This is an optimization exercise on Yosys and OpenROAD, whose aim is a short achievable clock period and few clock cycles, not a production implementation.
Where RTL was checked, it was by simulation tests only, not by an equivalence proof against the original.
The series may have gaps, and a smaller design here may also do less where the tests do not look.
The RTL of run 7 was laid out without a check of its function.
No activity file was given, so power comes from the tool's default toggle rates.

<file path="design.v">
module riscvsingle(clk, reset,
                   PC,
                   Instr,
                   MemWrite,
                   ALUResult, WriteData,
                   ReadData);
  input clk, reset;
  output [63:0] PC;
  input  [31:0] Instr;
  output MemWrite;
  output [63:0] ALUResult, WriteData;
  input  [63:0] ReadData;
  reg [63:0] pc_f;
  reg        x_br;         
  reg        x_jal;
  reg        x_ld;
  reg        x_sd;
  reg        x_we;         
  reg [4:0]  x_rd;
  reg [31:0] x_oh1, x_oh2;   
  reg        x_wdld;       
  reg        x_bimm;
  reg [63:0] x_imm;
  reg        x_sub;
  reg        x_sand, x_sor, x_sslt, x_ssum;
  reg [63:0] x_pc4;
  reg [63:0] x_tgt;
  reg        m_we;
  reg        m_ld;
  reg [4:0]  m_rd;
  reg [63:0] m_res;
  reg [63:0] alu_q;
  reg [63:0] wd_q;
  reg        mw_q;
  reg [63:0] rf [1:31];
  assign PC        = pc_f;
  assign ALUResult = alu_q;
  assign WriteData = wd_q;
  assign MemWrite  = mw_q;
  wire [6:0] op    = Instr[6:0];
  wire [4:0] f_rs1 = Instr[19:15];
  wire [4:0] f_rs2 = Instr[24:20];
  wire [4:0] f_rd  = Instr[11:7];
  wire [2:0] f3    = Instr[14:12];
  wire f_r    = (op[6:4] == 3'b011);
  wire f_i    = (op[6:4] == 3'b001);
  wire f_ld   = (op[6:4] == 3'b000);
  wire f_sd   = (op[6:4] == 3'b010);
  wire f_b    = (op[6:4] == 3'b110) & ~op[2];
  wire f_jal  = (op[6:4] == 3'b110) &  op[2];
  wire f_same = (f_rs1 == f_rs2);
  wire f_pred = f_jal | (f_b & f_same);
  wire f_br   = f_b & ~f_same;
  wire f_use1 = f_r | f_i | f_ld | f_sd | f_br;
  wire f_use2 = f_r | f_br;
  wire f_wrd  = (f_r | f_i | f_ld | f_jal) & (f_rd != 5'd0);
  wire x_ldw  = x_ld & x_we;
  wire m1     = (f_rs1 == x_rd);
  wire m2     = (f_rs2 == x_rd);
  wire hazard = x_ldw & ((f_use1 & m1) | (f_use2 & m2));
  wire fwd1   = x_we & m1;
  wire fwd2   = x_we & m2;
  wire [20:0] imm21;
  assign imm21[0]     = 1'b0;
  assign imm21[4:1]   = op[3] ? Instr[24:21] : Instr[11:8];
  assign imm21[10:5]  = Instr[30:25];
  assign imm21[11]    = op[3] ? Instr[20] : Instr[7];
  assign imm21[19:12] = op[3] ? Instr[19:12] : {8{Instr[31]}};
  assign imm21[20]    = Instr[31];
  wire [21:0] tlo = {1'b0, pc_f[20:0]} + {1'b0, imm21};
  wire [42:0] pc_hi_inc = pc_f[63:21] + 43'd1;
  wire [42:0] pc_hi_dec = pc_f[63:21] - 43'd1;
  wire [42:0] thi = (Instr[31] == tlo[21]) ? pc_f[63:21] :
                    (tlo[21] ? pc_hi_inc : pc_hi_dec);
  wire [63:0] f_tgt = {thi, tlo[20:0]};
  wire [63:0] pc_seq = pc_f + 64'd4;
  reg [63:0] ra, rb;
  integer k;
  always @(*) begin
    ra = {64{x_oh1[0]}} & m_res;
    rb = {64{x_oh2[0]}} & m_res;
    for (k = 1; k < 32; k = k + 1) begin
      ra = ra | ({64{x_oh1[k]}} & rf[k]);
      rb = rb | ({64{x_oh2[k]}} & rf[k]);
    end
  end
  wire [63:0] opb  = x_bimm ? x_imm : rb;
  wire [63:0] opbx = x_sub ? ~opb : opb;
  wire [64:0] sum1 = {ra, 1'b1} + {opbx, x_sub};
  wire [63:0] sum  = sum1[64:1];
  wire        lt   = (ra[63] != opb[63]) ? ra[63] : sum[63];
  wire        eq   = (ra == rb);
  wire [63:0] res  = ({64{x_ssum}} & sum) |
                     ({64{x_sand}} & (ra & opb)) |
                     ({64{x_sor}}  & (ra | opb)) |
                     {63'd0, x_sslt & lt};
  wire [63:0] mres = x_jal ? x_pc4 : res;
  wire redirect = x_br & eq;
  wire [63:0] pc_next = redirect ? x_tgt :
                        hazard   ? pc_f  :
                        f_pred   ? f_tgt : pc_seq;
  wire bubble = redirect | hazard;
  always @(posedge clk or posedge reset)
    if (reset) begin
      pc_f  <= 64'd0;
      x_br  <= 1'b0;
      x_jal <= 1'b0;
      x_ld  <= 1'b0;
      x_sd  <= 1'b0;
      x_we  <= 1'b0;
      m_we  <= 1'b0;
      m_ld  <= 1'b0;
      mw_q  <= 1'b0;
    end else begin
      pc_f  <= pc_next;
      x_br  <= ~bubble & f_br;
      x_jal <= ~bubble & f_jal;
      x_ld  <= ~bubble & f_ld;
      x_sd  <= ~bubble & f_sd;
      x_we  <= ~bubble & f_wrd;
      m_we  <= x_we;
      m_ld  <= x_ld;
      mw_q  <= x_sd;
    end
  integer j;
  always @(posedge clk) begin
    x_rd   <= f_rd;
    x_oh1[0] <= fwd1;
    x_oh2[0] <= fwd2;
    for (j = 1; j < 32; j = j + 1) begin
      x_oh1[j] <= (f_rs1 == j) & ~fwd1;
      x_oh2[j] <= (f_rs2 == j) & ~fwd2;
    end
    x_wdld <= x_ldw & m2;
    x_bimm <= ~op[5] | ~op[4];           
    x_imm  <= {{53{Instr[31]}}, Instr[30:25],
               f_sd ? Instr[11:7] : Instr[24:20]};
    x_sub  <= (f_r & (f3 == 3'b000) & Instr[30]) | ((f_r | f_i) & (f3 == 3'b010));
    x_sand <= (f_r | f_i) & (f3 == 3'b111);
    x_sor  <= (f_r | f_i) & (f3 == 3'b110);
    x_sslt <= (f_r | f_i) & (f3 == 3'b010);
    x_ssum <= ~((f_r | f_i) & f3[1]);
    x_pc4  <= pc_seq;
    x_tgt  <= f_tgt;
    m_rd   <= x_rd;
    m_res  <= mres;
    alu_q  <= res;
    wd_q   <= x_wdld ? ReadData : rb;
    if (m_we) rf[m_rd] <= m_ld ? ReadData : m_res;
  end
endmodule
</file>
<file path="run.sh">
#!/bin/bash
# synth_recipe.tcl (not shown) runs the flow's synth.tcl, then flattens the netlist and writes it again
# the make line also repeats each setting of config.mk as NAME=value (left out here)
make -C /OpenROAD-flow-scripts/flow DESIGN_CONFIG=/design/flow/config.mk WORK_HOME=/design/flow/orfs CLKGATE_MAP_FILE= SYNTH_SCRIPT=/design/flow/synth_recipe.tcl finish
</file>
<file path="config.mk">
export PLATFORM = sky130hd
export DESIGN_NAME = riscvsingle
export DESIGN_NICKNAME = riscvsingle
export VERILOG_FILES = /design/flow/design.v
export SDC_FILE = /design/flow/constraint.sdc
export NUM_CORES = 4
export LEC_CHECK = 0
export CAP_MARGIN = 20
export CORE_MARGIN = 2
export CORE_UTILIZATION = 40
export SLEW_MARGIN = 20
</file>
<file path="constraint.sdc">
create_clock -name core_clock -period 13.0 [get_ports {clk}]
set_input_delay 2.6000 -clock core_clock [delete_from_list [all_inputs] [get_ports {clk}]]
set_output_delay 2.6000 -clock core_clock [all_outputs]
set_load 0.01 [all_outputs]
</file>
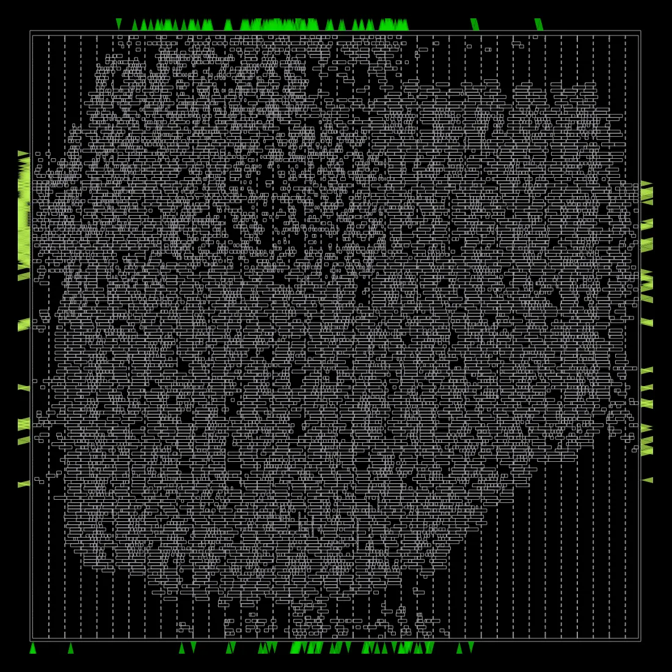
Run 1: cell placement
Layout Utilization: 46.7%
Fill cells: 23800

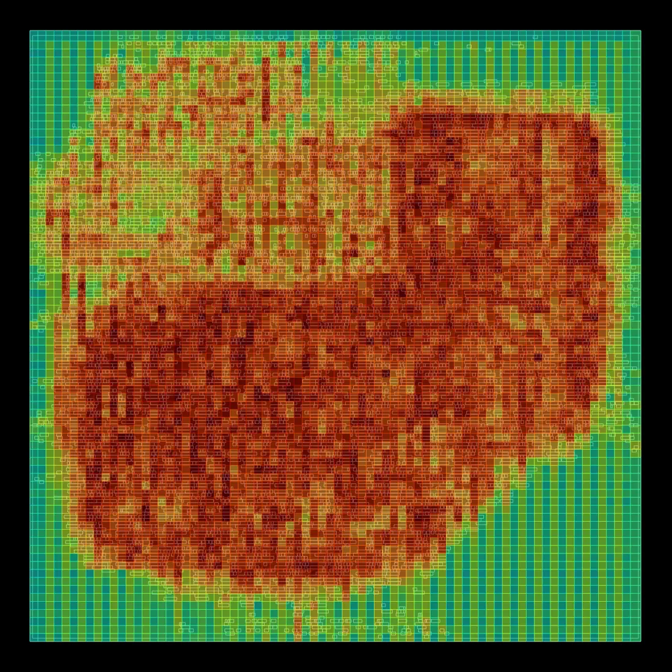
Run 1: routing congestion
met1 Usage GRT: 49.2%
met3 GRT Util: 19.6%
Total Routing Usage GR: 40.0%
drt wl/cell: 46.1 um
met2 usage: 53.9%

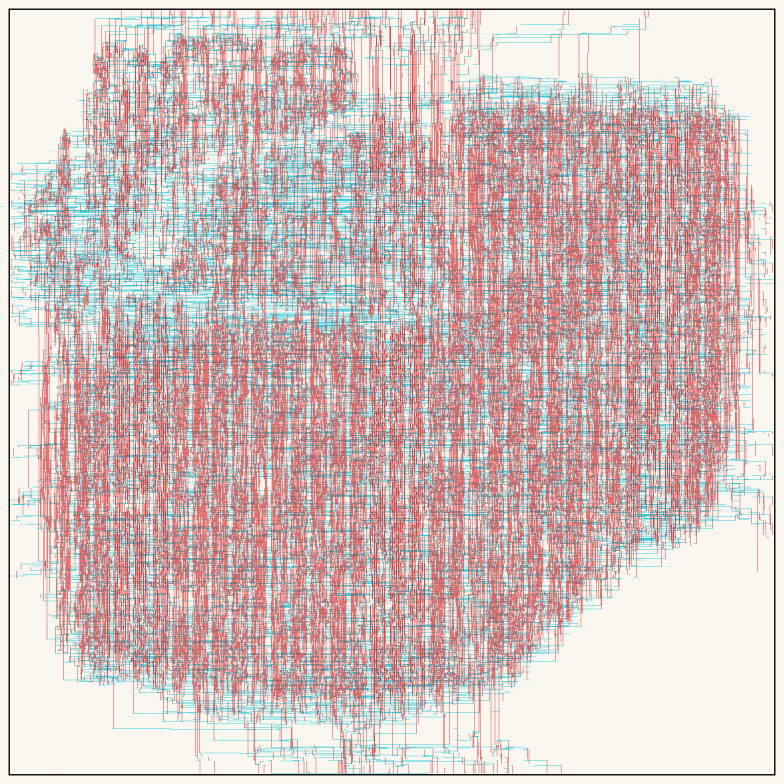
Run 1: routed metal, one colour a layer
Two of the layers only.
legend:
  met2:
    colour: red
    wire_length: 222 mm
  met1:
    colour: cyan
    wire_length: 191 mm

run 1: worst reg2reg max path: stages (launching register included):
cell and delay [ns]:
dfxtp_4 0.63, buf_4 0.50, a22oi_1 0.31, nand4_1 0.16, nor4_2 0.97, nand2_1 0.49, o21ai_0 0.30, xnor2_1 0.11
ha_1 0.42, a311oi_1 0.13, or4_4 0.57, a211oi_2 0.55, o2111ai_1 0.25, a211oi_1 0.75, o211ai_1 0.31, a21oi_1 0.34
nand2b_1 0.16, xnor2_1 0.26, o21ai_0 0.31, mux2_2 0.45
run 1: area by class of cell:
class / count / area (um^2) / area share, %
diodes: 85 / 213 / 0.168
clock buffers: 362 / 7630 / 6.02
clock inverters: 135 / 1520 / 1.20
inverters: 137 / 517 / 0.408
multi-input cells: 5151 / 36900 / 29.1
flip-flops and latches: 2468 / 69900 / 55.2
well taps: 3570 / 4470 / 3.53
repair buffers: 601 / 5580 / 4.41
run 1: per-layer routing:
metal | part of all wire (%) | vias up
li1 | - | 34700
met1 | 33 | 46600
met2 | 39 | 11400
met3 | 19 | 3281
met4 | 9.7 | 30
met5 | 0.084 | -
==> impl_metrics.toml, run 1 <==
[synth]
ys_ff_latch = 2468
synthMuxAreaShare_pct = 2.58
ys_warn_count = 1
synth_cell_types = 97
synthAdderAreaFrac_pct = 1.49
synth-seq-area-share_pct = 63.8
synth_area_leader_cell = "edfxtp_1"

[clocking]
numCtsBuffers = 278
clock_sinks = 2468
hold_buffers = 0
cts.repair.resized = 0

[critical_path]
crit_path_end_kind = "flip-flop"
cp-start-kind = "input pin"
critPathBufInv = 4
crit_path_max_incr_delay_ns = 0.84

[floorplan]
fp-row-count = 191
dieArea_um2 = 277000

[pwr]
sequentialPower_mw = 11.0
pg_comb_mw = 6.10
clockPowerShare_pct = 32.2
internal-power_mw = 16.8
power.switching_mw = 8.39
swShare_pct = 33.3
finalPower_mw = 25.2
pg_clk_mw = 8.11

[timing]
rsz0062_at_grt = "false"
worstMarginPinSlew_ns = 1.28
min_period_over_period_pct = 70.5
hold_viol_final = 0
finalSetupViolCount = 0
fin_ws_ns = 3.84

[placed_design]
place_inst = 11900

[global_route]
grt-ovfl-total = 0
busiest_layer = "met2"
grt_max_degree = 65

[hold_path]
min_path_type = "flip-flop to flip-flop"
hold_depth = 0

[drt]
viasPerCell = 7.67
totalWireLength_um = 577000
drt_pre_antenna_iters = 14

[final_layout]
stdcell_count = 12500
drive_gt1_share_pct = 12.4

[status]
outcome = "no timing/DRC/antenna violations"
Testbench counts for the RTL of run 1, summed over its fixed seeds: cycles 150,831.
==> run 2: a larger rewrite; changed files in full <==
removed: run.sh
==> design.v <==
module riscvsingle(clk, reset,
                   PC,
                   Instr,
                   MemWrite,
                   ALUResult, WriteData,
                   ReadData);
  input clk, reset;
  output [63:0] PC;
  input  [31:0] Instr;
  output MemWrite;
  output [63:0] ALUResult, WriteData;
  input  [63:0] ReadData;
  reg [63:0] pc_f;
  reg        x_br;         
  reg        x_ld;
  reg        x_sd;
  reg        x_we;         
  reg [4:0]  x_rd;
  reg [63:0] x_a, x_b, x_imm;          
  reg        sa_m, sa_w, sa_r;         
  reg        sa_l, sd_l, sb_l;         
  reg        sb_m, sb_w, sb_r;         
  reg        sb_mn, sb_wn, sb_rn, sb_i;
  reg        sd_m, sd_w, sd_r;         
  reg        x_sub;
  reg        x_sand, x_sor, x_sslt, x_ssum;
  reg [63:0] x_tgt;
  reg        m_we;
  reg        m_ld;
  reg [4:0]  m_rd;
  reg [63:0] m_res;
  reg [63:0] alu_q;
  reg [63:0] wd_q;
  reg        mw_q;
  reg [63:0] w_res;
  reg [63:0] rf [1:31];
  assign PC        = pc_f;
  assign ALUResult = alu_q;
  assign WriteData = wd_q;
  assign MemWrite  = mw_q;
  wire [6:0] op    = Instr[6:0];
  wire [4:0] f_rs1 = Instr[19:15];
  wire [4:0] f_rs2 = Instr[24:20];
  wire [4:0] f_rd  = Instr[11:7];
  wire [2:0] f3    = Instr[14:12];
  wire f_r    = (op[6:4] == 3'b011);
  wire f_i    = (op[6:4] == 3'b001);
  wire f_ld   = (op[6:4] == 3'b000);
  wire f_sd   = (op[6:4] == 3'b010);
  wire f_b    = (op[6:4] == 3'b110) & ~op[2];
  wire f_jal  = (op[6:4] == 3'b110) &  op[2];
  wire f_same = (f_rs1 == f_rs2);
  wire f_bt   = f_b & f_same;        
  wire f_br   = f_b & ~f_same;
  wire f_logic = (f_r | f_i) & f3[2] & f3[1];
  wire f_use1 = f_ld | f_sd | f_br | ((f_r | f_i) & ~f_logic);
  wire f_use2 = f_br | (f_r & ~f_logic);
  wire f_wrd  = (f_r | f_i | f_ld | f_jal) & (f_rd != 5'd0);
  wire f_bimm = ~op[5] | ~op[4] | f_jal;    
  wire f_sub  = (f_r & (f3 == 3'b000) & Instr[30]) | ((f_r | f_i) & (f3 == 3'b010));
  wire x1 = (f_rs1 == x_rd) & x_we;
  wire x2 = (f_rs2 == x_rd) & x_we;
  wire w1 = (f_rs1 == m_rd) & m_we;
  wire w2 = (f_rs2 == m_rd) & m_we;
  wire hazard = x_ld & ((f_use1 & x1) | (f_use2 & x2));
  wire [63:0] pc_seq = pc_f + 64'd4;
  reg [63:0] rv1, rv2;
  integer k;
  always @(*) begin
    rv1 = 64'd0;
    rv2 = 64'd0;
    for (k = 1; k < 32; k = k + 1) begin
      rv1 = rv1 | ({64{f_rs1 == k}} & rf[k]);
      rv2 = rv2 | ({64{f_rs2 == k}} & rf[k]);
    end
  end
  wire [20:0] immJ = {Instr[31], Instr[19:12], Instr[20], Instr[30:21], 1'b0};
  wire [12:0] immB = {Instr[31], Instr[7], Instr[30:25], Instr[11:8], 1'b0};
  wire [20:0] tJlo;
  wire [12:0] tBlo;
  wire        cJ, cB;
  tgtadd #(21) addJ(.a(pc_f[20:0]), .b(immJ), .s(tJlo), .co(cJ));
  tgtadd #(13) addB(.a(pc_f[12:0]), .b(immB), .s(tBlo), .co(cB));
  wire [42:0] hJ_inc, hJ_dec, hJ_t;
  wire [50:0] hB_inc, hB_dec, hB_t;
  incdec #(43) idJ(.h(pc_f[63:21]), .hi(hJ_inc), .hd(hJ_dec));
  incdec #(51) idB(.h(pc_f[63:13]), .hi(hB_inc), .hd(hB_dec));
  hisel  #(43) hsJ(.h(pc_f[63:21]), .hi(hJ_inc), .hd(hJ_dec), .sign(Instr[31]), .c(cJ), .y(hJ_t));
  hisel  #(51) hsB(.h(pc_f[63:13]), .hi(hB_inc), .hd(hB_dec), .sign(Instr[31]), .c(cB), .y(hB_t));
  wire [63:0] tJ  = {hJ_t, tJlo};
  wire [63:0] tB  = {hB_t, tBlo};
  wire [63:0] a   = ({64{sa_m}} & m_res) | ({64{sa_w}} & w_res) | ({64{sa_r}} & x_a);
  wire [63:0] al  = a | ({64{sa_l}} & ReadData);
  wire [63:0] b2e = ({64{sd_m}} & m_res) | ({64{sd_w}} & w_res) | ({64{sd_r}} & x_b);
  wire [63:0] b2  = b2e | ({64{sd_l}} & ReadData);
  wire [63:0] opbx = ({64{sb_m}}  & m_res)  | ({64{sb_w}}  & w_res)  | ({64{sb_r}}  & x_b) |
                     ({64{sb_mn}} & ~m_res) | ({64{sb_wn}} & ~w_res) | ({64{sb_rn}} & ~x_b) |
                     ({64{sb_i}}  & x_imm);
  wire [64:0] sum1 = {a, 1'b1} + {opbx, x_sub};
  wire [63:0] sum  = sum1[64:1];
  wire        lt   = (a[63] == opbx[63]) ? a[63] : sum[63];
  wire [63:0] opbl = opbx | ({64{sb_l}} & ReadData);
  wire        eq   = (a == b2e);
  wire [63:0] res  = ({64{x_ssum}} & sum) |
                     ({64{x_sand}} & (al & opbl)) |
                     ({64{x_sor}}  & (al | opbl)) |
                     {63'd0, x_sslt & lt};
  wire redirect = x_br & eq;
  wire s_J    = ~redirect & f_jal;
  wire s_B    = ~redirect & f_bt;
  wire s_R    = redirect | (~f_jal & ~f_bt);
  wire s_hold = ~redirect & hazard;
  wire [63:0] pc_early = redirect ? x_tgt : pc_seq;
  wire [63:0] pc_rest, pc_next;
  lmux  #(64) mH(.s(s_hold), .a(pc_f), .b(pc_early), .y(pc_rest));
  lsel3 #(64) mT(.s1(s_J), .a1(tJ), .s2(s_B), .a2(tB), .s3(s_R), .a3(pc_rest), .y(pc_next));
  wire bubble = redirect | hazard;
  always @(posedge clk or posedge reset)
    if (reset) begin
      pc_f  <= 64'd0;
      x_br  <= 1'b0;
      x_ld  <= 1'b0;
      x_sd  <= 1'b0;
      x_we  <= 1'b0;
      m_we  <= 1'b0;
      m_ld  <= 1'b0;
      mw_q  <= 1'b0;
    end else begin
      pc_f  <= pc_next;
      x_br  <= ~bubble & f_br;
      x_ld  <= ~bubble & f_ld;
      x_sd  <= ~bubble & f_sd;
      x_we  <= ~bubble & f_wrd;
      m_we  <= x_we;
      m_ld  <= x_ld;
      mw_q  <= x_sd;
    end
  wire [63:0] wdata = m_ld ? ReadData : m_res;
  integer j;
  always @(posedge clk) begin
    x_rd   <= f_rd;
    x_a    <= rv1;
    x_b    <= rv2;
    x_imm  <= f_jal ? pc_seq :
              {64{f_sub}} ^ {{53{Instr[31]}}, Instr[30:25],
                             f_sd ? Instr[11:7] : Instr[24:20]};
    sa_m   <= ~f_jal & x1 & ~x_ld;
    sa_l   <= ~f_jal & x1 & x_ld;
    sa_w   <= ~f_jal & ~x1 & w1;
    sa_r   <= ~f_jal & ~x1 & ~w1;
    sd_m   <= x2 & ~x_ld;
    sd_l   <= x2 & x_ld;
    sd_w   <= ~x2 & w2;
    sd_r   <= ~x2 & ~w2;
    sb_i   <= f_bimm;
    sb_m   <= ~f_bimm & ~f_sub & x2 & ~x_ld;
    sb_l   <= ~f_bimm & ~f_sub & x2 & x_ld;
    sb_w   <= ~f_bimm & ~f_sub & ~x2 & w2;
    sb_r   <= ~f_bimm & ~f_sub & ~x2 & ~w2;
    sb_mn  <= ~f_bimm & f_sub & x2 & ~x_ld;
    sb_wn  <= ~f_bimm & f_sub & ~x2 & w2;
    sb_rn  <= ~f_bimm & f_sub & ~x2 & ~w2;
    x_sub  <= f_sub;
    x_sand <= (f_r | f_i) & (f3 == 3'b111);
    x_sor  <= (f_r | f_i) & (f3 == 3'b110);
    x_sslt <= (f_r | f_i) & (f3 == 3'b010);
    x_ssum <= ~((f_r | f_i) & f3[1]);
    x_tgt  <= tB;
    m_rd   <= x_rd;
    m_res  <= res;
    alu_q  <= res;
    wd_q   <= b2;
    w_res  <= wdata;
    if (m_we) rf[m_rd] <= wdata;
  end
endmodule
module tgtadd #(parameter W = 21) (a, b, s, co);
  input  [W-1:0] a, b;
  output [W-1:0] s;
  output co;
  assign {co, s} = {1'b0, a} + {1'b0, b};
endmodule
module incdec #(parameter W = 43) (h, hi, hd);
  input  [W-1:0] h;
  output [W-1:0] hi, hd;
  assign hi = h + 1'b1;
  assign hd = h - 1'b1;
endmodule
module hisel #(parameter W = 43) (h, hi, hd, sign, c, y);
  input  [W-1:0] h, hi, hd;
  input  sign, c;
  output [W-1:0] y;
  wire [W-1:0] y1 = sign ? h  : hi;
  wire [W-1:0] y0 = sign ? hd : h;
  assign y = c ? y1 : y0;
endmodule
module lmux #(parameter W = 64) (s, a, b, y);
  input  s;
  input  [W-1:0] a, b;
  output [W-1:0] y;
  assign y = s ? a : b;
endmodule
module lsel3 #(parameter W = 64) (s1, a1, s2, a2, s3, a3, y);
  input  s1, s2, s3;
  input  [W-1:0] a1, a2, a3;
  output [W-1:0] y;
  assign y = ({W{s1}} & a1) | ({W{s2}} & a2) | ({W{s3}} & a3);
endmodule
==> flow/run.sh <==
#!/bin/bash
# Standard synthesis and layout; repair aims at a tighter period than the
# 13 ns constraint (SDC unchanged) by raising the setup slack margin.
set -euo pipefail
MARGIN=$(cat flow/margin.txt)
bash standard.sh synth > synth.log 2>&1
bash standard.sh SETUP_SLACK_MARGIN=$MARGIN finish > layout.log 2>&1
==> flow/margin.txt <==
8.6
==> standard.sh <==
#!/bin/bash
# synth_recipe.tcl (not shown) runs the flow's synth.tcl, then flattens the netlist and writes it again
# the make line also repeats each setting of config.mk as NAME=value (left out here)
make -C /OpenROAD-flow-scripts/flow DESIGN_CONFIG=/design/flow/config.mk WORK_HOME=/design/flow/orfs CLKGATE_MAP_FILE= SYNTH_SCRIPT=/design/flow/synth_recipe.tcl "${@:-finish}"
==> config.mk <==
export PLATFORM = sky130hd
export DESIGN_NAME = riscvsingle
export DESIGN_NICKNAME = riscvsingle
export VERILOG_FILES = /design/flow/design.v
export SDC_FILE = /design/flow/constraint.sdc
export NUM_CORES = 4
export LEC_CHECK = 0
export ABC_CLOCK_PERIOD_IN_PS = 2000
export CAP_MARGIN = 20
export CELL_PAD_IN_SITES_DETAIL_PLACEMENT = 1
export CELL_PAD_IN_SITES_GLOBAL_PLACEMENT = 2
export CORE_MARGIN = 2
export CORE_UTILIZATION = 35
export PLACE_DENSITY = 0.45
export SLEW_MARGIN = 20
export SYNTH_HIERARCHICAL = 1
==> run 2 against run 1 <==
Power rose by 9.9%; non-clock buffer count grew 423; clock skew grew 0.033 ns; register-to-register slack improved by 3.7 ns; largest cell class unchanged; design area is 15% higher; worst hold slack got worse by 0.0064 ns; still clean on timing, DRC and antenna.
==> impl_metrics.toml, run 2 <==
[status]
outcome = "no timing/DRC/antenna violations"

[timing]
fin_ws_ns = 8.35
clock.fmax_ghz = 0.215
min_period_over_period_pct = 35.8
worstMarginPinSlew_ns = 1.29
rsz0062_at_grt = "true"
hold_viol_final = 0
finalSetupViolCount = 0

[final_layout]
signal_buffers = 1024
n_clock_buffer = 398
sh_seq_area_pct = 49.0
seq_cell_count = 2534
inv_count = 189
antennaDiodeCount = 93
regArea_um2 = 71200
nMultiInputCombCells = 5980
fin_area_um2 = 145000
dominant_cells = "flip-flops and latches"
drive_gt1_share_pct = 18.0
stdcell_count = 14900
utilization_pct = 43.1
multi_input_area_um2 = 45800
layout.nonclk_buf_share_pct = 8.26
multi_input_area_share_pct = 31.5
fillers = 34300
final-clk-cell-share_pct = 6.65

[clocking]
clock_sinks = 2534
numCtsBuffers = 300
cts-root-buf = "clkbuf_16"

[synth]
synth_common_cells = "edfxtp_1, a22oi_1, clkbuf_1, nand2_1, nand3_1"
synthAdderAreaFrac_pct = 1.13
synth-seq-area-share_pct = 59.8
synthMuxAreaShare_pct = 4.97
ys_warn_count = 7
synth_cell_types = 106
async_flop_share_pct = 2.80
syn_inst = 9426
ys_ff_latch = 2534
synth_area_leader_cell = "edfxtp_1"

[placed_design]
place_inst = 13800
place_ws_ns = 5.32

[critical_path]
crit_path_max_incr_delay_ns = 0.79
critPathCapture = "x_a[2]$_DFF_P_"
crit_chain = "buf_12, buf_4, or2_4, buf_4, nor2_4, buf_6, a221oi_1, nand3_1, or4_1"
cp-start-kind = "input pin"
critPathKind = "input pin to flip-flop"
crit_path_end_kind = "flip-flop"

[pwr]
power_density_nw_per_um2 = 191
sequentialPower_mw = 11.0
pg_clk_mw = 8.66
pg_comb_mw = 8.00
swShare_pct = 34.9
internal-power_mw = 18.0
clockPowerShare_pct = 31.3
finalPower_mw = 27.7
vdd_ir_drop_max_uv = 115
power.switching_mw = 9.65

[drt]
drt_pre_antenna_iters = 10
viasPerCell = 7.20
totalWireLength_um = 766000

[global_route]
grt-ovfl-total = 0
grt_pass1_vias = 101000
grt_usage_pct = 42.1
grt_max_degree = 73

[floorplan]
dieArea_um2 = 344000
taps = 4515
fp-row-count = 213

[hold_path]
hold_depth = 0
min_path_type = "flip-flop to flip-flop"
Testbench counts for the RTL of run 2, summed over its fixed seeds: cycles 150,406.
==> run 2: cell types whose count changed in the layout (fill, tap and decap cells not counted), sizes merged, moves of 150 or more <==
cell / previous run / this run
mux2i: 72 / 412
clkdlybuf4s50: 288 / 67
buf: 313 / 715
a22oi: 1861 / 1236
a22o: 96 / 288
dlygate4sd2: 0 / 150
a221oi: 103 / 358
nand3: 150 / 483
nand4: 481 / 246
a222oi: 0 / 307
==> run 2: per-layer routing <==
metal	vias up	part of all wire [%]	global-route usage [%]
li1	39700	-	-
met1	56100	38	55.4
met2	9054	43	64.1
met3	2222	12	9.13
met4	50	7.2	23.8
met5	-	0.046	0
==> run 2: critical path: cells and delay by family <==
family | cells | cell delay, ns
and+or+nand+nor | 4 | 1.36
AOI/OAI and AO/OA | 1 | 0.19
buffers and inverters | 4 | 1.24
==> run 2: what timing repair did <==
action / 4_1_cts / 5_1_grt
gates resized for setup: 938 / 241
hold buffers: 0 / 0
setup endpoints to repair: 510 / 170
pin swaps: 120 / 111
gates cloned: 43 / 30
buffers inserted: 263 / 115
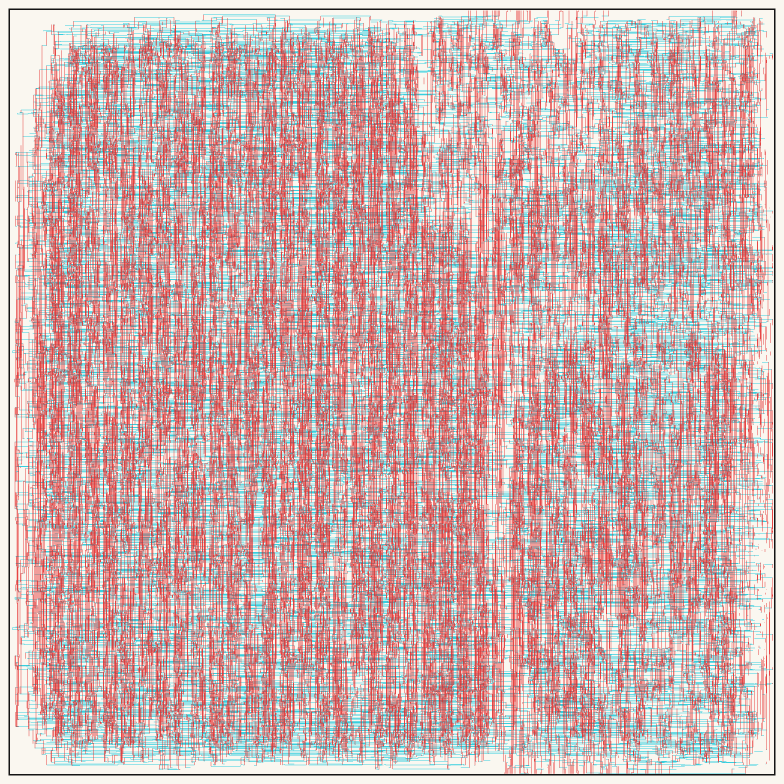
Run 2: routed metal, one colour a layer
Two of the layers only.
legend:
  met1:
    colour: cyan
    wire_length: 289 mm
  met2:
    colour: red
    wire_length: 331 mm

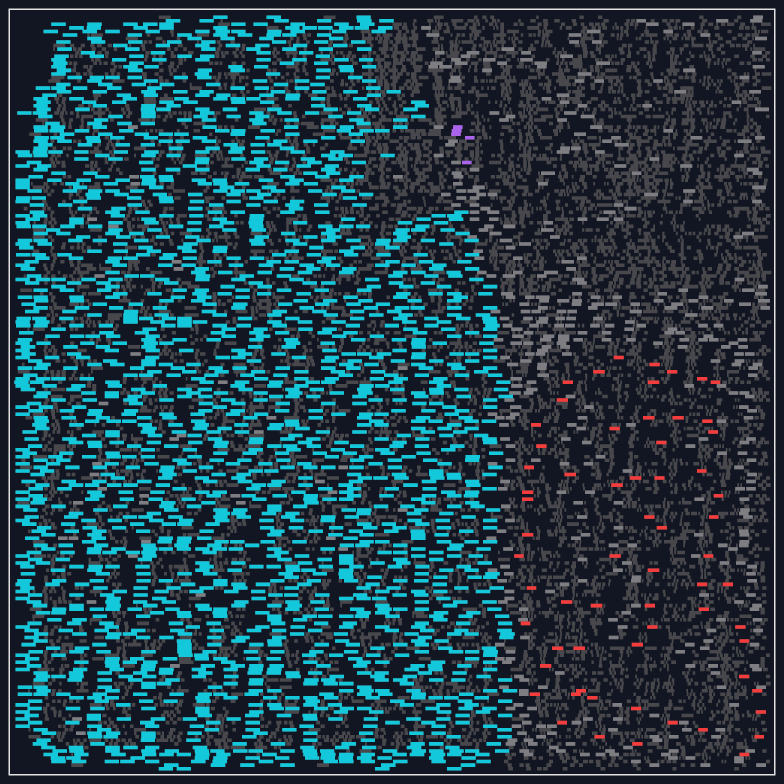
Run 2: sequential cells coloured by netlist name
Other sequential cells in the stronger grey, the rest of the logic in the fainter grey.
legend:
  rf:
    colour: cyan
    flops: 1984
  alu_q:
    colour: red
    flops: 64
  x_rd:
    colour: purple
    flops: 5
    where: top middle
not coloured: 481

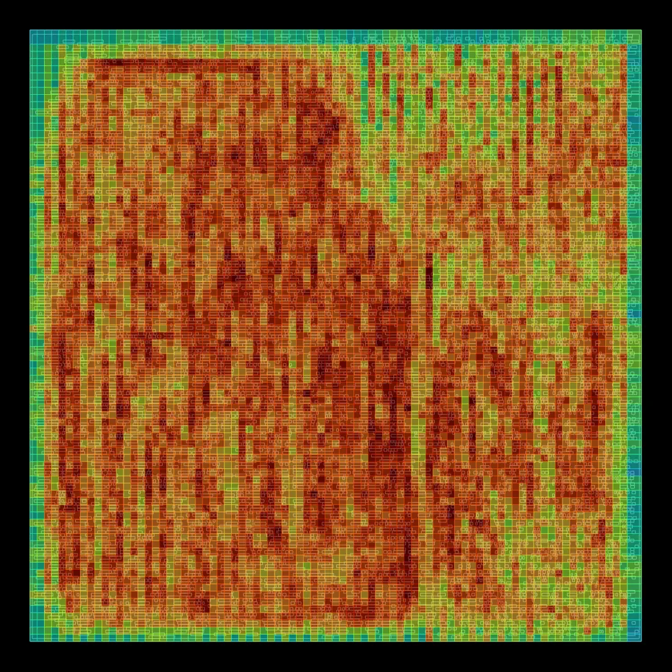
Run 2: routing congestion
drt wl/cell: 51.5 um
met1 Usage GRT: 55.4%
met2 usage: 64.1%

==> run 2 -> run 3 <==
==> run.sh (new file) <==
#!/bin/bash
# synth_recipe.tcl (not shown) runs the flow's synth.tcl, then flattens the netlist and writes it again
# the make line also repeats each setting of config.mk as NAME=value (left out here)
make -C /OpenROAD-flow-scripts/flow DESIGN_CONFIG=/design/flow/config.mk WORK_HOME=/design/flow/orfs CLKGATE_MAP_FILE= SYNTH_SCRIPT=/design/flow/synth_recipe.tcl finish
--- a/config.mk
+++ b/config.mk
@@ -14,2 +14,3 @@
 export PLACE_DENSITY = 0.45
+export SETUP_SLACK_MARGIN = 5
 export SLEW_MARGIN = 20
removed: flow/run.sh
removed: flow/margin.txt
removed: standard.sh
==> run 3 against run 2 <==
Fmax decreased by 36%; sequential cell count stayed put; global-route usage shrank 1.5 points; largest power group unchanged.
==> impl_metrics.toml, run 3 <==
[status]
outcome = "no timing/DRC/antenna violations"

[placed_design]
place_inst = 13900
io_buffers = 287
hpwl_um = 422000
place_ws_ns = 4.92
place_area_um2 = 128000
place_congestion = 0.920

[synth]
ys_warn_count = 7
ys_ff_latch = 2534
syn_inst = 9426
synth_xor_area_share_pct = 2.89
synth_area_leaders = "edfxtp_1, dfxtp_1, a22oi_1"
synthMuxAreaShare_pct = 4.97
synth_top_area_share_pct = 50.2
synth-edff-count = 1984
synth_cell_types = 106
synth-seq-area-share_pct = 59.8
synth_area_leader_cell = "edfxtp_1"
async_flop_share_pct = 2.80
synthFlopType = "edfxtp_1"
synth_simple_gate_area_share_pct = 8.94
synthAdderAreaFrac_pct = 1.13
synth_common_cells = "edfxtp_1, a22oi_1, clkbuf_1, nand2_1, nand3_1"
synth_area_um2 = 119000
syn-mean-instance-area_um2 = 12.6
yosys.cell_count.top_type = "edfxtp_1"
synth_top_family_by_area = "compound AO/OA/AOI/OAI gates"
synth_compound_area_share_pct = 18.8

[pwr]
internal-power_mw = 17.6
clockPowerShare_pct = 33.9
pg_clk_mw = 9.07
pg_comb_mw = 6.62
finalPower_mw = 26.8
power.group.top = "registers"
power_frac_seq_pct = 41.5
leakagePower_nw = 47.5
vdd_ir_drop_max_uv = 131
sequentialPower_mw = 11.1
power_density_nw_per_um2 = 194
swShare_pct = 34.3
power.switching_mw = 9.20

[final_layout]
fin_area_um2 = 138000
drive_gt1_share_pct = 11.6
largest_register = "rf"
area_growth_pct = 16.5
fin_nets = 9850
most-common-layout-cells = "edfxtp_1, a22oi_1, nand2_1"

[clocking]
postCtsSetupBuffers = 0
cts.repair.resized = 0
hold_buffers = 0
cts-root-buf = "clkbuf_16"
cts_max_path_buffers = 4
numCtsBuffers = 307
clk_latency_ns = 0.97
cts_tree = "built"
cts.reportedPaths.clkPinSlew_ns = 0.06
clock_sinks = 2534
h-tree-depth = 5

[hold_path]
hold_path_end = "mw_q$_DFF_PP0_"
min_path_type = "flip-flop to flip-flop"
hold_depth = 0

[timing]
hold_viol_final = 0
clock.fmax_ghz = 0.138
skew_ns = 0.0748
slew_headroom_pct = 10.5
rsz0062_at_grt = "false"
fin_ws_ns = 5.75
worstMarginPinSlew_ns = 1.33
slew_viol_final = 0
finalSetupViolCount = 0
hold_slack_ns = 0.368
setup_tns_ns = 0
min_period_over_period_pct = 55.8
period_needed_ns = 7.25

[critical_path]
r2r-end = "pc_f[58]$_DFF_PP0_"
critPathKind = "input pin to flip-flop"
crit_chain = "clkdlybuf4s50_1, ha_1, nand2_1, o21ai_0, a31oi_1, o21ai_0, nor3b_1, a221oi_4, buf_4, buf_4, mux2i_1, mux2i_1, a222oi_1, inv_1"
reg2reg_from = "sa_m$_DFF_P_"
worstRegToRegCells = 13
cp-start-kind = "input pin"
crit_family = "buffers and inverters"
slowest_stage = "clkdlybuf4s50_1"
critPathBufInv = 4
worstPathArrival_ns = 8.03
crit_path_end_kind = "flip-flop"
cp_max_fo = 49
crit_path_max_incr_delay_ns = 1.00

[drt]
drt_pre_antenna_iters = 13
totalWireLength_um = 722000
wl_per_cell_um = 49.6
ant_nets = 0
viasPerCell = 7.12

[floorplan]
dieArea_um2 = 344000
start_util_pct = 35.2
dieHeight_um = 586
io_pins = 291
fp-row-count = 213

[global_route]
grt-ovfl-total = 0
grt_usage_pct = 40.6
grt_max_degree = 104
grt_pass1_vias = 99300
antenna_found_initial = 97
grt_pass1_wl_um = 943000
-- run 3: cell counts after synthesis --
Identical to the previous run, type by type.
-- run 3: worst max path at each step --
stage,slack (ns),end,start,depth (start not counted)
floorplan,7.77,pc_f[62]$_DFF_PP0_,Instr[17],14
global placement,4.94,pc_f[60]$_DFF_PP0_,Instr[21],14
global route,5.51,pc_f[44]$_DFF_PP0_,Instr[20],14
finish,5.75,pc_f[45]$_DFF_PP0_,Instr[20],14
detailed placement,4.92,pc_f[60]$_DFF_PP0_,Instr[21],14
CTS,5.90,pc_f[60]$_DFF_PP0_,Instr[21],14
-- run 3: layer usage --
metal	track usage (%)	routed length, um	vias to the layer above
met3	10.0	86500	1839
met5	0	271	-
met4	20.7	42300	38
met2	60.6	310000	8160
met1	54.6	283000	54500
li1	-	-	39000
-- run 3: layout make-up --
| type | count | area [um^2] |
|---|---|---|
| well taps | 4515 | 5650 |
| clock inverters | 172 | 1860 |
| multi-input cells | 5977 | 44300 |
| fillers | 34900 | 199000 |
| diodes | 128 | 320 |
| clock buffers | 393 | 8460 |
| repair buffers | 638 | 5910 |
| inverters | 189 | 711 |
| flip-flops and latches | 2534 | 71000 |
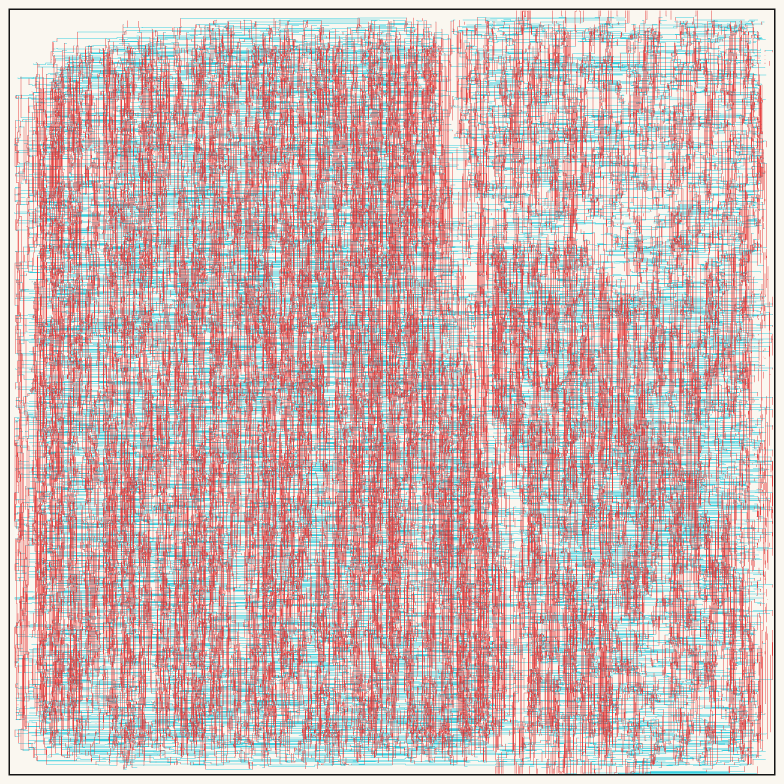
Run 3: routed metal, one colour a layer
Two of the layers only.
legend:
  met1:
    colour: cyan
    wire_length: 283 mm
  met2:
    colour: red
    wire_length: 310 mm

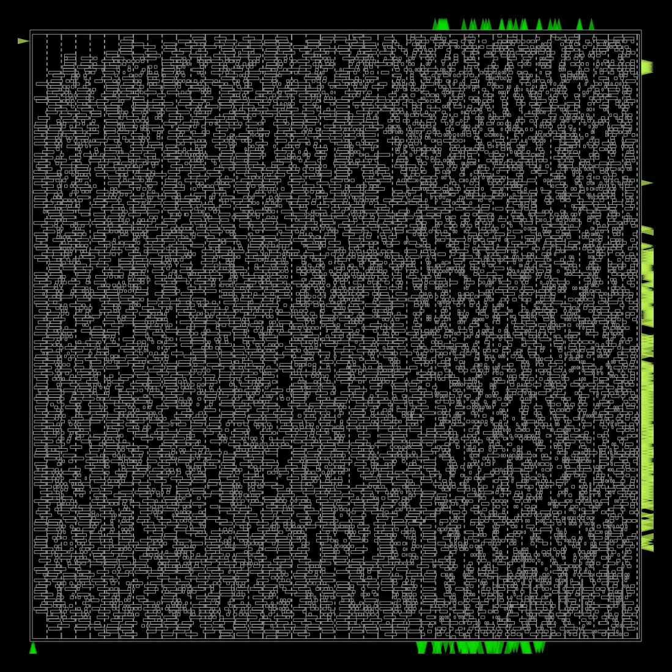
Run 3: cell placement
Non-Filler Instances: 14500
Layout Utilization: 41.0%
layout sequential cell count: 2534
Core ar.: 337000 um^2
tap cells: 4515

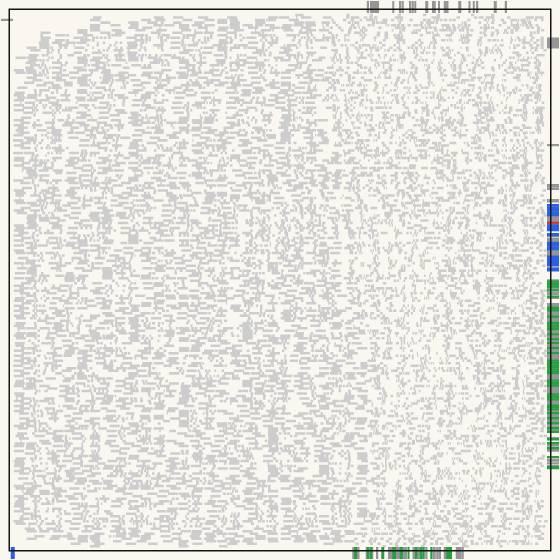
Run 3: ports around the boundary
Pins as bars across the die edge, other pins in grey.
legend:
  ReadData:
    colour: green
    pins: 64
    direction: input
    edge: 45 right, 19 bottom
  MemWrite:
    colour: red
    pins: 1
    direction: output
    edge: right
  Instr:
    colour: blue
    pins: 32
    direction: input
    edge: 29 right, 3 bottom
all pins by edge: 193 right, 65 bottom, 32 top, 1 left

==> run 3 -> run 4 <==
--- a/design.v
+++ b/design.v
@@ -54,5 +54,3 @@
   wire f_br   = f_b & ~f_same;
-  wire f_logic = (f_r | f_i) & f3[2] & f3[1];
-  wire f_use1 = f_ld | f_sd | f_br | ((f_r | f_i) & ~f_logic);
-  wire f_use2 = f_br | (f_r & ~f_logic);
+  wire f_use2 = f_r | f_b;
   wire f_wrd  = (f_r | f_i | f_ld | f_jal) & (f_rd != 5'd0);
@@ -64,3 +62,3 @@
   wire w2 = (f_rs2 == m_rd) & m_we;
-  wire hazard = x_ld & ((f_use1 & x1) | (f_use2 & x2));
+  wire hazard = x_ld & (x1 | (f_use2 & x2));
   wire [63:0] pc_seq = pc_f + 64'd4;
@@ -116,3 +114,3 @@
   lsel3 #(64) mT(.s1(s_J), .a1(tJ), .s2(s_B), .a2(tB), .s3(s_R), .a3(pc_rest), .y(pc_next));
-  wire bubble = redirect | hazard;
+  wire bubble = redirect | (hazard & ~f_jal & ~f_bt);
   always @(posedge clk or posedge reset)
==> flow/run.sh (new file) <==
#!/bin/bash
# Standard synthesis and layout; repair aims at a tighter period than the
# 13 ns constraint (SDC unchanged) by raising the setup slack margin.
set -euo pipefail
MARGIN=$(cat flow/margin.txt)
bash standard.sh synth > synth.log 2>&1
bash standard.sh SETUP_SLACK_MARGIN=$MARGIN finish > layout.log 2>&1
==> flow/margin.txt (new file) <==
8.6
==> standard.sh (new file) <==
#!/bin/bash
# synth_recipe.tcl (not shown) runs the flow's synth.tcl, then flattens the netlist and writes it again
# the make line also repeats each setting of config.mk as NAME=value (left out here)
make -C /OpenROAD-flow-scripts/flow DESIGN_CONFIG=/design/flow/config.mk WORK_HOME=/design/flow/orfs CLKGATE_MAP_FILE= SYNTH_SCRIPT=/design/flow/synth_recipe.tcl "${@:-finish}"
--- a/config.mk
+++ b/config.mk
@@ -14,3 +14,2 @@
 export PLACE_DENSITY = 0.45
-export SETUP_SLACK_MARGIN = 5
 export SLEW_MARGIN = 20
removed: run.sh
==> run 4 against run 3 <==
Sequential cell count stayed put; combinational power is 25% higher; synthesized cell count hardly changed; still clean on timing, DRC and antenna.
==> impl_metrics.toml, run 4 <==
[synth]
syn-mean-instance-area_um2 = 12.6
ys_warn_count = 7
async_flop_share_pct = 2.80
synth-seq-area-share_pct = 59.8
synth_top_area_share_pct = 50.2
synthFlopType = "edfxtp_1"
ys_ff_latch = 2534
synth_area_leader_cell = "edfxtp_1"

[drt]
viasPerCell = 7.25
met3_length_um = 104000
drt_pre_antenna_iters = 10
totalWireLength_um = 801000
wl_per_cell_um = 53.0
highest_layer = "met5"
wl_met1_um = 296000
wl_met2_um = 340000

[pwr]
power_frac_seq_pct = 39.0
pg_comb_mw = 8.28
vdd_ir_drop_max_uv = 178
internal-power_mw = 18.4
power.group.top = "registers"
power.switching_mw = 9.82
swShare_pct = 34.8
leakagePower_nw = 52.2
sequentialPower_mw = 11.0

[clocking]
cts.repair.resized = 1065
clk_latency_ns = 0.99
hold_buffers = 0
numCtsBuffers = 302
clock_sinks = 2534
cts_max_path_buffers = 4
postCtsSetupBuffers = 319
cts-root-buf = "clkbuf_16"

[final_layout]
fin_nets = 10400
signal_buffers = 1157
inv_count = 174
fillers = 34300
seq_cell_count = 2534
drive_gt1_share_pct = 20.0
multi_input_area_um2 = 46200
largest_register = "rf"
antennaDiodeCount = 181
dominant_cells = "flip-flops and latches"
regArea_um2 = 71200
fin_area_um2 = 149000
n_clock_buffer = 405
sh_seq_area_pct = 47.8

[critical_path]
r2r-end = "pc_f[6]$_DFF_PP0_"
crit_path_max_incr_delay_ns = 0.61
slowest_stage = "or4_4"
crit_chain = "clkbuf_4, nand2b_4, buf_4, nor2_4, buf_12, a22o_1, a221oi_1, nand3_1, or4_4"
crit_family = "simple AND/OR/NAND/NOR gates"
critPathBufInv = 3
crit_path_end_kind = "flip-flop"
cp.depth = 9
critPathCapture = "x_a[27]$_DFF_P_"
critPathKind = "input pin to flip-flop"
crit_start = "Instr[16]"
cp_max_fo = 55
worstRegToRegCells = 15
reg2reg_from = "sd_m$_DFF_P_"
cp-start-kind = "input pin"

[timing]
skew_ns = 0.0847
setup_tns_ns = 0
worstMarginPinSlew_ns = 1.31
hold_viol_final = 0
finalSetupViolCount = 0
slew_viol_final = 0
clock.fmax_ghz = 0.217
slew_headroom_pct = 12.4

[global_route]
grt_usage_pct = 43.5
grt-ovfl-total = 0
grt_max_degree = 67
antenna_found_initial = 133
busiest_layer = "met2"
grt_pass1_wl_um = 999000
grt_use_met1_pct = 56.3

[floorplan]
start_util_pct = 35.2
dieArea_um2 = 344000
taps = 4515
io_pins = 291
fp-row-count = 213

[placed_design]
place_congestion = 0.887
io_buffers = 287

[hold_path]
hold_depth = 0

[status]
outcome = "no timing/DRC/antenna violations"
Testbench counts for the RTL of run 4, summed over its fixed seeds: cycles 150,831.
run 4: cell types whose count changed in the layout (fill, tap and decap cells not counted), moves of 62 or more:
| cell | change |
|---|---|
| buf_6 | +62 |
| buf_16 | +63 |
| or4_4 | +62 |
| dlygate4sd2_1 | +156 |
| dfxtp_1 | -62 |
| buf_12 | +122 |
| buf_4 | +159 |
| or4_1 | -70 |
| clkdlybuf4s50_1 | -216 |
run 4: stage by stage:
stage	instances	setup slack, ns	util (%)
2_1_floorplan	9421	8.05	-
3_3_place_gp	13800	5.06	37.8
3_5_place_dp	13800	5.12	37.8
4_1_cts	14700	8.45	43.1
5_1_grt	15000	8.25	44.1
6_report	15100	8.38	44.2
run 4: cell families (layout without fill, tap and decap cells):
group                    Yosys count  count (layout)  synth area share [%]
AO/OA/AOI/OAI                   2865            2866                  18.8
flip-flops                      2534            2534                  59.8
AND/OR/NAND/NOR                 2073            2073                  9.01
buffers and inverters            900            1885                  3.42
multiplexers                     550             550                  4.97
XOR/XNOR                         392             392                  2.89
adder cells (fa/ha/maj)          105             105                  1.13
other                              1             183               0.00316
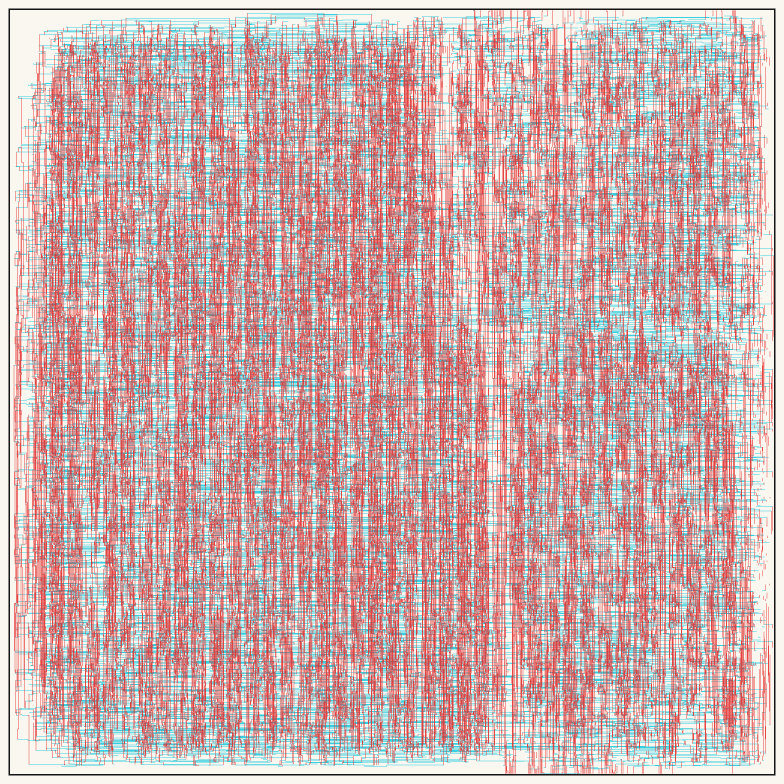
Run 4: routed metal, one colour a layer
Two of the layers only.
legend:
  met1:
    colour: cyan
    wire_length: 296 mm
  met2:
    colour: red
    wire_length: 340 mm

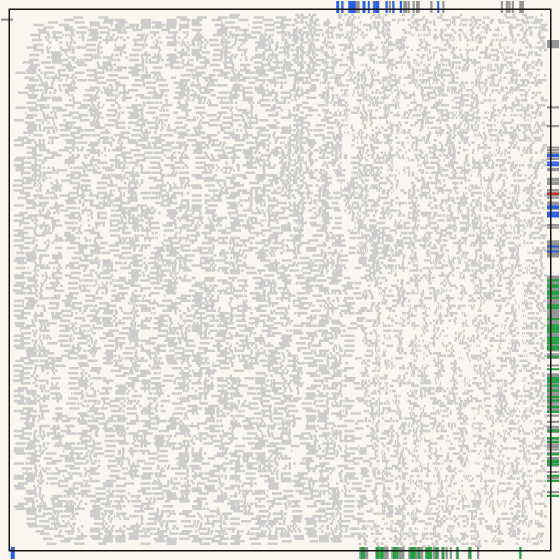
Run 4: ports around the boundary
Pins as bars across the die edge, other pins in grey.
legend:
  Instr:
    colour: blue
    pins: 32
    direction: input
    edge: 18 top, 11 right, 3 bottom
  MemWrite:
    colour: red
    pins: 1
    direction: output
    edge: right
  ReadData:
    colour: green
    pins: 64
    direction: input
    edge: 41 right, 23 bottom

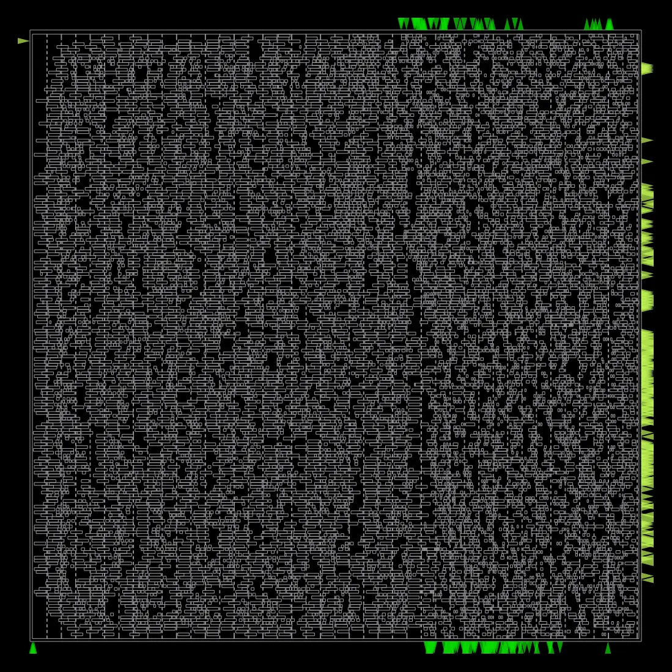
Run 4: cell placement
Layout Utilization: 44.2%
Non-Filler Instances: 15100
Core ar.: 337000 um^2

==> run 4 -> run 5 <==
==> flow/margin.txt (replaced) <==
8.8
--- a/config.mk
+++ b/config.mk
@@ -9,7 +9,7 @@
 export CAP_MARGIN = 20
-export CELL_PAD_IN_SITES_DETAIL_PLACEMENT = 1
-export CELL_PAD_IN_SITES_GLOBAL_PLACEMENT = 2
+export CELL_PAD_IN_SITES_DETAIL_PLACEMENT = 2
+export CELL_PAD_IN_SITES_GLOBAL_PLACEMENT = 3
 export CORE_MARGIN = 2
-export CORE_UTILIZATION = 35
-export PLACE_DENSITY = 0.45
+export CORE_UTILIZATION = 28
+export PLACE_DENSITY = 0.35
 export SLEW_MARGIN = 20
==> run 5 against run 4 <==
Still clean on timing, DRC and antenna; area after synthesis did not move; sequential share of layout area fell by 2.9 points; register-to-register slack improved by 0.10 ns; clock skew fell by 0.0094 ns; critical path depth rose by 5; cell count rose by 11%; power rose by 5.1%; fmax fell by 0.52%.
==> impl_metrics.toml, run 5 <==
[hold_path]
hold_depth = 0
hold_path_end = "mw_q$_DFF_PP0_"
min_path_type = "flip-flop to flip-flop"

[drt]
ant_nets = 0
wl_per_cell_um = 54.9
wl_met2_um = 399000
drt_pre_antenna_iters = 9
highest_layer = "met5"
wl_met1_um = 363000
met3_length_um = 93500

[placed_design]
place_area_um2 = 131000
io_buffers = 287
place_ws_ns = 5.27
place_inst = 15000
hpwl_um = 489000

[pwr]
power_density_nw_per_um2 = 187
finalPower_mw = 29.6
vdd_ir_drop_max_uv = 123

[timing]
finalSetupViolCount = 0
skew_ns = 0.0753
rsz0062_at_grt = "true"
hold_viol_final = 0
setup_tns_ns = 0
slew_headroom_pct = 16.8
hold_slack_ns = 0.388

[clocking]
cts_max_path_buffers = 4
cts.reportedPaths.clkPinSlew_ns = 0.06
cts.repair.resized = 1716
cts_tree = "built"
clock_sinks = 2534
hold_buffers = 0
cts-root-buf = "clkbuf_16"
numCtsBuffers = 319

[global_route]
grt_max_degree = 69
antenna_found_initial = 154
met3_usage_pct = 7.57
grt_pass1_wl_um = 1120000
gr-usage-met2_pct = 60.9
grt_pass1_vias = 106000
busiest_layer = "met2"
grt-ovfl-total = 0

[floorplan]
dieArea_um2 = 429000
dieHeight_um = 655
core-area_um2 = 423000
start_util_pct = 28.1

[critical_path]
slowest_stage = "a222oi_1"
critPathCapture = "pc_f[53]$_DFF_PP0_"
reg2reg_from = "x_a[47]$_DFF_P_"
crit_path_max_incr_delay_ns = 0.43
critPathBufInv = 6
worstRegToRegCells = 15
crit_start = "Instr[13]"
crit_path_end_kind = "flip-flop"
crit_chain = "clkdlybuf4s15_2, ha_4, nand4_4, nor2_4, nand3_4, a221oi_4, buf_6, buf_12, buf_12, buf_8, mux2i_1, mux2i_1, a222oi_1, inv_1"
cp-start-kind = "input pin"
cp.depth = 14
cp_max_fo = 7
worstPathArrival_ns = 5.44
crit_family = "buffers and inverters"

[synth]
synthMuxAreaShare_pct = 4.97
synth_top_area_share_pct = 50.2
synth_top_family_by_area = "compound AO/OA/AOI/OAI gates"
synth_area_leaders = "edfxtp_1, dfxtp_1, a22oi_1"
synthAdderAreaFrac_pct = 1.13
synthFlopType = "edfxtp_1"
synth_cell_types = 106
ys_warn_count = 7
syn_inst = 9420
synth-edff-count = 1984
synth_area_um2 = 119000
synth_simple_gate_area_share_pct = 9.01
synth_area_leader_cell = "edfxtp_1"
async_flop_share_pct = 2.80

[final_layout]
most-common-layout-cells = "edfxtp_1, a22oi_1, buf_4"
fillers = 42700
area_growth_pct = 33.8
stdcell_count = 16700
drive_gt1_share_pct = 28.2

[status]
outcome = "no timing/DRC/antenna violations"
run 5: cell count changes in the layout (fill, tap and decap cells not counted), moves of 65 or more:
cell | before | now
dlygate4sd2_1 | 156 | 30
a221oi_2 | 37 | 194
a221oi_1 | 338 | 177
buf_4 | 477 | 811
buf_6 | 64 | 160
a22oi_2 | 4 | 98
a22oi_1 | 1199 | 1105
buf_2 | 12 | 77
run 5: report_power, final:
| part | internal [mW] | total (mW) | switching (mW) | leakage (nW) |
|---|---|---|---|---|
| Sequential | 10.3 | 11.1 | 0.813 | 22.9 |
| Clock | 5.36 | 9.30 | 3.94 | 5.14 |
| Combinational | 3.39 | 9.27 | 5.88 | 27.9 |
| Total | 19.0 | 29.6 | 10.6 | 55.9 |
run 5: cell type report:
cell class | instances | area, um^2 | area share [%]
sequential | 2534 | 71300 | 44.9
multi-input combinational | 5989 | 48900 | 30.8
timing repair buffer | 1627 | 19900 | 12.5
clock buffer | 433 | 9040 | 5.69
tap | 5663 | 7090 | 4.46
clock inverter | 144 | 1420 | 0.893
inverter | 174 | 659 | 0.415
antenna | 171 | 428 | 0.270
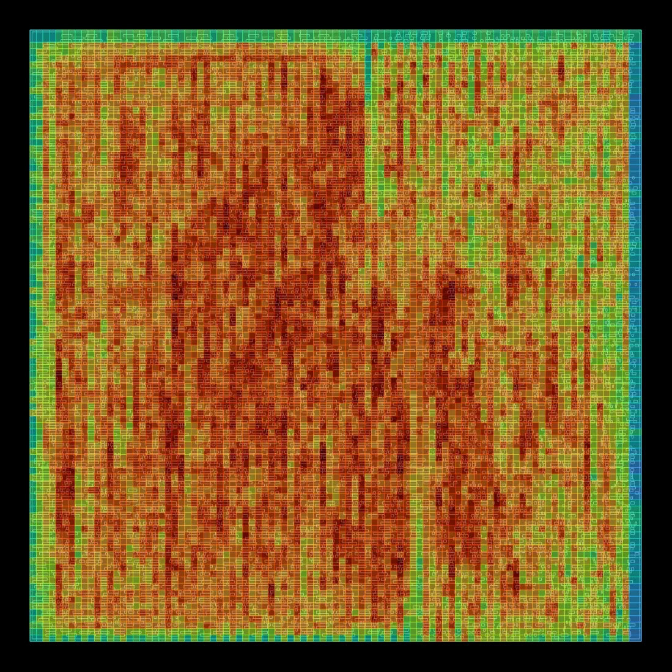
Run 5: routing congestion
Layout Utilization: 37.5%
met1 Usage GRT: 52.9%

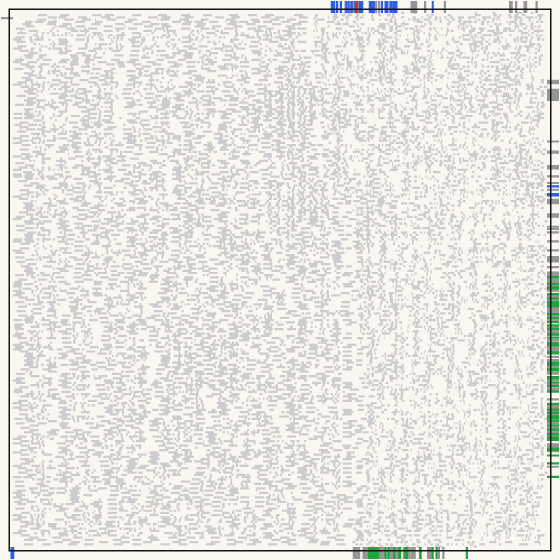
Run 5: ports around the boundary
Pins as bars across the die edge, other pins in grey.
legend:
  MemWrite:
    colour: red
    pins: 1
    direction: output
    edge: top
  Instr:
    colour: blue
    pins: 32
    direction: input
    edge: 26 top, 3 bottom, 3 right
  ReadData:
    colour: green
    pins: 64
    direction: input
    edge: 46 right, 18 bottom
all pins by edge: 156 right, 79 bottom, 55 top, 1 left

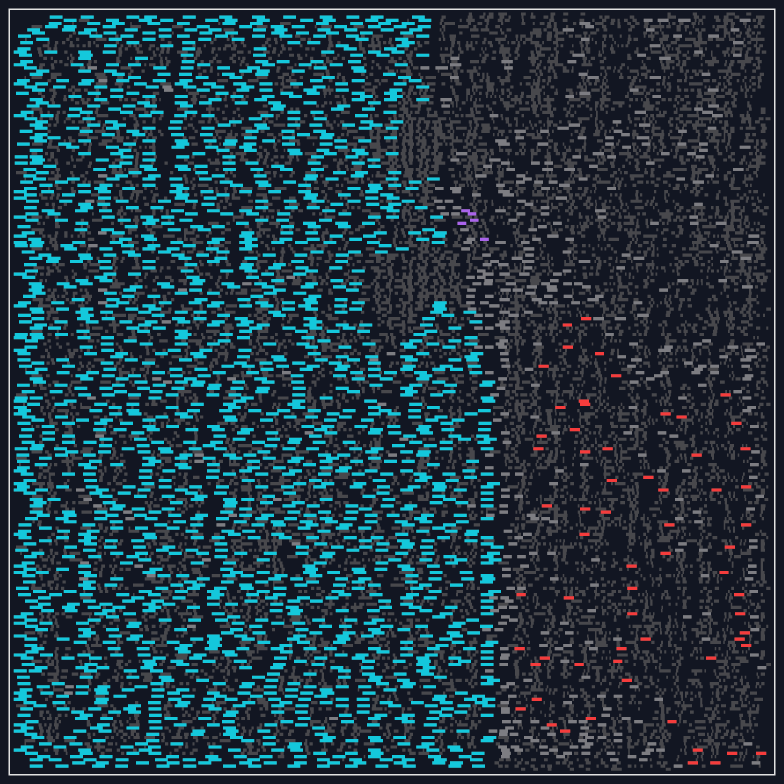
Run 5: sequential cells coloured by netlist name
Other sequential cells in the stronger grey, the rest of the logic in the fainter grey.
legend:
  x_rd:
    colour: purple
    flops: 5
    where: top middle
  rf:
    colour: cyan
    flops: 1984
  alu_q:
    colour: red
    flops: 64
not coloured: 481

==> run 5 -> run 6 <==
--- a/design.v
+++ b/design.v
@@ -64,12 +64,15 @@
   wire [63:0] pc_seq = pc_f + 64'd4;
-  reg [63:0] rv1, rv2;
-  integer k;
-  always @(*) begin
-    rv1 = 64'd0;
-    rv2 = 64'd0;
-    for (k = 1; k < 32; k = k + 1) begin
-      rv1 = rv1 | ({64{f_rs1 == k}} & rf[k]);
-      rv2 = rv2 | ({64{f_rs2 == k}} & rf[k]);
+  wire [31*32-1:0] rf_lo, rf_hi;
+  genvar g;
+  generate
+    for (g = 1; g < 32; g = g + 1) begin : rfh
+      assign rf_lo[(g-1)*32 +: 32] = rf[g][31:0];
+      assign rf_hi[(g-1)*32 +: 32] = rf[g][63:32];
     end
-  end
+  endgenerate
+  wire [63:0] rv1, rv2;
+  rdhalf r1l(.rs(f_rs1), .regs(rf_lo), .y(rv1[31:0]));
+  rdhalf r1h(.rs(f_rs1), .regs(rf_hi), .y(rv1[63:32]));
+  rdhalf r2l(.rs(f_rs2), .regs(rf_lo), .y(rv2[31:0]));
+  rdhalf r2h(.rs(f_rs2), .regs(rf_hi), .y(rv2[63:32]));
   wire [20:0] immJ = {Instr[31], Instr[19:12], Instr[20], Instr[30:21], 1'b0};
@@ -80,2 +83,5 @@
   tgtadd #(21) addJ(.a(pc_f[20:0]), .b(immJ), .s(tJlo), .co(cJ));
+  wire [20:0] tJlo2_unused;
+  wire        cJ2;
+  tgtadd #(21) addJ2(.a(pc_f[20:0]), .b(immJ), .s(tJlo2_unused), .co(cJ2));
   tgtadd #(13) addB(.a(pc_f[12:0]), .b(immB), .s(tBlo), .co(cB));
@@ -85,3 +91,4 @@
   incdec #(51) idB(.h(pc_f[63:13]), .hi(hB_inc), .hd(hB_dec));
-  hisel  #(43) hsJ(.h(pc_f[63:21]), .hi(hJ_inc), .hd(hJ_dec), .sign(Instr[31]), .c(cJ), .y(hJ_t));
+  hisel  #(22) hsJ(.h(pc_f[42:21]), .hi(hJ_inc[21:0]), .hd(hJ_dec[21:0]), .sign(Instr[31]), .c(cJ), .y(hJ_t[21:0]));
+  hisel  #(21) hsJ2(.h(pc_f[63:43]), .hi(hJ_inc[42:22]), .hd(hJ_dec[42:22]), .sign(Instr[31]), .c(cJ2), .y(hJ_t[42:22]));
   hisel  #(51) hsB(.h(pc_f[63:13]), .hi(hB_inc), .hd(hB_dec), .sign(Instr[31]), .c(cB), .y(hB_t));
@@ -206 +213,12 @@
 endmodule
+module rdhalf (rs, regs, y);
+  input  [4:0] rs;
+  input  [31*32-1:0] regs;      
+  output reg [31:0] y;
+  integer k;
+  always @(*) begin
+    y = 32'd0;
+    for (k = 1; k < 32; k = k + 1)
+      y = y | ({32{rs == k}} & regs[(k-1)*32 +: 32]);
+  end
+endmodule
==> flow/margin.txt (replaced) <==
8.6
--- a/config.mk
+++ b/config.mk
@@ -9,7 +9,7 @@
 export CAP_MARGIN = 20
-export CELL_PAD_IN_SITES_DETAIL_PLACEMENT = 2
-export CELL_PAD_IN_SITES_GLOBAL_PLACEMENT = 3
+export CELL_PAD_IN_SITES_DETAIL_PLACEMENT = 1
+export CELL_PAD_IN_SITES_GLOBAL_PLACEMENT = 2
 export CORE_MARGIN = 2
-export CORE_UTILIZATION = 28
-export PLACE_DENSITY = 0.35
+export CORE_UTILIZATION = 35
+export PLACE_DENSITY = 0.45
 export SLEW_MARGIN = 20
==> run 6 against run 5 <==
Via count down 3.4%; wire length is 22% lower; critical endpoint is now x_b[28]$_DFF_P_; cell count down 2.0%; non-clock buffer count down 356; still clean; highest routed layer unchanged; sequential share of layout area about the same; combinational power down 6.6%.
==> impl_metrics.toml, run 6 <==
[timing]
worstMarginPinSlew_ns = 1.35
slew_headroom_pct = 9.74
slew_viol_final = 0
hold_slack_ns = 0.357
finalSetupViolCount = 0
setup_tns_ns = 0
period_needed_ns = 4.64
fin_ws_ns = 8.36

[final_layout]
multi_input_area_um2 = 55600
layout.nonclk_buf_share_pct = 9.49
n_clock_buffer = 427
dominant_cells = "flip-flops and latches"
seq_cell_count = 2534
final-clk-cell-share_pct = 6.12
regArea_um2 = 71200
antennaDiodeCount = 43
fin_area_um2 = 159000
multi_input_area_share_pct = 35.1
signal_buffers = 1271
nMultiInputCombCells = 6924
inv_count = 244
fin_nets = 11500
most-common-layout-cells = "edfxtp_1, mux2i_1, a22oi_1"

[critical_path]
crit_family = "simple AND/OR/NAND/NOR gates"
critPathKind = "input pin to flip-flop"
crit_path_max_incr_delay_ns = 0.60
crit_chain = "buf_16, buf_16, buf_12, buf_16, buf_4, or4bb_4, o32ai_1, nor3b_4, and4_1, nand4_1"
worstPathArrival_ns = 5.17
crit_path_end_kind = "flip-flop"

[floorplan]
core-area_um2 = 365000
io_pins = 291
fp-row-count = 222
dieArea_um2 = 371000
start_util_pct = 35.1

[pwr]
swShare_pct = 35.1
power.switching_mw = 9.87
power_frac_seq_pct = 38.6
comb_power_share_pct = 30.8
leakagePower_nw = 58.4
finalPower_mw = 28.1
clockPowerShare_pct = 30.6

[placed_design]
hpwl_um = 426000
place_congestion = 0.873
io_buffers = 287

[global_route]
gr-usage-met2_pct = 57.7

[synth]
syn_inst = 10500
syn-mean-instance-area_um2 = 12.2
synth_area_um2 = 128000

[status]
outcome = "no timing/DRC/antenna violations"

[drt]
drt_pre_antenna_iters = 10
viasPerCell = 6.56
wl_per_cell_um = 43.5
ant_nets = 0

[clocking]
clock_sinks = 2534
cts_tree = "built"
Testbench counts for the RTL of run 6, summed over its fixed seeds: cycles 150,831.
==> run 6: final timing paths <==
path | startpoint | end | depth (start not counted)
max | Instr[20] | x_b[28]$_DFF_P_ | 10
min | x_sd$_DFF_PP0_ | mw_q$_DFF_PP0_ | 0
max reg2reg | sa_r$_DFF_P_ | pc_f[48]$_DFF_PP0_ | 16
min reg2reg | x_sd$_DFF_PP0_ | mw_q$_DFF_PP0_ | 0
max in group asynchronous | reset | pc_f[18]$_DFF_PP0_ | 3
min in group asynchronous | reset | pc_f[8]$_DFF_PP0_ | 2
==> run 6: power by group through the flow <==
stage,registers (mW),logic [mW],clock network (mW)
finish,10.9,8.66,8.60
global route,10.9,9.03,9.00
CTS,10.8,8.09,8.69
detailed placement,11.2,6.92,0
global placement,11.1,6.79,0
floorplan,10.9,4.05,0
==> run 6: repair_timing <==
action	4_1_cts	5_1_grt
endpoints found under the hold margin	0	0
hold buffers	0	0
pin swaps	136	171
gates resized for setup	1155	336
setup buffers	367	182
cloned	74	33
endpoints found under the setup margin	480	180
==> run 6: per-layer routing <==
metal / vias up / routed length (um)
met3: 1341 / 68900
met5: - / 369
met2: 6196 / 323000
li1: 43400 / -
met1: 56600 / 288000
met4: 56 / 32500
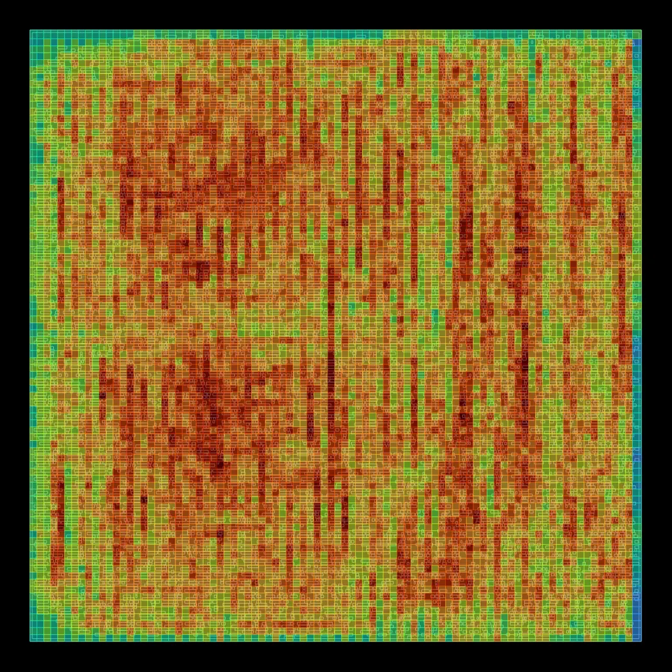
Run 6: routing congestion
Total Routing Usage GR: 36.4%
met3 GRT Util: 7.55%
Layout Utilization: 43.5%
grt peak-use layer: met2
met1 Usage GRT: 48.5%

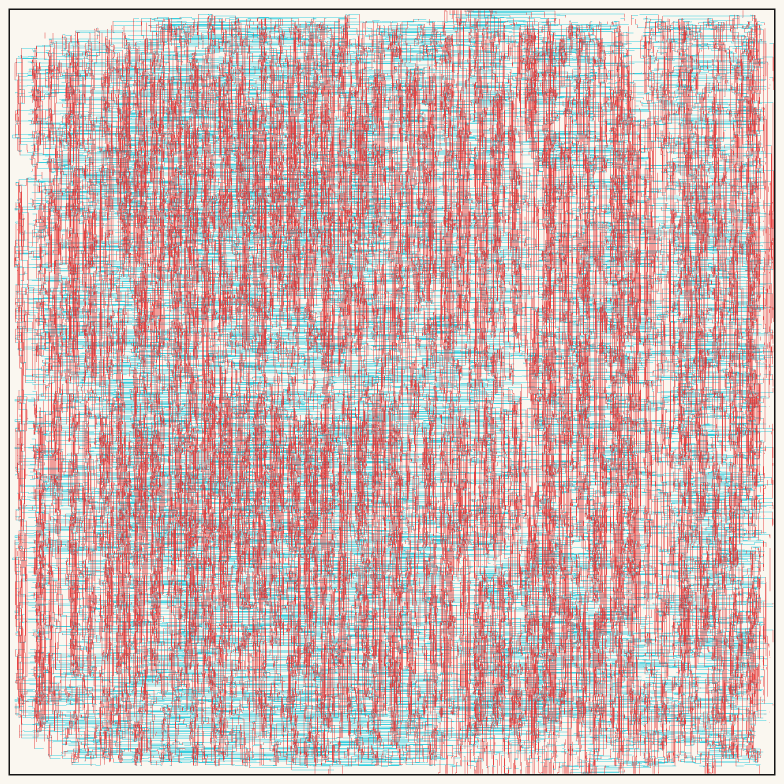
Run 6: routed metal, one colour a layer
Two of the layers only.
legend:
  met1:
    colour: cyan
    wire_length: 288 mm
  met2:
    colour: red
    wire_length: 323 mm

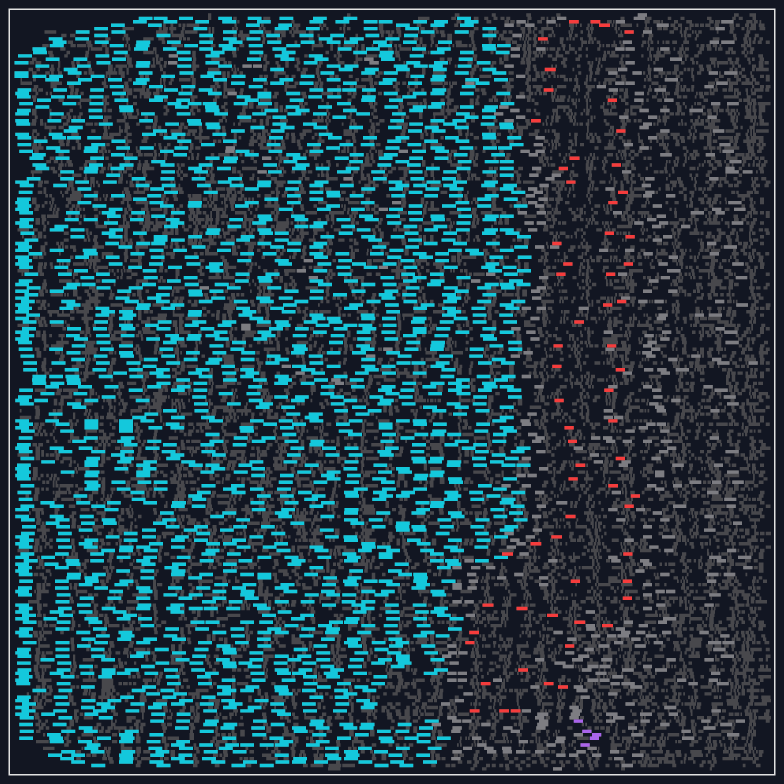
Run 6: sequential cells coloured by netlist name
Other sequential cells in the stronger grey, the rest of the logic in the fainter grey.
legend:
  x_rd:
    colour: purple
    flops: 5
    where: bottom right
  rf:
    colour: cyan
    flops: 1984
  alu_q:
    colour: red
    flops: 64
    where: a vertical strip on the right
not coloured: 481

--- run 7 (changed files replaced; the others as in run 6) ---
removed: flow/run.sh
removed: flow/margin.txt
removed: standard.sh
==> design.v <==
module riscvsingle(clk, reset,
                   PC,
                   Instr,
                   MemWrite,
                   ALUResult, WriteData,
                   ReadData);
input clk, reset;
output [63:0] PC;
input  [31:0] Instr;
output MemWrite;
output [63:0] ALUResult, WriteData;
input  [63:0] ReadData;
  wire       ALUSrc, RegWrite, Jump, Zero;
  wire [1:0] ResultSrc, ImmSrc;
  wire [2:0] ALUControl;
  controller c(Instr[6:0], Instr[14:12], Instr[30], Zero,
               ResultSrc, MemWrite, PCSrc,
               ALUSrc, RegWrite, Jump,
               ImmSrc, ALUControl);
  datapath dp(clk, reset, ResultSrc, PCSrc,
              ALUSrc, RegWrite,
              ImmSrc, ALUControl,
              Zero, PC, Instr,
              ALUResult, WriteData, ReadData);
endmodule
module controller(op,
                  funct3,
                  funct7b5,
                  Zero,
                  ResultSrc,
                  MemWrite,
                  PCSrc, ALUSrc,
                  RegWrite, Jump,
                  ImmSrc,
                  ALUControl);
  input  [6:0] op;
  input  [2:0] funct3;
  input  funct7b5;
  input  Zero;
  output [1:0] ResultSrc;
  output MemWrite;
  output PCSrc, ALUSrc;
  output RegWrite, Jump;
  output [1:0] ImmSrc;
  output [2:0] ALUControl;
  wire [1:0] ALUOp;
  wire       Branch;
  maindec md(op, ResultSrc, MemWrite, Branch,
             ALUSrc, RegWrite, Jump, ImmSrc, ALUOp);
  aludec  ad(op[5], funct3, funct7b5, ALUOp, ALUControl);
  assign PCSrc = Branch & Zero | Jump;
endmodule
module maindec(op,
               ResultSrc,
               MemWrite,
               Branch, ALUSrc,
               RegWrite, Jump,
               ImmSrc,
               ALUOp);
  input [6:0] op;
  output [1:0] ResultSrc;
  output MemWrite;
  output Branch, ALUSrc;
  output RegWrite, Jump;
  output [1:0] ImmSrc;
  output [1:0] ALUOp;
  reg [10:0] controls;
  assign {RegWrite, ImmSrc, ALUSrc, MemWrite,
          ResultSrc, Branch, ALUOp, Jump} = controls;
always @(*) begin
    case (op)
        7'b000_0011: controls = 14'b1_00_1_0_01_0_00_0;  
        7'b010_0011: controls = 14'b0_01_1_1_00_0_00_0;  
        7'b011_0011: controls = 14'b1_00_0_0_00_0_10_0;  
        7'b110_0011: controls = 14'b0_10_0_0_00_1_01_0;  
        7'b001_0011: controls = 14'b1_00_1_0_00_0_10_0;  
        7'b110_1111: controls = 14'b1_11_0_0_10_0_00_1;  
            default: controls = 14'b0_00_0_0_00_0_00_0;  
    endcase
end
endmodule
module aludec(opb5,
              funct3,
              funct7b5, 
              ALUOp,
              ALUControl);
  input  opb5;
  input  [2:0] funct3;
  input  funct7b5; 
  input  [1:0] ALUOp;
  output reg [2:0] ALUControl;
  wire  RtypeSub;
  assign RtypeSub = funct7b5 & opb5;   
  always@(*)
    case(ALUOp)
      2'b00:                ALUControl = 3'b000;  
      2'b01:                ALUControl = 3'b001;  
      default: case(funct3)  
                 3'b000:  if (RtypeSub) 
                            ALUControl = 3'b001;  
                          else          
                            ALUControl = 3'b000;  
                 3'b010:    ALUControl = 3'b101;  
                 3'b110:    ALUControl = 3'b011;  
                 3'b111:    ALUControl = 3'b010;  
                 default:   ALUControl = 3'bxxx;  
               endcase
    endcase
endmodule
module datapath(clk, reset,
                ResultSrc, 
                PCSrc, ALUSrc,
                RegWrite,
                ImmSrc,
                ALUControl,
                Zero,
                PC,
                Instr,
                ALUResult, WriteData,
                ReadData);
  input  clk, reset;
  input  [1:0] ResultSrc; 
  input  PCSrc, ALUSrc;
  input  RegWrite;
  input  [1:0] ImmSrc;
  input  [2:0]  ALUControl;
  output Zero;
  output [63:0]  PC;
  input  [31:0] Instr;
  output [63:0] ALUResult, WriteData;
  input  [63:0] ReadData;
  wire [63:0] PCNext, PCPlus4;
  wire [63:0] ImmExt;
  wire [63:0] SrcA, SrcB;
  wire [63:0] Result;
  flopr pcreg(clk, reset, PCNext, PC);	
  NextPCLogic pcNEXT(PCNext, PCPlus4, PC, ImmExt, PCSrc);
  regfile regFile(clk, RegWrite, Instr[19:15], Instr[24:20], Instr[11:7], Result, SrcA, WriteData);
  extend ext(Instr[31:7], ImmSrc, ImmExt[63:0]);
  mux2  srcbmux(WriteData, ImmExt, ALUSrc, SrcB);
  alu aluUnit(SrcA, SrcB, ALUControl, ALUResult, Zero);
  mux3  resultmux(ALUResult, ReadData, PCPlus4, ResultSrc, Result);
endmodule
module flopr  (clk, reset, d, q);
  input  clk, reset;
  input  [63:0] d; 
  output reg [63:0] q;
  always @(posedge clk, posedge reset)
    if (reset) q <= 0;
    else       q <= d;
endmodule
module mux2  (d0, d1, s, y);
	input  [63:0] d0, d1; 
        input  s; 
        output [63:0] y;
  assign y = s ? d1 : d0; 
endmodule
module mux3 (d0, d1, d2, s, y);
  input  [63:0] d0, d1, d2;
  input  [1:0] s;
  output [63:0] y;
  assign y = s[1] ? d2 : (s[0] ? d1 : d0); 
endmodule
module alu(a, b, alucontrol, result, zero);
	input signed [63:0] a, b;
	input  [2:0]  alucontrol;
	output reg [63:0] result;
	output zero;
	always @(*) begin
		case (alucontrol)
	      		3'b000:  result = a+b;          
	      		3'b001:  result = a-b;          
	      		3'b010:  result = a & b;        
	      		3'b011:  result = a | b;        
	      		3'b100:  result = a ^ b;        
	      		3'b101:  result = {63'd0,(a < b)};  
	      		3'b110:  result = a << b[4:0];  
	      		3'b111:  result = a >> b[4:0];  
	      		default: result = 32'bx;
		endcase
	end
		assign zero = (result==0)? 1 : 0;
endmodule
module extend(instr,
	        immsrc,
              immext);
  input [31:7] instr;
  input [1:0]  immsrc;
  output reg [63:0] immext;
  always @(*)
    case(immsrc)
      2'b00:   immext = {{52{instr[31]}}, instr[31:20]};  
      2'b01:   immext = {{52{instr[31]}}, instr[31:25], instr[11:7]};
      2'b10:   immext = {{52{instr[31]}}, instr[7], instr[30:25], instr[11:8], 1'b0};
      2'b11:   immext = {{44{instr[31]}}, instr[19:12], instr[20], instr[30:21], 1'b0};
      default: immext = 64'bx;  
    endcase             
endmodule
module regfile (clk, we3, r1, r2, r3, dw3, rd1, rd2);
    output [63:0] rd1;
    output [63:0] rd2;
    input [63:0] dw3;
    input [4:0] r1;
    input [4:0] r2;
    input [4:0] r3;
    input we3;
    input clk;
    reg [63:0] registers [31:1];
  always @(posedge clk)
    if (we3) registers[r3] <= dw3;	
  assign rd1 = (r1 != 0) ? registers[r1] : 0;
  assign rd2 = (r2 != 0) ? registers[r2] : 0;
endmodule
module NextPCLogic(PCNext, PCPlus4, PC, ImmExt, PCSrc);
       input [63:0] PC, ImmExt;
       input PCSrc;
       output [63:0] PCNext, PCPlus4;
	assign PCPlus4=PC+4;
        assign PCNext=(PCSrc==1)?PC+ ImmExt:PCPlus4;
endmodule
==> run.sh <==
#!/bin/bash
# synth_recipe.tcl (not shown) runs the flow's synth.tcl, then flattens the netlist and writes it again
# the make line also repeats each setting of config.mk as NAME=value (left out here)
make -C /OpenROAD-flow-scripts/flow DESIGN_CONFIG=/design/flow/config.mk WORK_HOME=/design/flow/orfs CLKGATE_MAP_FILE= SYNTH_SCRIPT=/design/flow/synth_recipe.tcl finish
==> config.mk <==
export PLATFORM = sky130hd
export DESIGN_NAME = riscvsingle
export DESIGN_NICKNAME = riscvsingle
export VERILOG_FILES = /design/flow/design.v
export SDC_FILE = /design/flow/constraint.sdc
export NUM_CORES = 4
export LEC_CHECK = 0
export CAP_MARGIN = 20
export CORE_MARGIN = 2
export CORE_UTILIZATION = 40
export SLEW_MARGIN = 20
==> run 7 against run 6 <==
Critical endpoint is now ALUResult[49]; area after synthesis is 12% lower; worst setup slack worse by 8.0 ns; worst hold slack better by 0.27 ns; sequential power is 25% lower; first-iteration DRC count is 22% lower; clock-buffer cell count is 172 lower; clock skew is 0.039 ns higher; power is 29% lower; clock power is 27% lower.
==> impl_metrics.toml, run 7 <==
[timing]
min_period_over_period_pct = 97.4
hold_viol_final = 0
finalSetupViolCount = 0
clock.fmax_ghz = 0.0790
rsz0062_at_grt = "false"
worstMarginPinSlew_ns = 1.23
period_needed_ns = 12.66

[pwr]
pg_comb_mw = 5.40
internal-power_mw = 13.5
power.switching_mw = 6.45
finalPower_mw = 19.9
leakagePower_nw = 44.1
clockPowerShare_pct = 31.6
power_density_nw_per_um2 = 154
power_frac_seq_pct = 41.3

[synth]
async_flop_share_pct = 3.13
synth_simple_gate_area_share_pct = 6.07
synth-seq-area-share_pct = 54.3
synth_cell_types = 99
syn_inst = 8020
synth_area_um2 = 113000
synthAdderAreaFrac_pct = 2.91
synth_area_leader_cell = "edfxtp_1"
synthFlopType = "edfxtp_1"
synthMuxAreaShare_pct = 22.3
ys_ff_latch = 2048
synth_common_cells = "edfxtp_1, mux4_2, a21oi_1, nor2_1, mux2i_1"

[placed_design]
place_area_um2 = 122000
place_inst = 11800
io_buffers = 290
place_ws_ns = 0.584

[final_layout]
nMultiInputCombCells = 5120
stdcell_count = 12200
layout.nonclk_buf_share_pct = 5.02
n_clock_buffer = 255
drive_gt1_share_pct = 21.2
fin_area_um2 = 130000
fin_nets = 8693
most-common-layout-cells = "edfxtp_1, mux4_2, a21oi_1"
inv_count = 286
seq_cell_count = 2048
signal_buffers = 664

[floorplan]
dieHeight_um = 535
start_util_pct = 40.3
fp-row-count = 194
taps = 3724

[critical_path]
critPathBufInv = 6
slowest_stage = "a2111oi_1"
cp_max_fo = 26
worstPathArrival_ns = 10.06
cp-start-kind = "input pin"
crit_path_max_incr_delay_ns = 1.02
reg2reg_from = "dp.regFile.registers[31][0]$_DFFE_PP_"
crit_family = "compound AO/OA/AOI/OAI gates"
r2r-end = "dp.pcreg.q[36]$_DFF_PP0_"
critPathCapture = "ALUResult[49]"
critPathKind = "input pin to primary output"
cp.depth = 22

[status]
outcome = "no timing/DRC/antenna violations"

[global_route]
grt_pass1_vias = 78200
grt_max_degree = 112
grt_usage_pct = 29.3

[clocking]
h-tree-depth = 4
cts_max_path_buffers = 4
postCtsSetupBuffers = 0
hold_buffers = 0

[hold_path]
hold_path_end = "dp.pcreg.q[0]$_DFFE_PP0P_"
hold_start = "dp.pcreg.q[0]$_DFFE_PP0P_"

[drt]
ant_nets = 0
-- run 7: cell families (layout without fill, tap and decap cells) --
family / Yosys count / count (layout)
xor gates and xnor gates: 141 / 141
muxes: 1432 / 1432
and+or+nand+nor: 1431 / 1431
buffers and inverters: 852 / 1336
other: 0 / 3
DFF: 2048 / 2048
adders and majority gates: 260 / 260
AOI/OAI and AO/OA: 1856 / 1856
-- run 7: per-layer routing --
metal | wire [um] | global-route usage, % | part of all wire [%]
met3 | 48200 | 5.68 | 11
met1 | 170000 | 41.1 | 40
met2 | 194000 | 45.4 | 45
met4 | 17000 | 10.4 | 4.0
met5 | 74 | 0 | 0.017
-- run 7: worst register-to-register path, cell delays in order (launching register included) --
cell and delay (ns):
edfxtp_1 0.40, mux4_2 0.48, mux4_2 0.55, mux2i_1 0.37, nor3_1 0.09, a21oi_1 0.24, inv_1 0.10, ha_1 0.26
fa_1 0.48, nor2b_1 0.18, o21ai_0 0.45, nand2_1 0.18, a221oi_1 0.47, o221a_2 0.26, o22ai_1 0.37, nor4bb_1 0.85
nand4b_1 0.25, nor4_1 0.53, nand4b_1 0.19, nor4_1 0.65, and4b_1 0.41, a21oi_4 0.17, buf_12 0.24, mux2_2 0.42
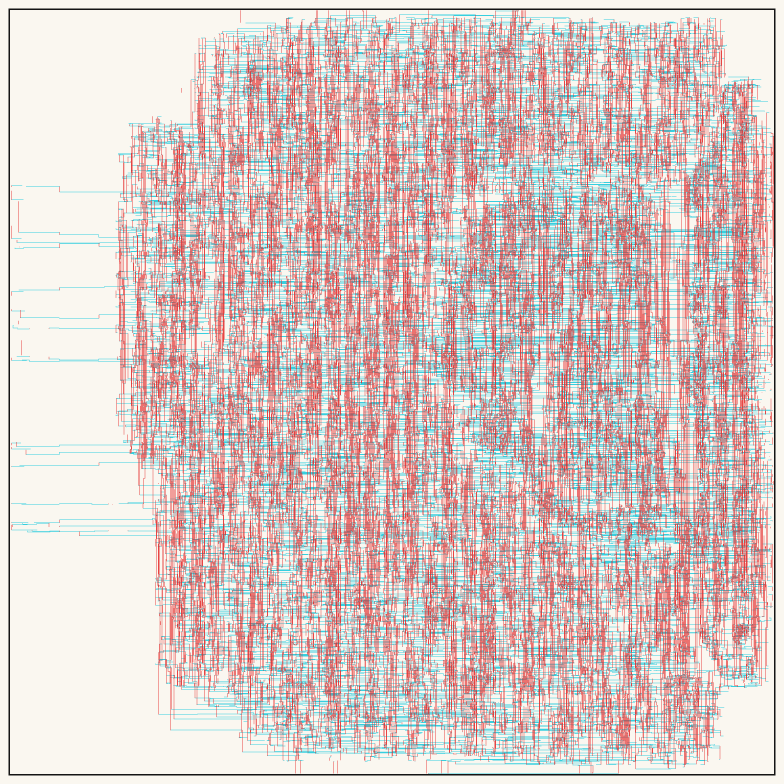
Run 7: routed metal, one colour a layer
Two of the layers only.
legend:
  met1:
    colour: cyan
    wire_length: 170 mm
  met2:
    colour: red
    wire_length: 194 mm

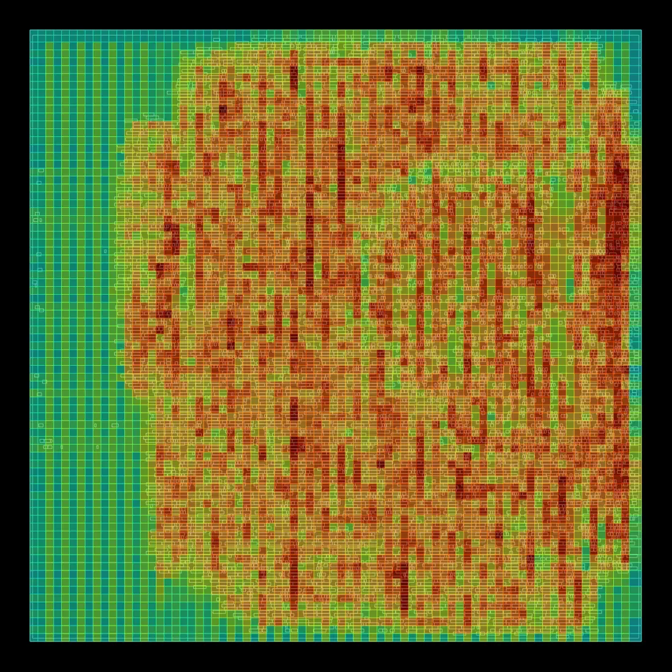
Run 7: routing congestion
met1 Usage GRT: 41.1%
Layout Utilization: 46.3%
met2 usage: 45.4%
drt wl/cell: 35.1 um

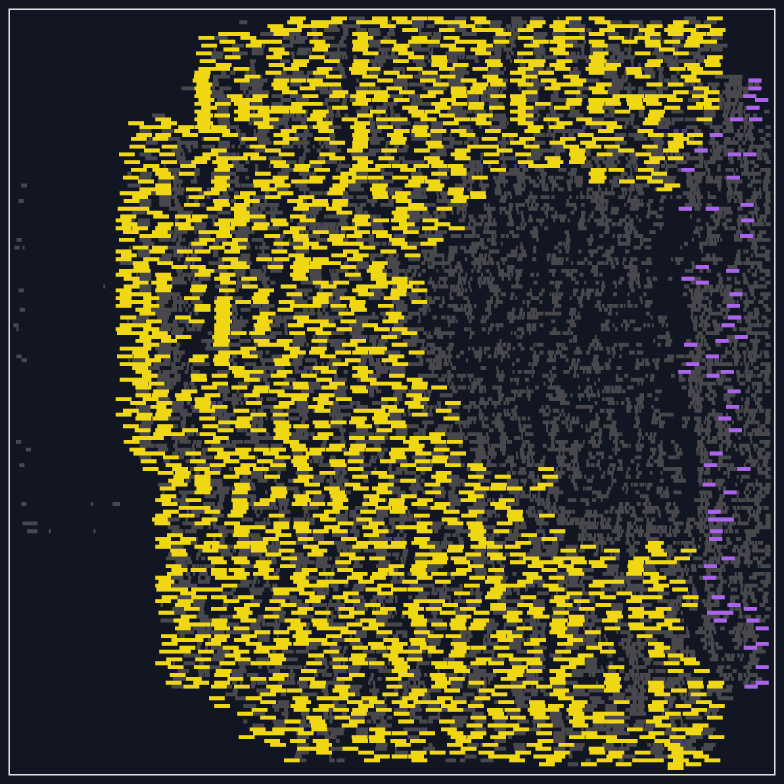
Run 7: sequential cells coloured by netlist name
Other cells in grey.
sequential cell area: 61200 um^2
P_seq: 8.22 mW
Seq area share: 47.2%


==> gallery <==
Cell placement.
image #1
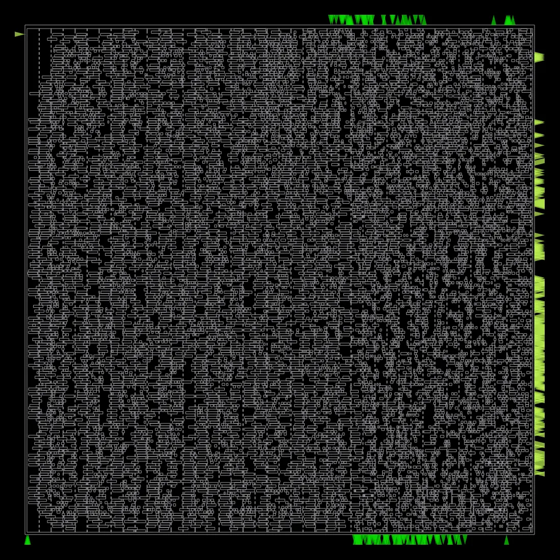
image #2
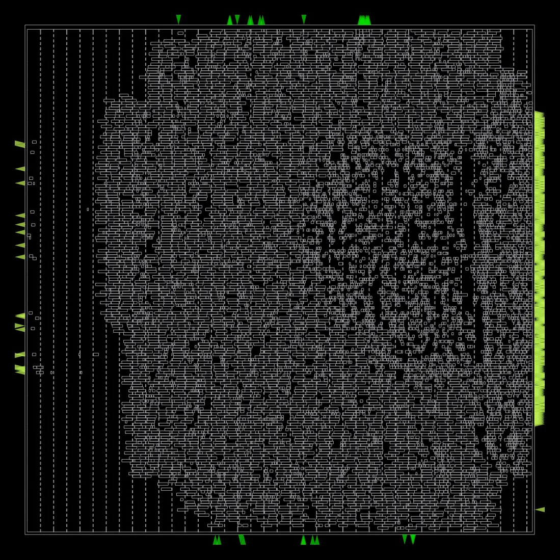
| picture | from |
|---|---|
| image #2 | run 7 |
| image #1 | run 2 |
Of these, most cells: image #1
Of these, most sequential cells: image #1


## Gallery

Ports around the boundary.
Pins as bars across the die edge, other pins in grey.
picture 1
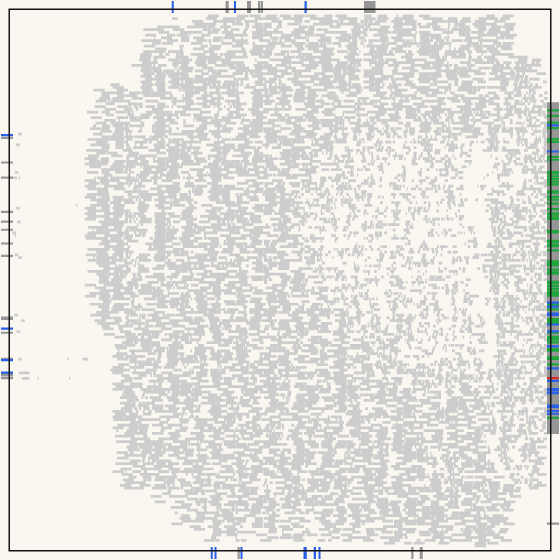
picture 2
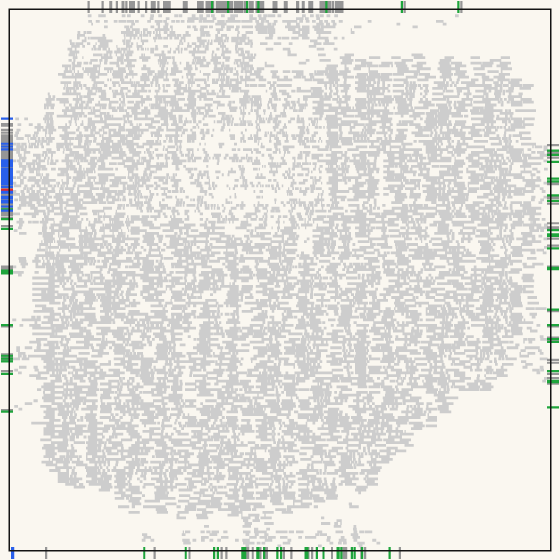
picture 3
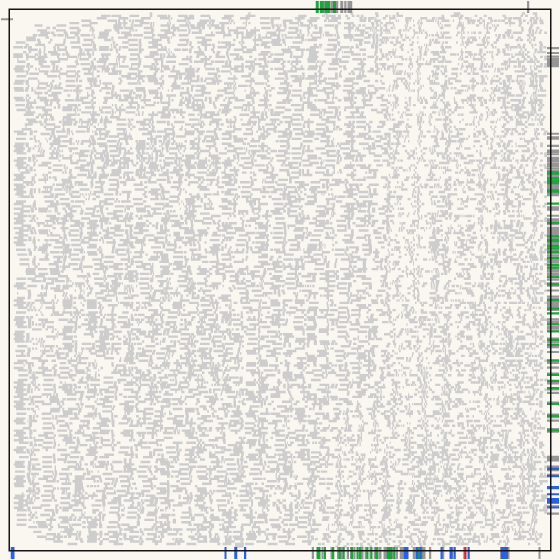
picture 4
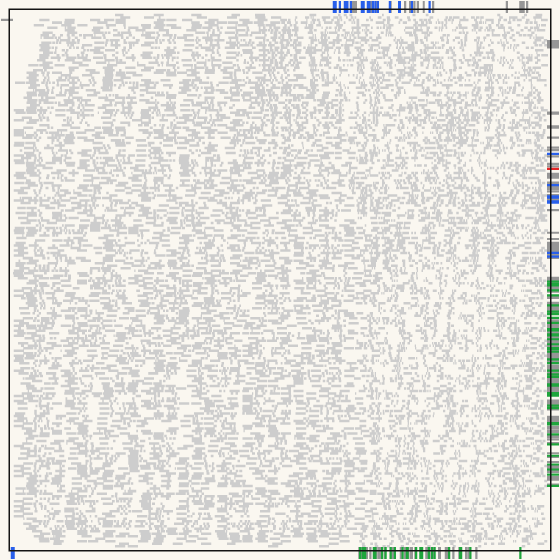
Picture 3 is run 6.
Picture 1 is run 7.
Picture 2 is run 1.
Picture 4 is run 2.

Key to picture 2:
legend:
  ReadData:
    colour: green
    pins: 64
    direction: input
    edge: 24 bottom, 21 right, 12 left, 7 top
  Instr:
    colour: blue
    pins: 32
    direction: input
    edge: 30 left, 2 bottom
  MemWrite:
    colour: red
    pins: 1
    direction: output
    edge: left
all pins by edge: 112 top, 85 left, 49 bottom, 45 right

==> re-timing with driven ports <==
Ports are ideal in the flow. The routed layouts listed here were re-timed in OpenROAD. Step 1 sets driving cells, clkbuf_16 on the clock port and buf_2 on the other inputs (assumed; they add their load-dependent delay and slew). Step 2, shift: input delay + t, output delay - t, t = (earliest + latest rising clock arrival at the registers) / 2. This alone moves slack from input paths to output paths. a / b / c = no drivers / after step 1 / after step 2; a / b = the first two.
run	t (ns)	setup slack, ns	worst data-port slew with drivers (ns)
run 1	0.966	3.838 / 3.914 / 2.948	0.08
run 2	1.070	8.351 / 8.320 / 7.251	0.26
run 3	1.051	5.751 / 5.839 / 4.787	0.15
run 4	1.066	8.382 / 8.285 / 7.219	0.21
run 5	1.085	8.358 / 8.465 / 7.380	0.21
run 6	1.029	8.360 / 8.000 / 6.971	0.71
run 7	0.977	0.336 / 0.285 / 0.285	0.10
After both steps setup and hold are still met in every run listed. For run 6, which loses most, drivers alone change the setup slack by -0.360 ns; drivers and shift together by -1.389 ns.
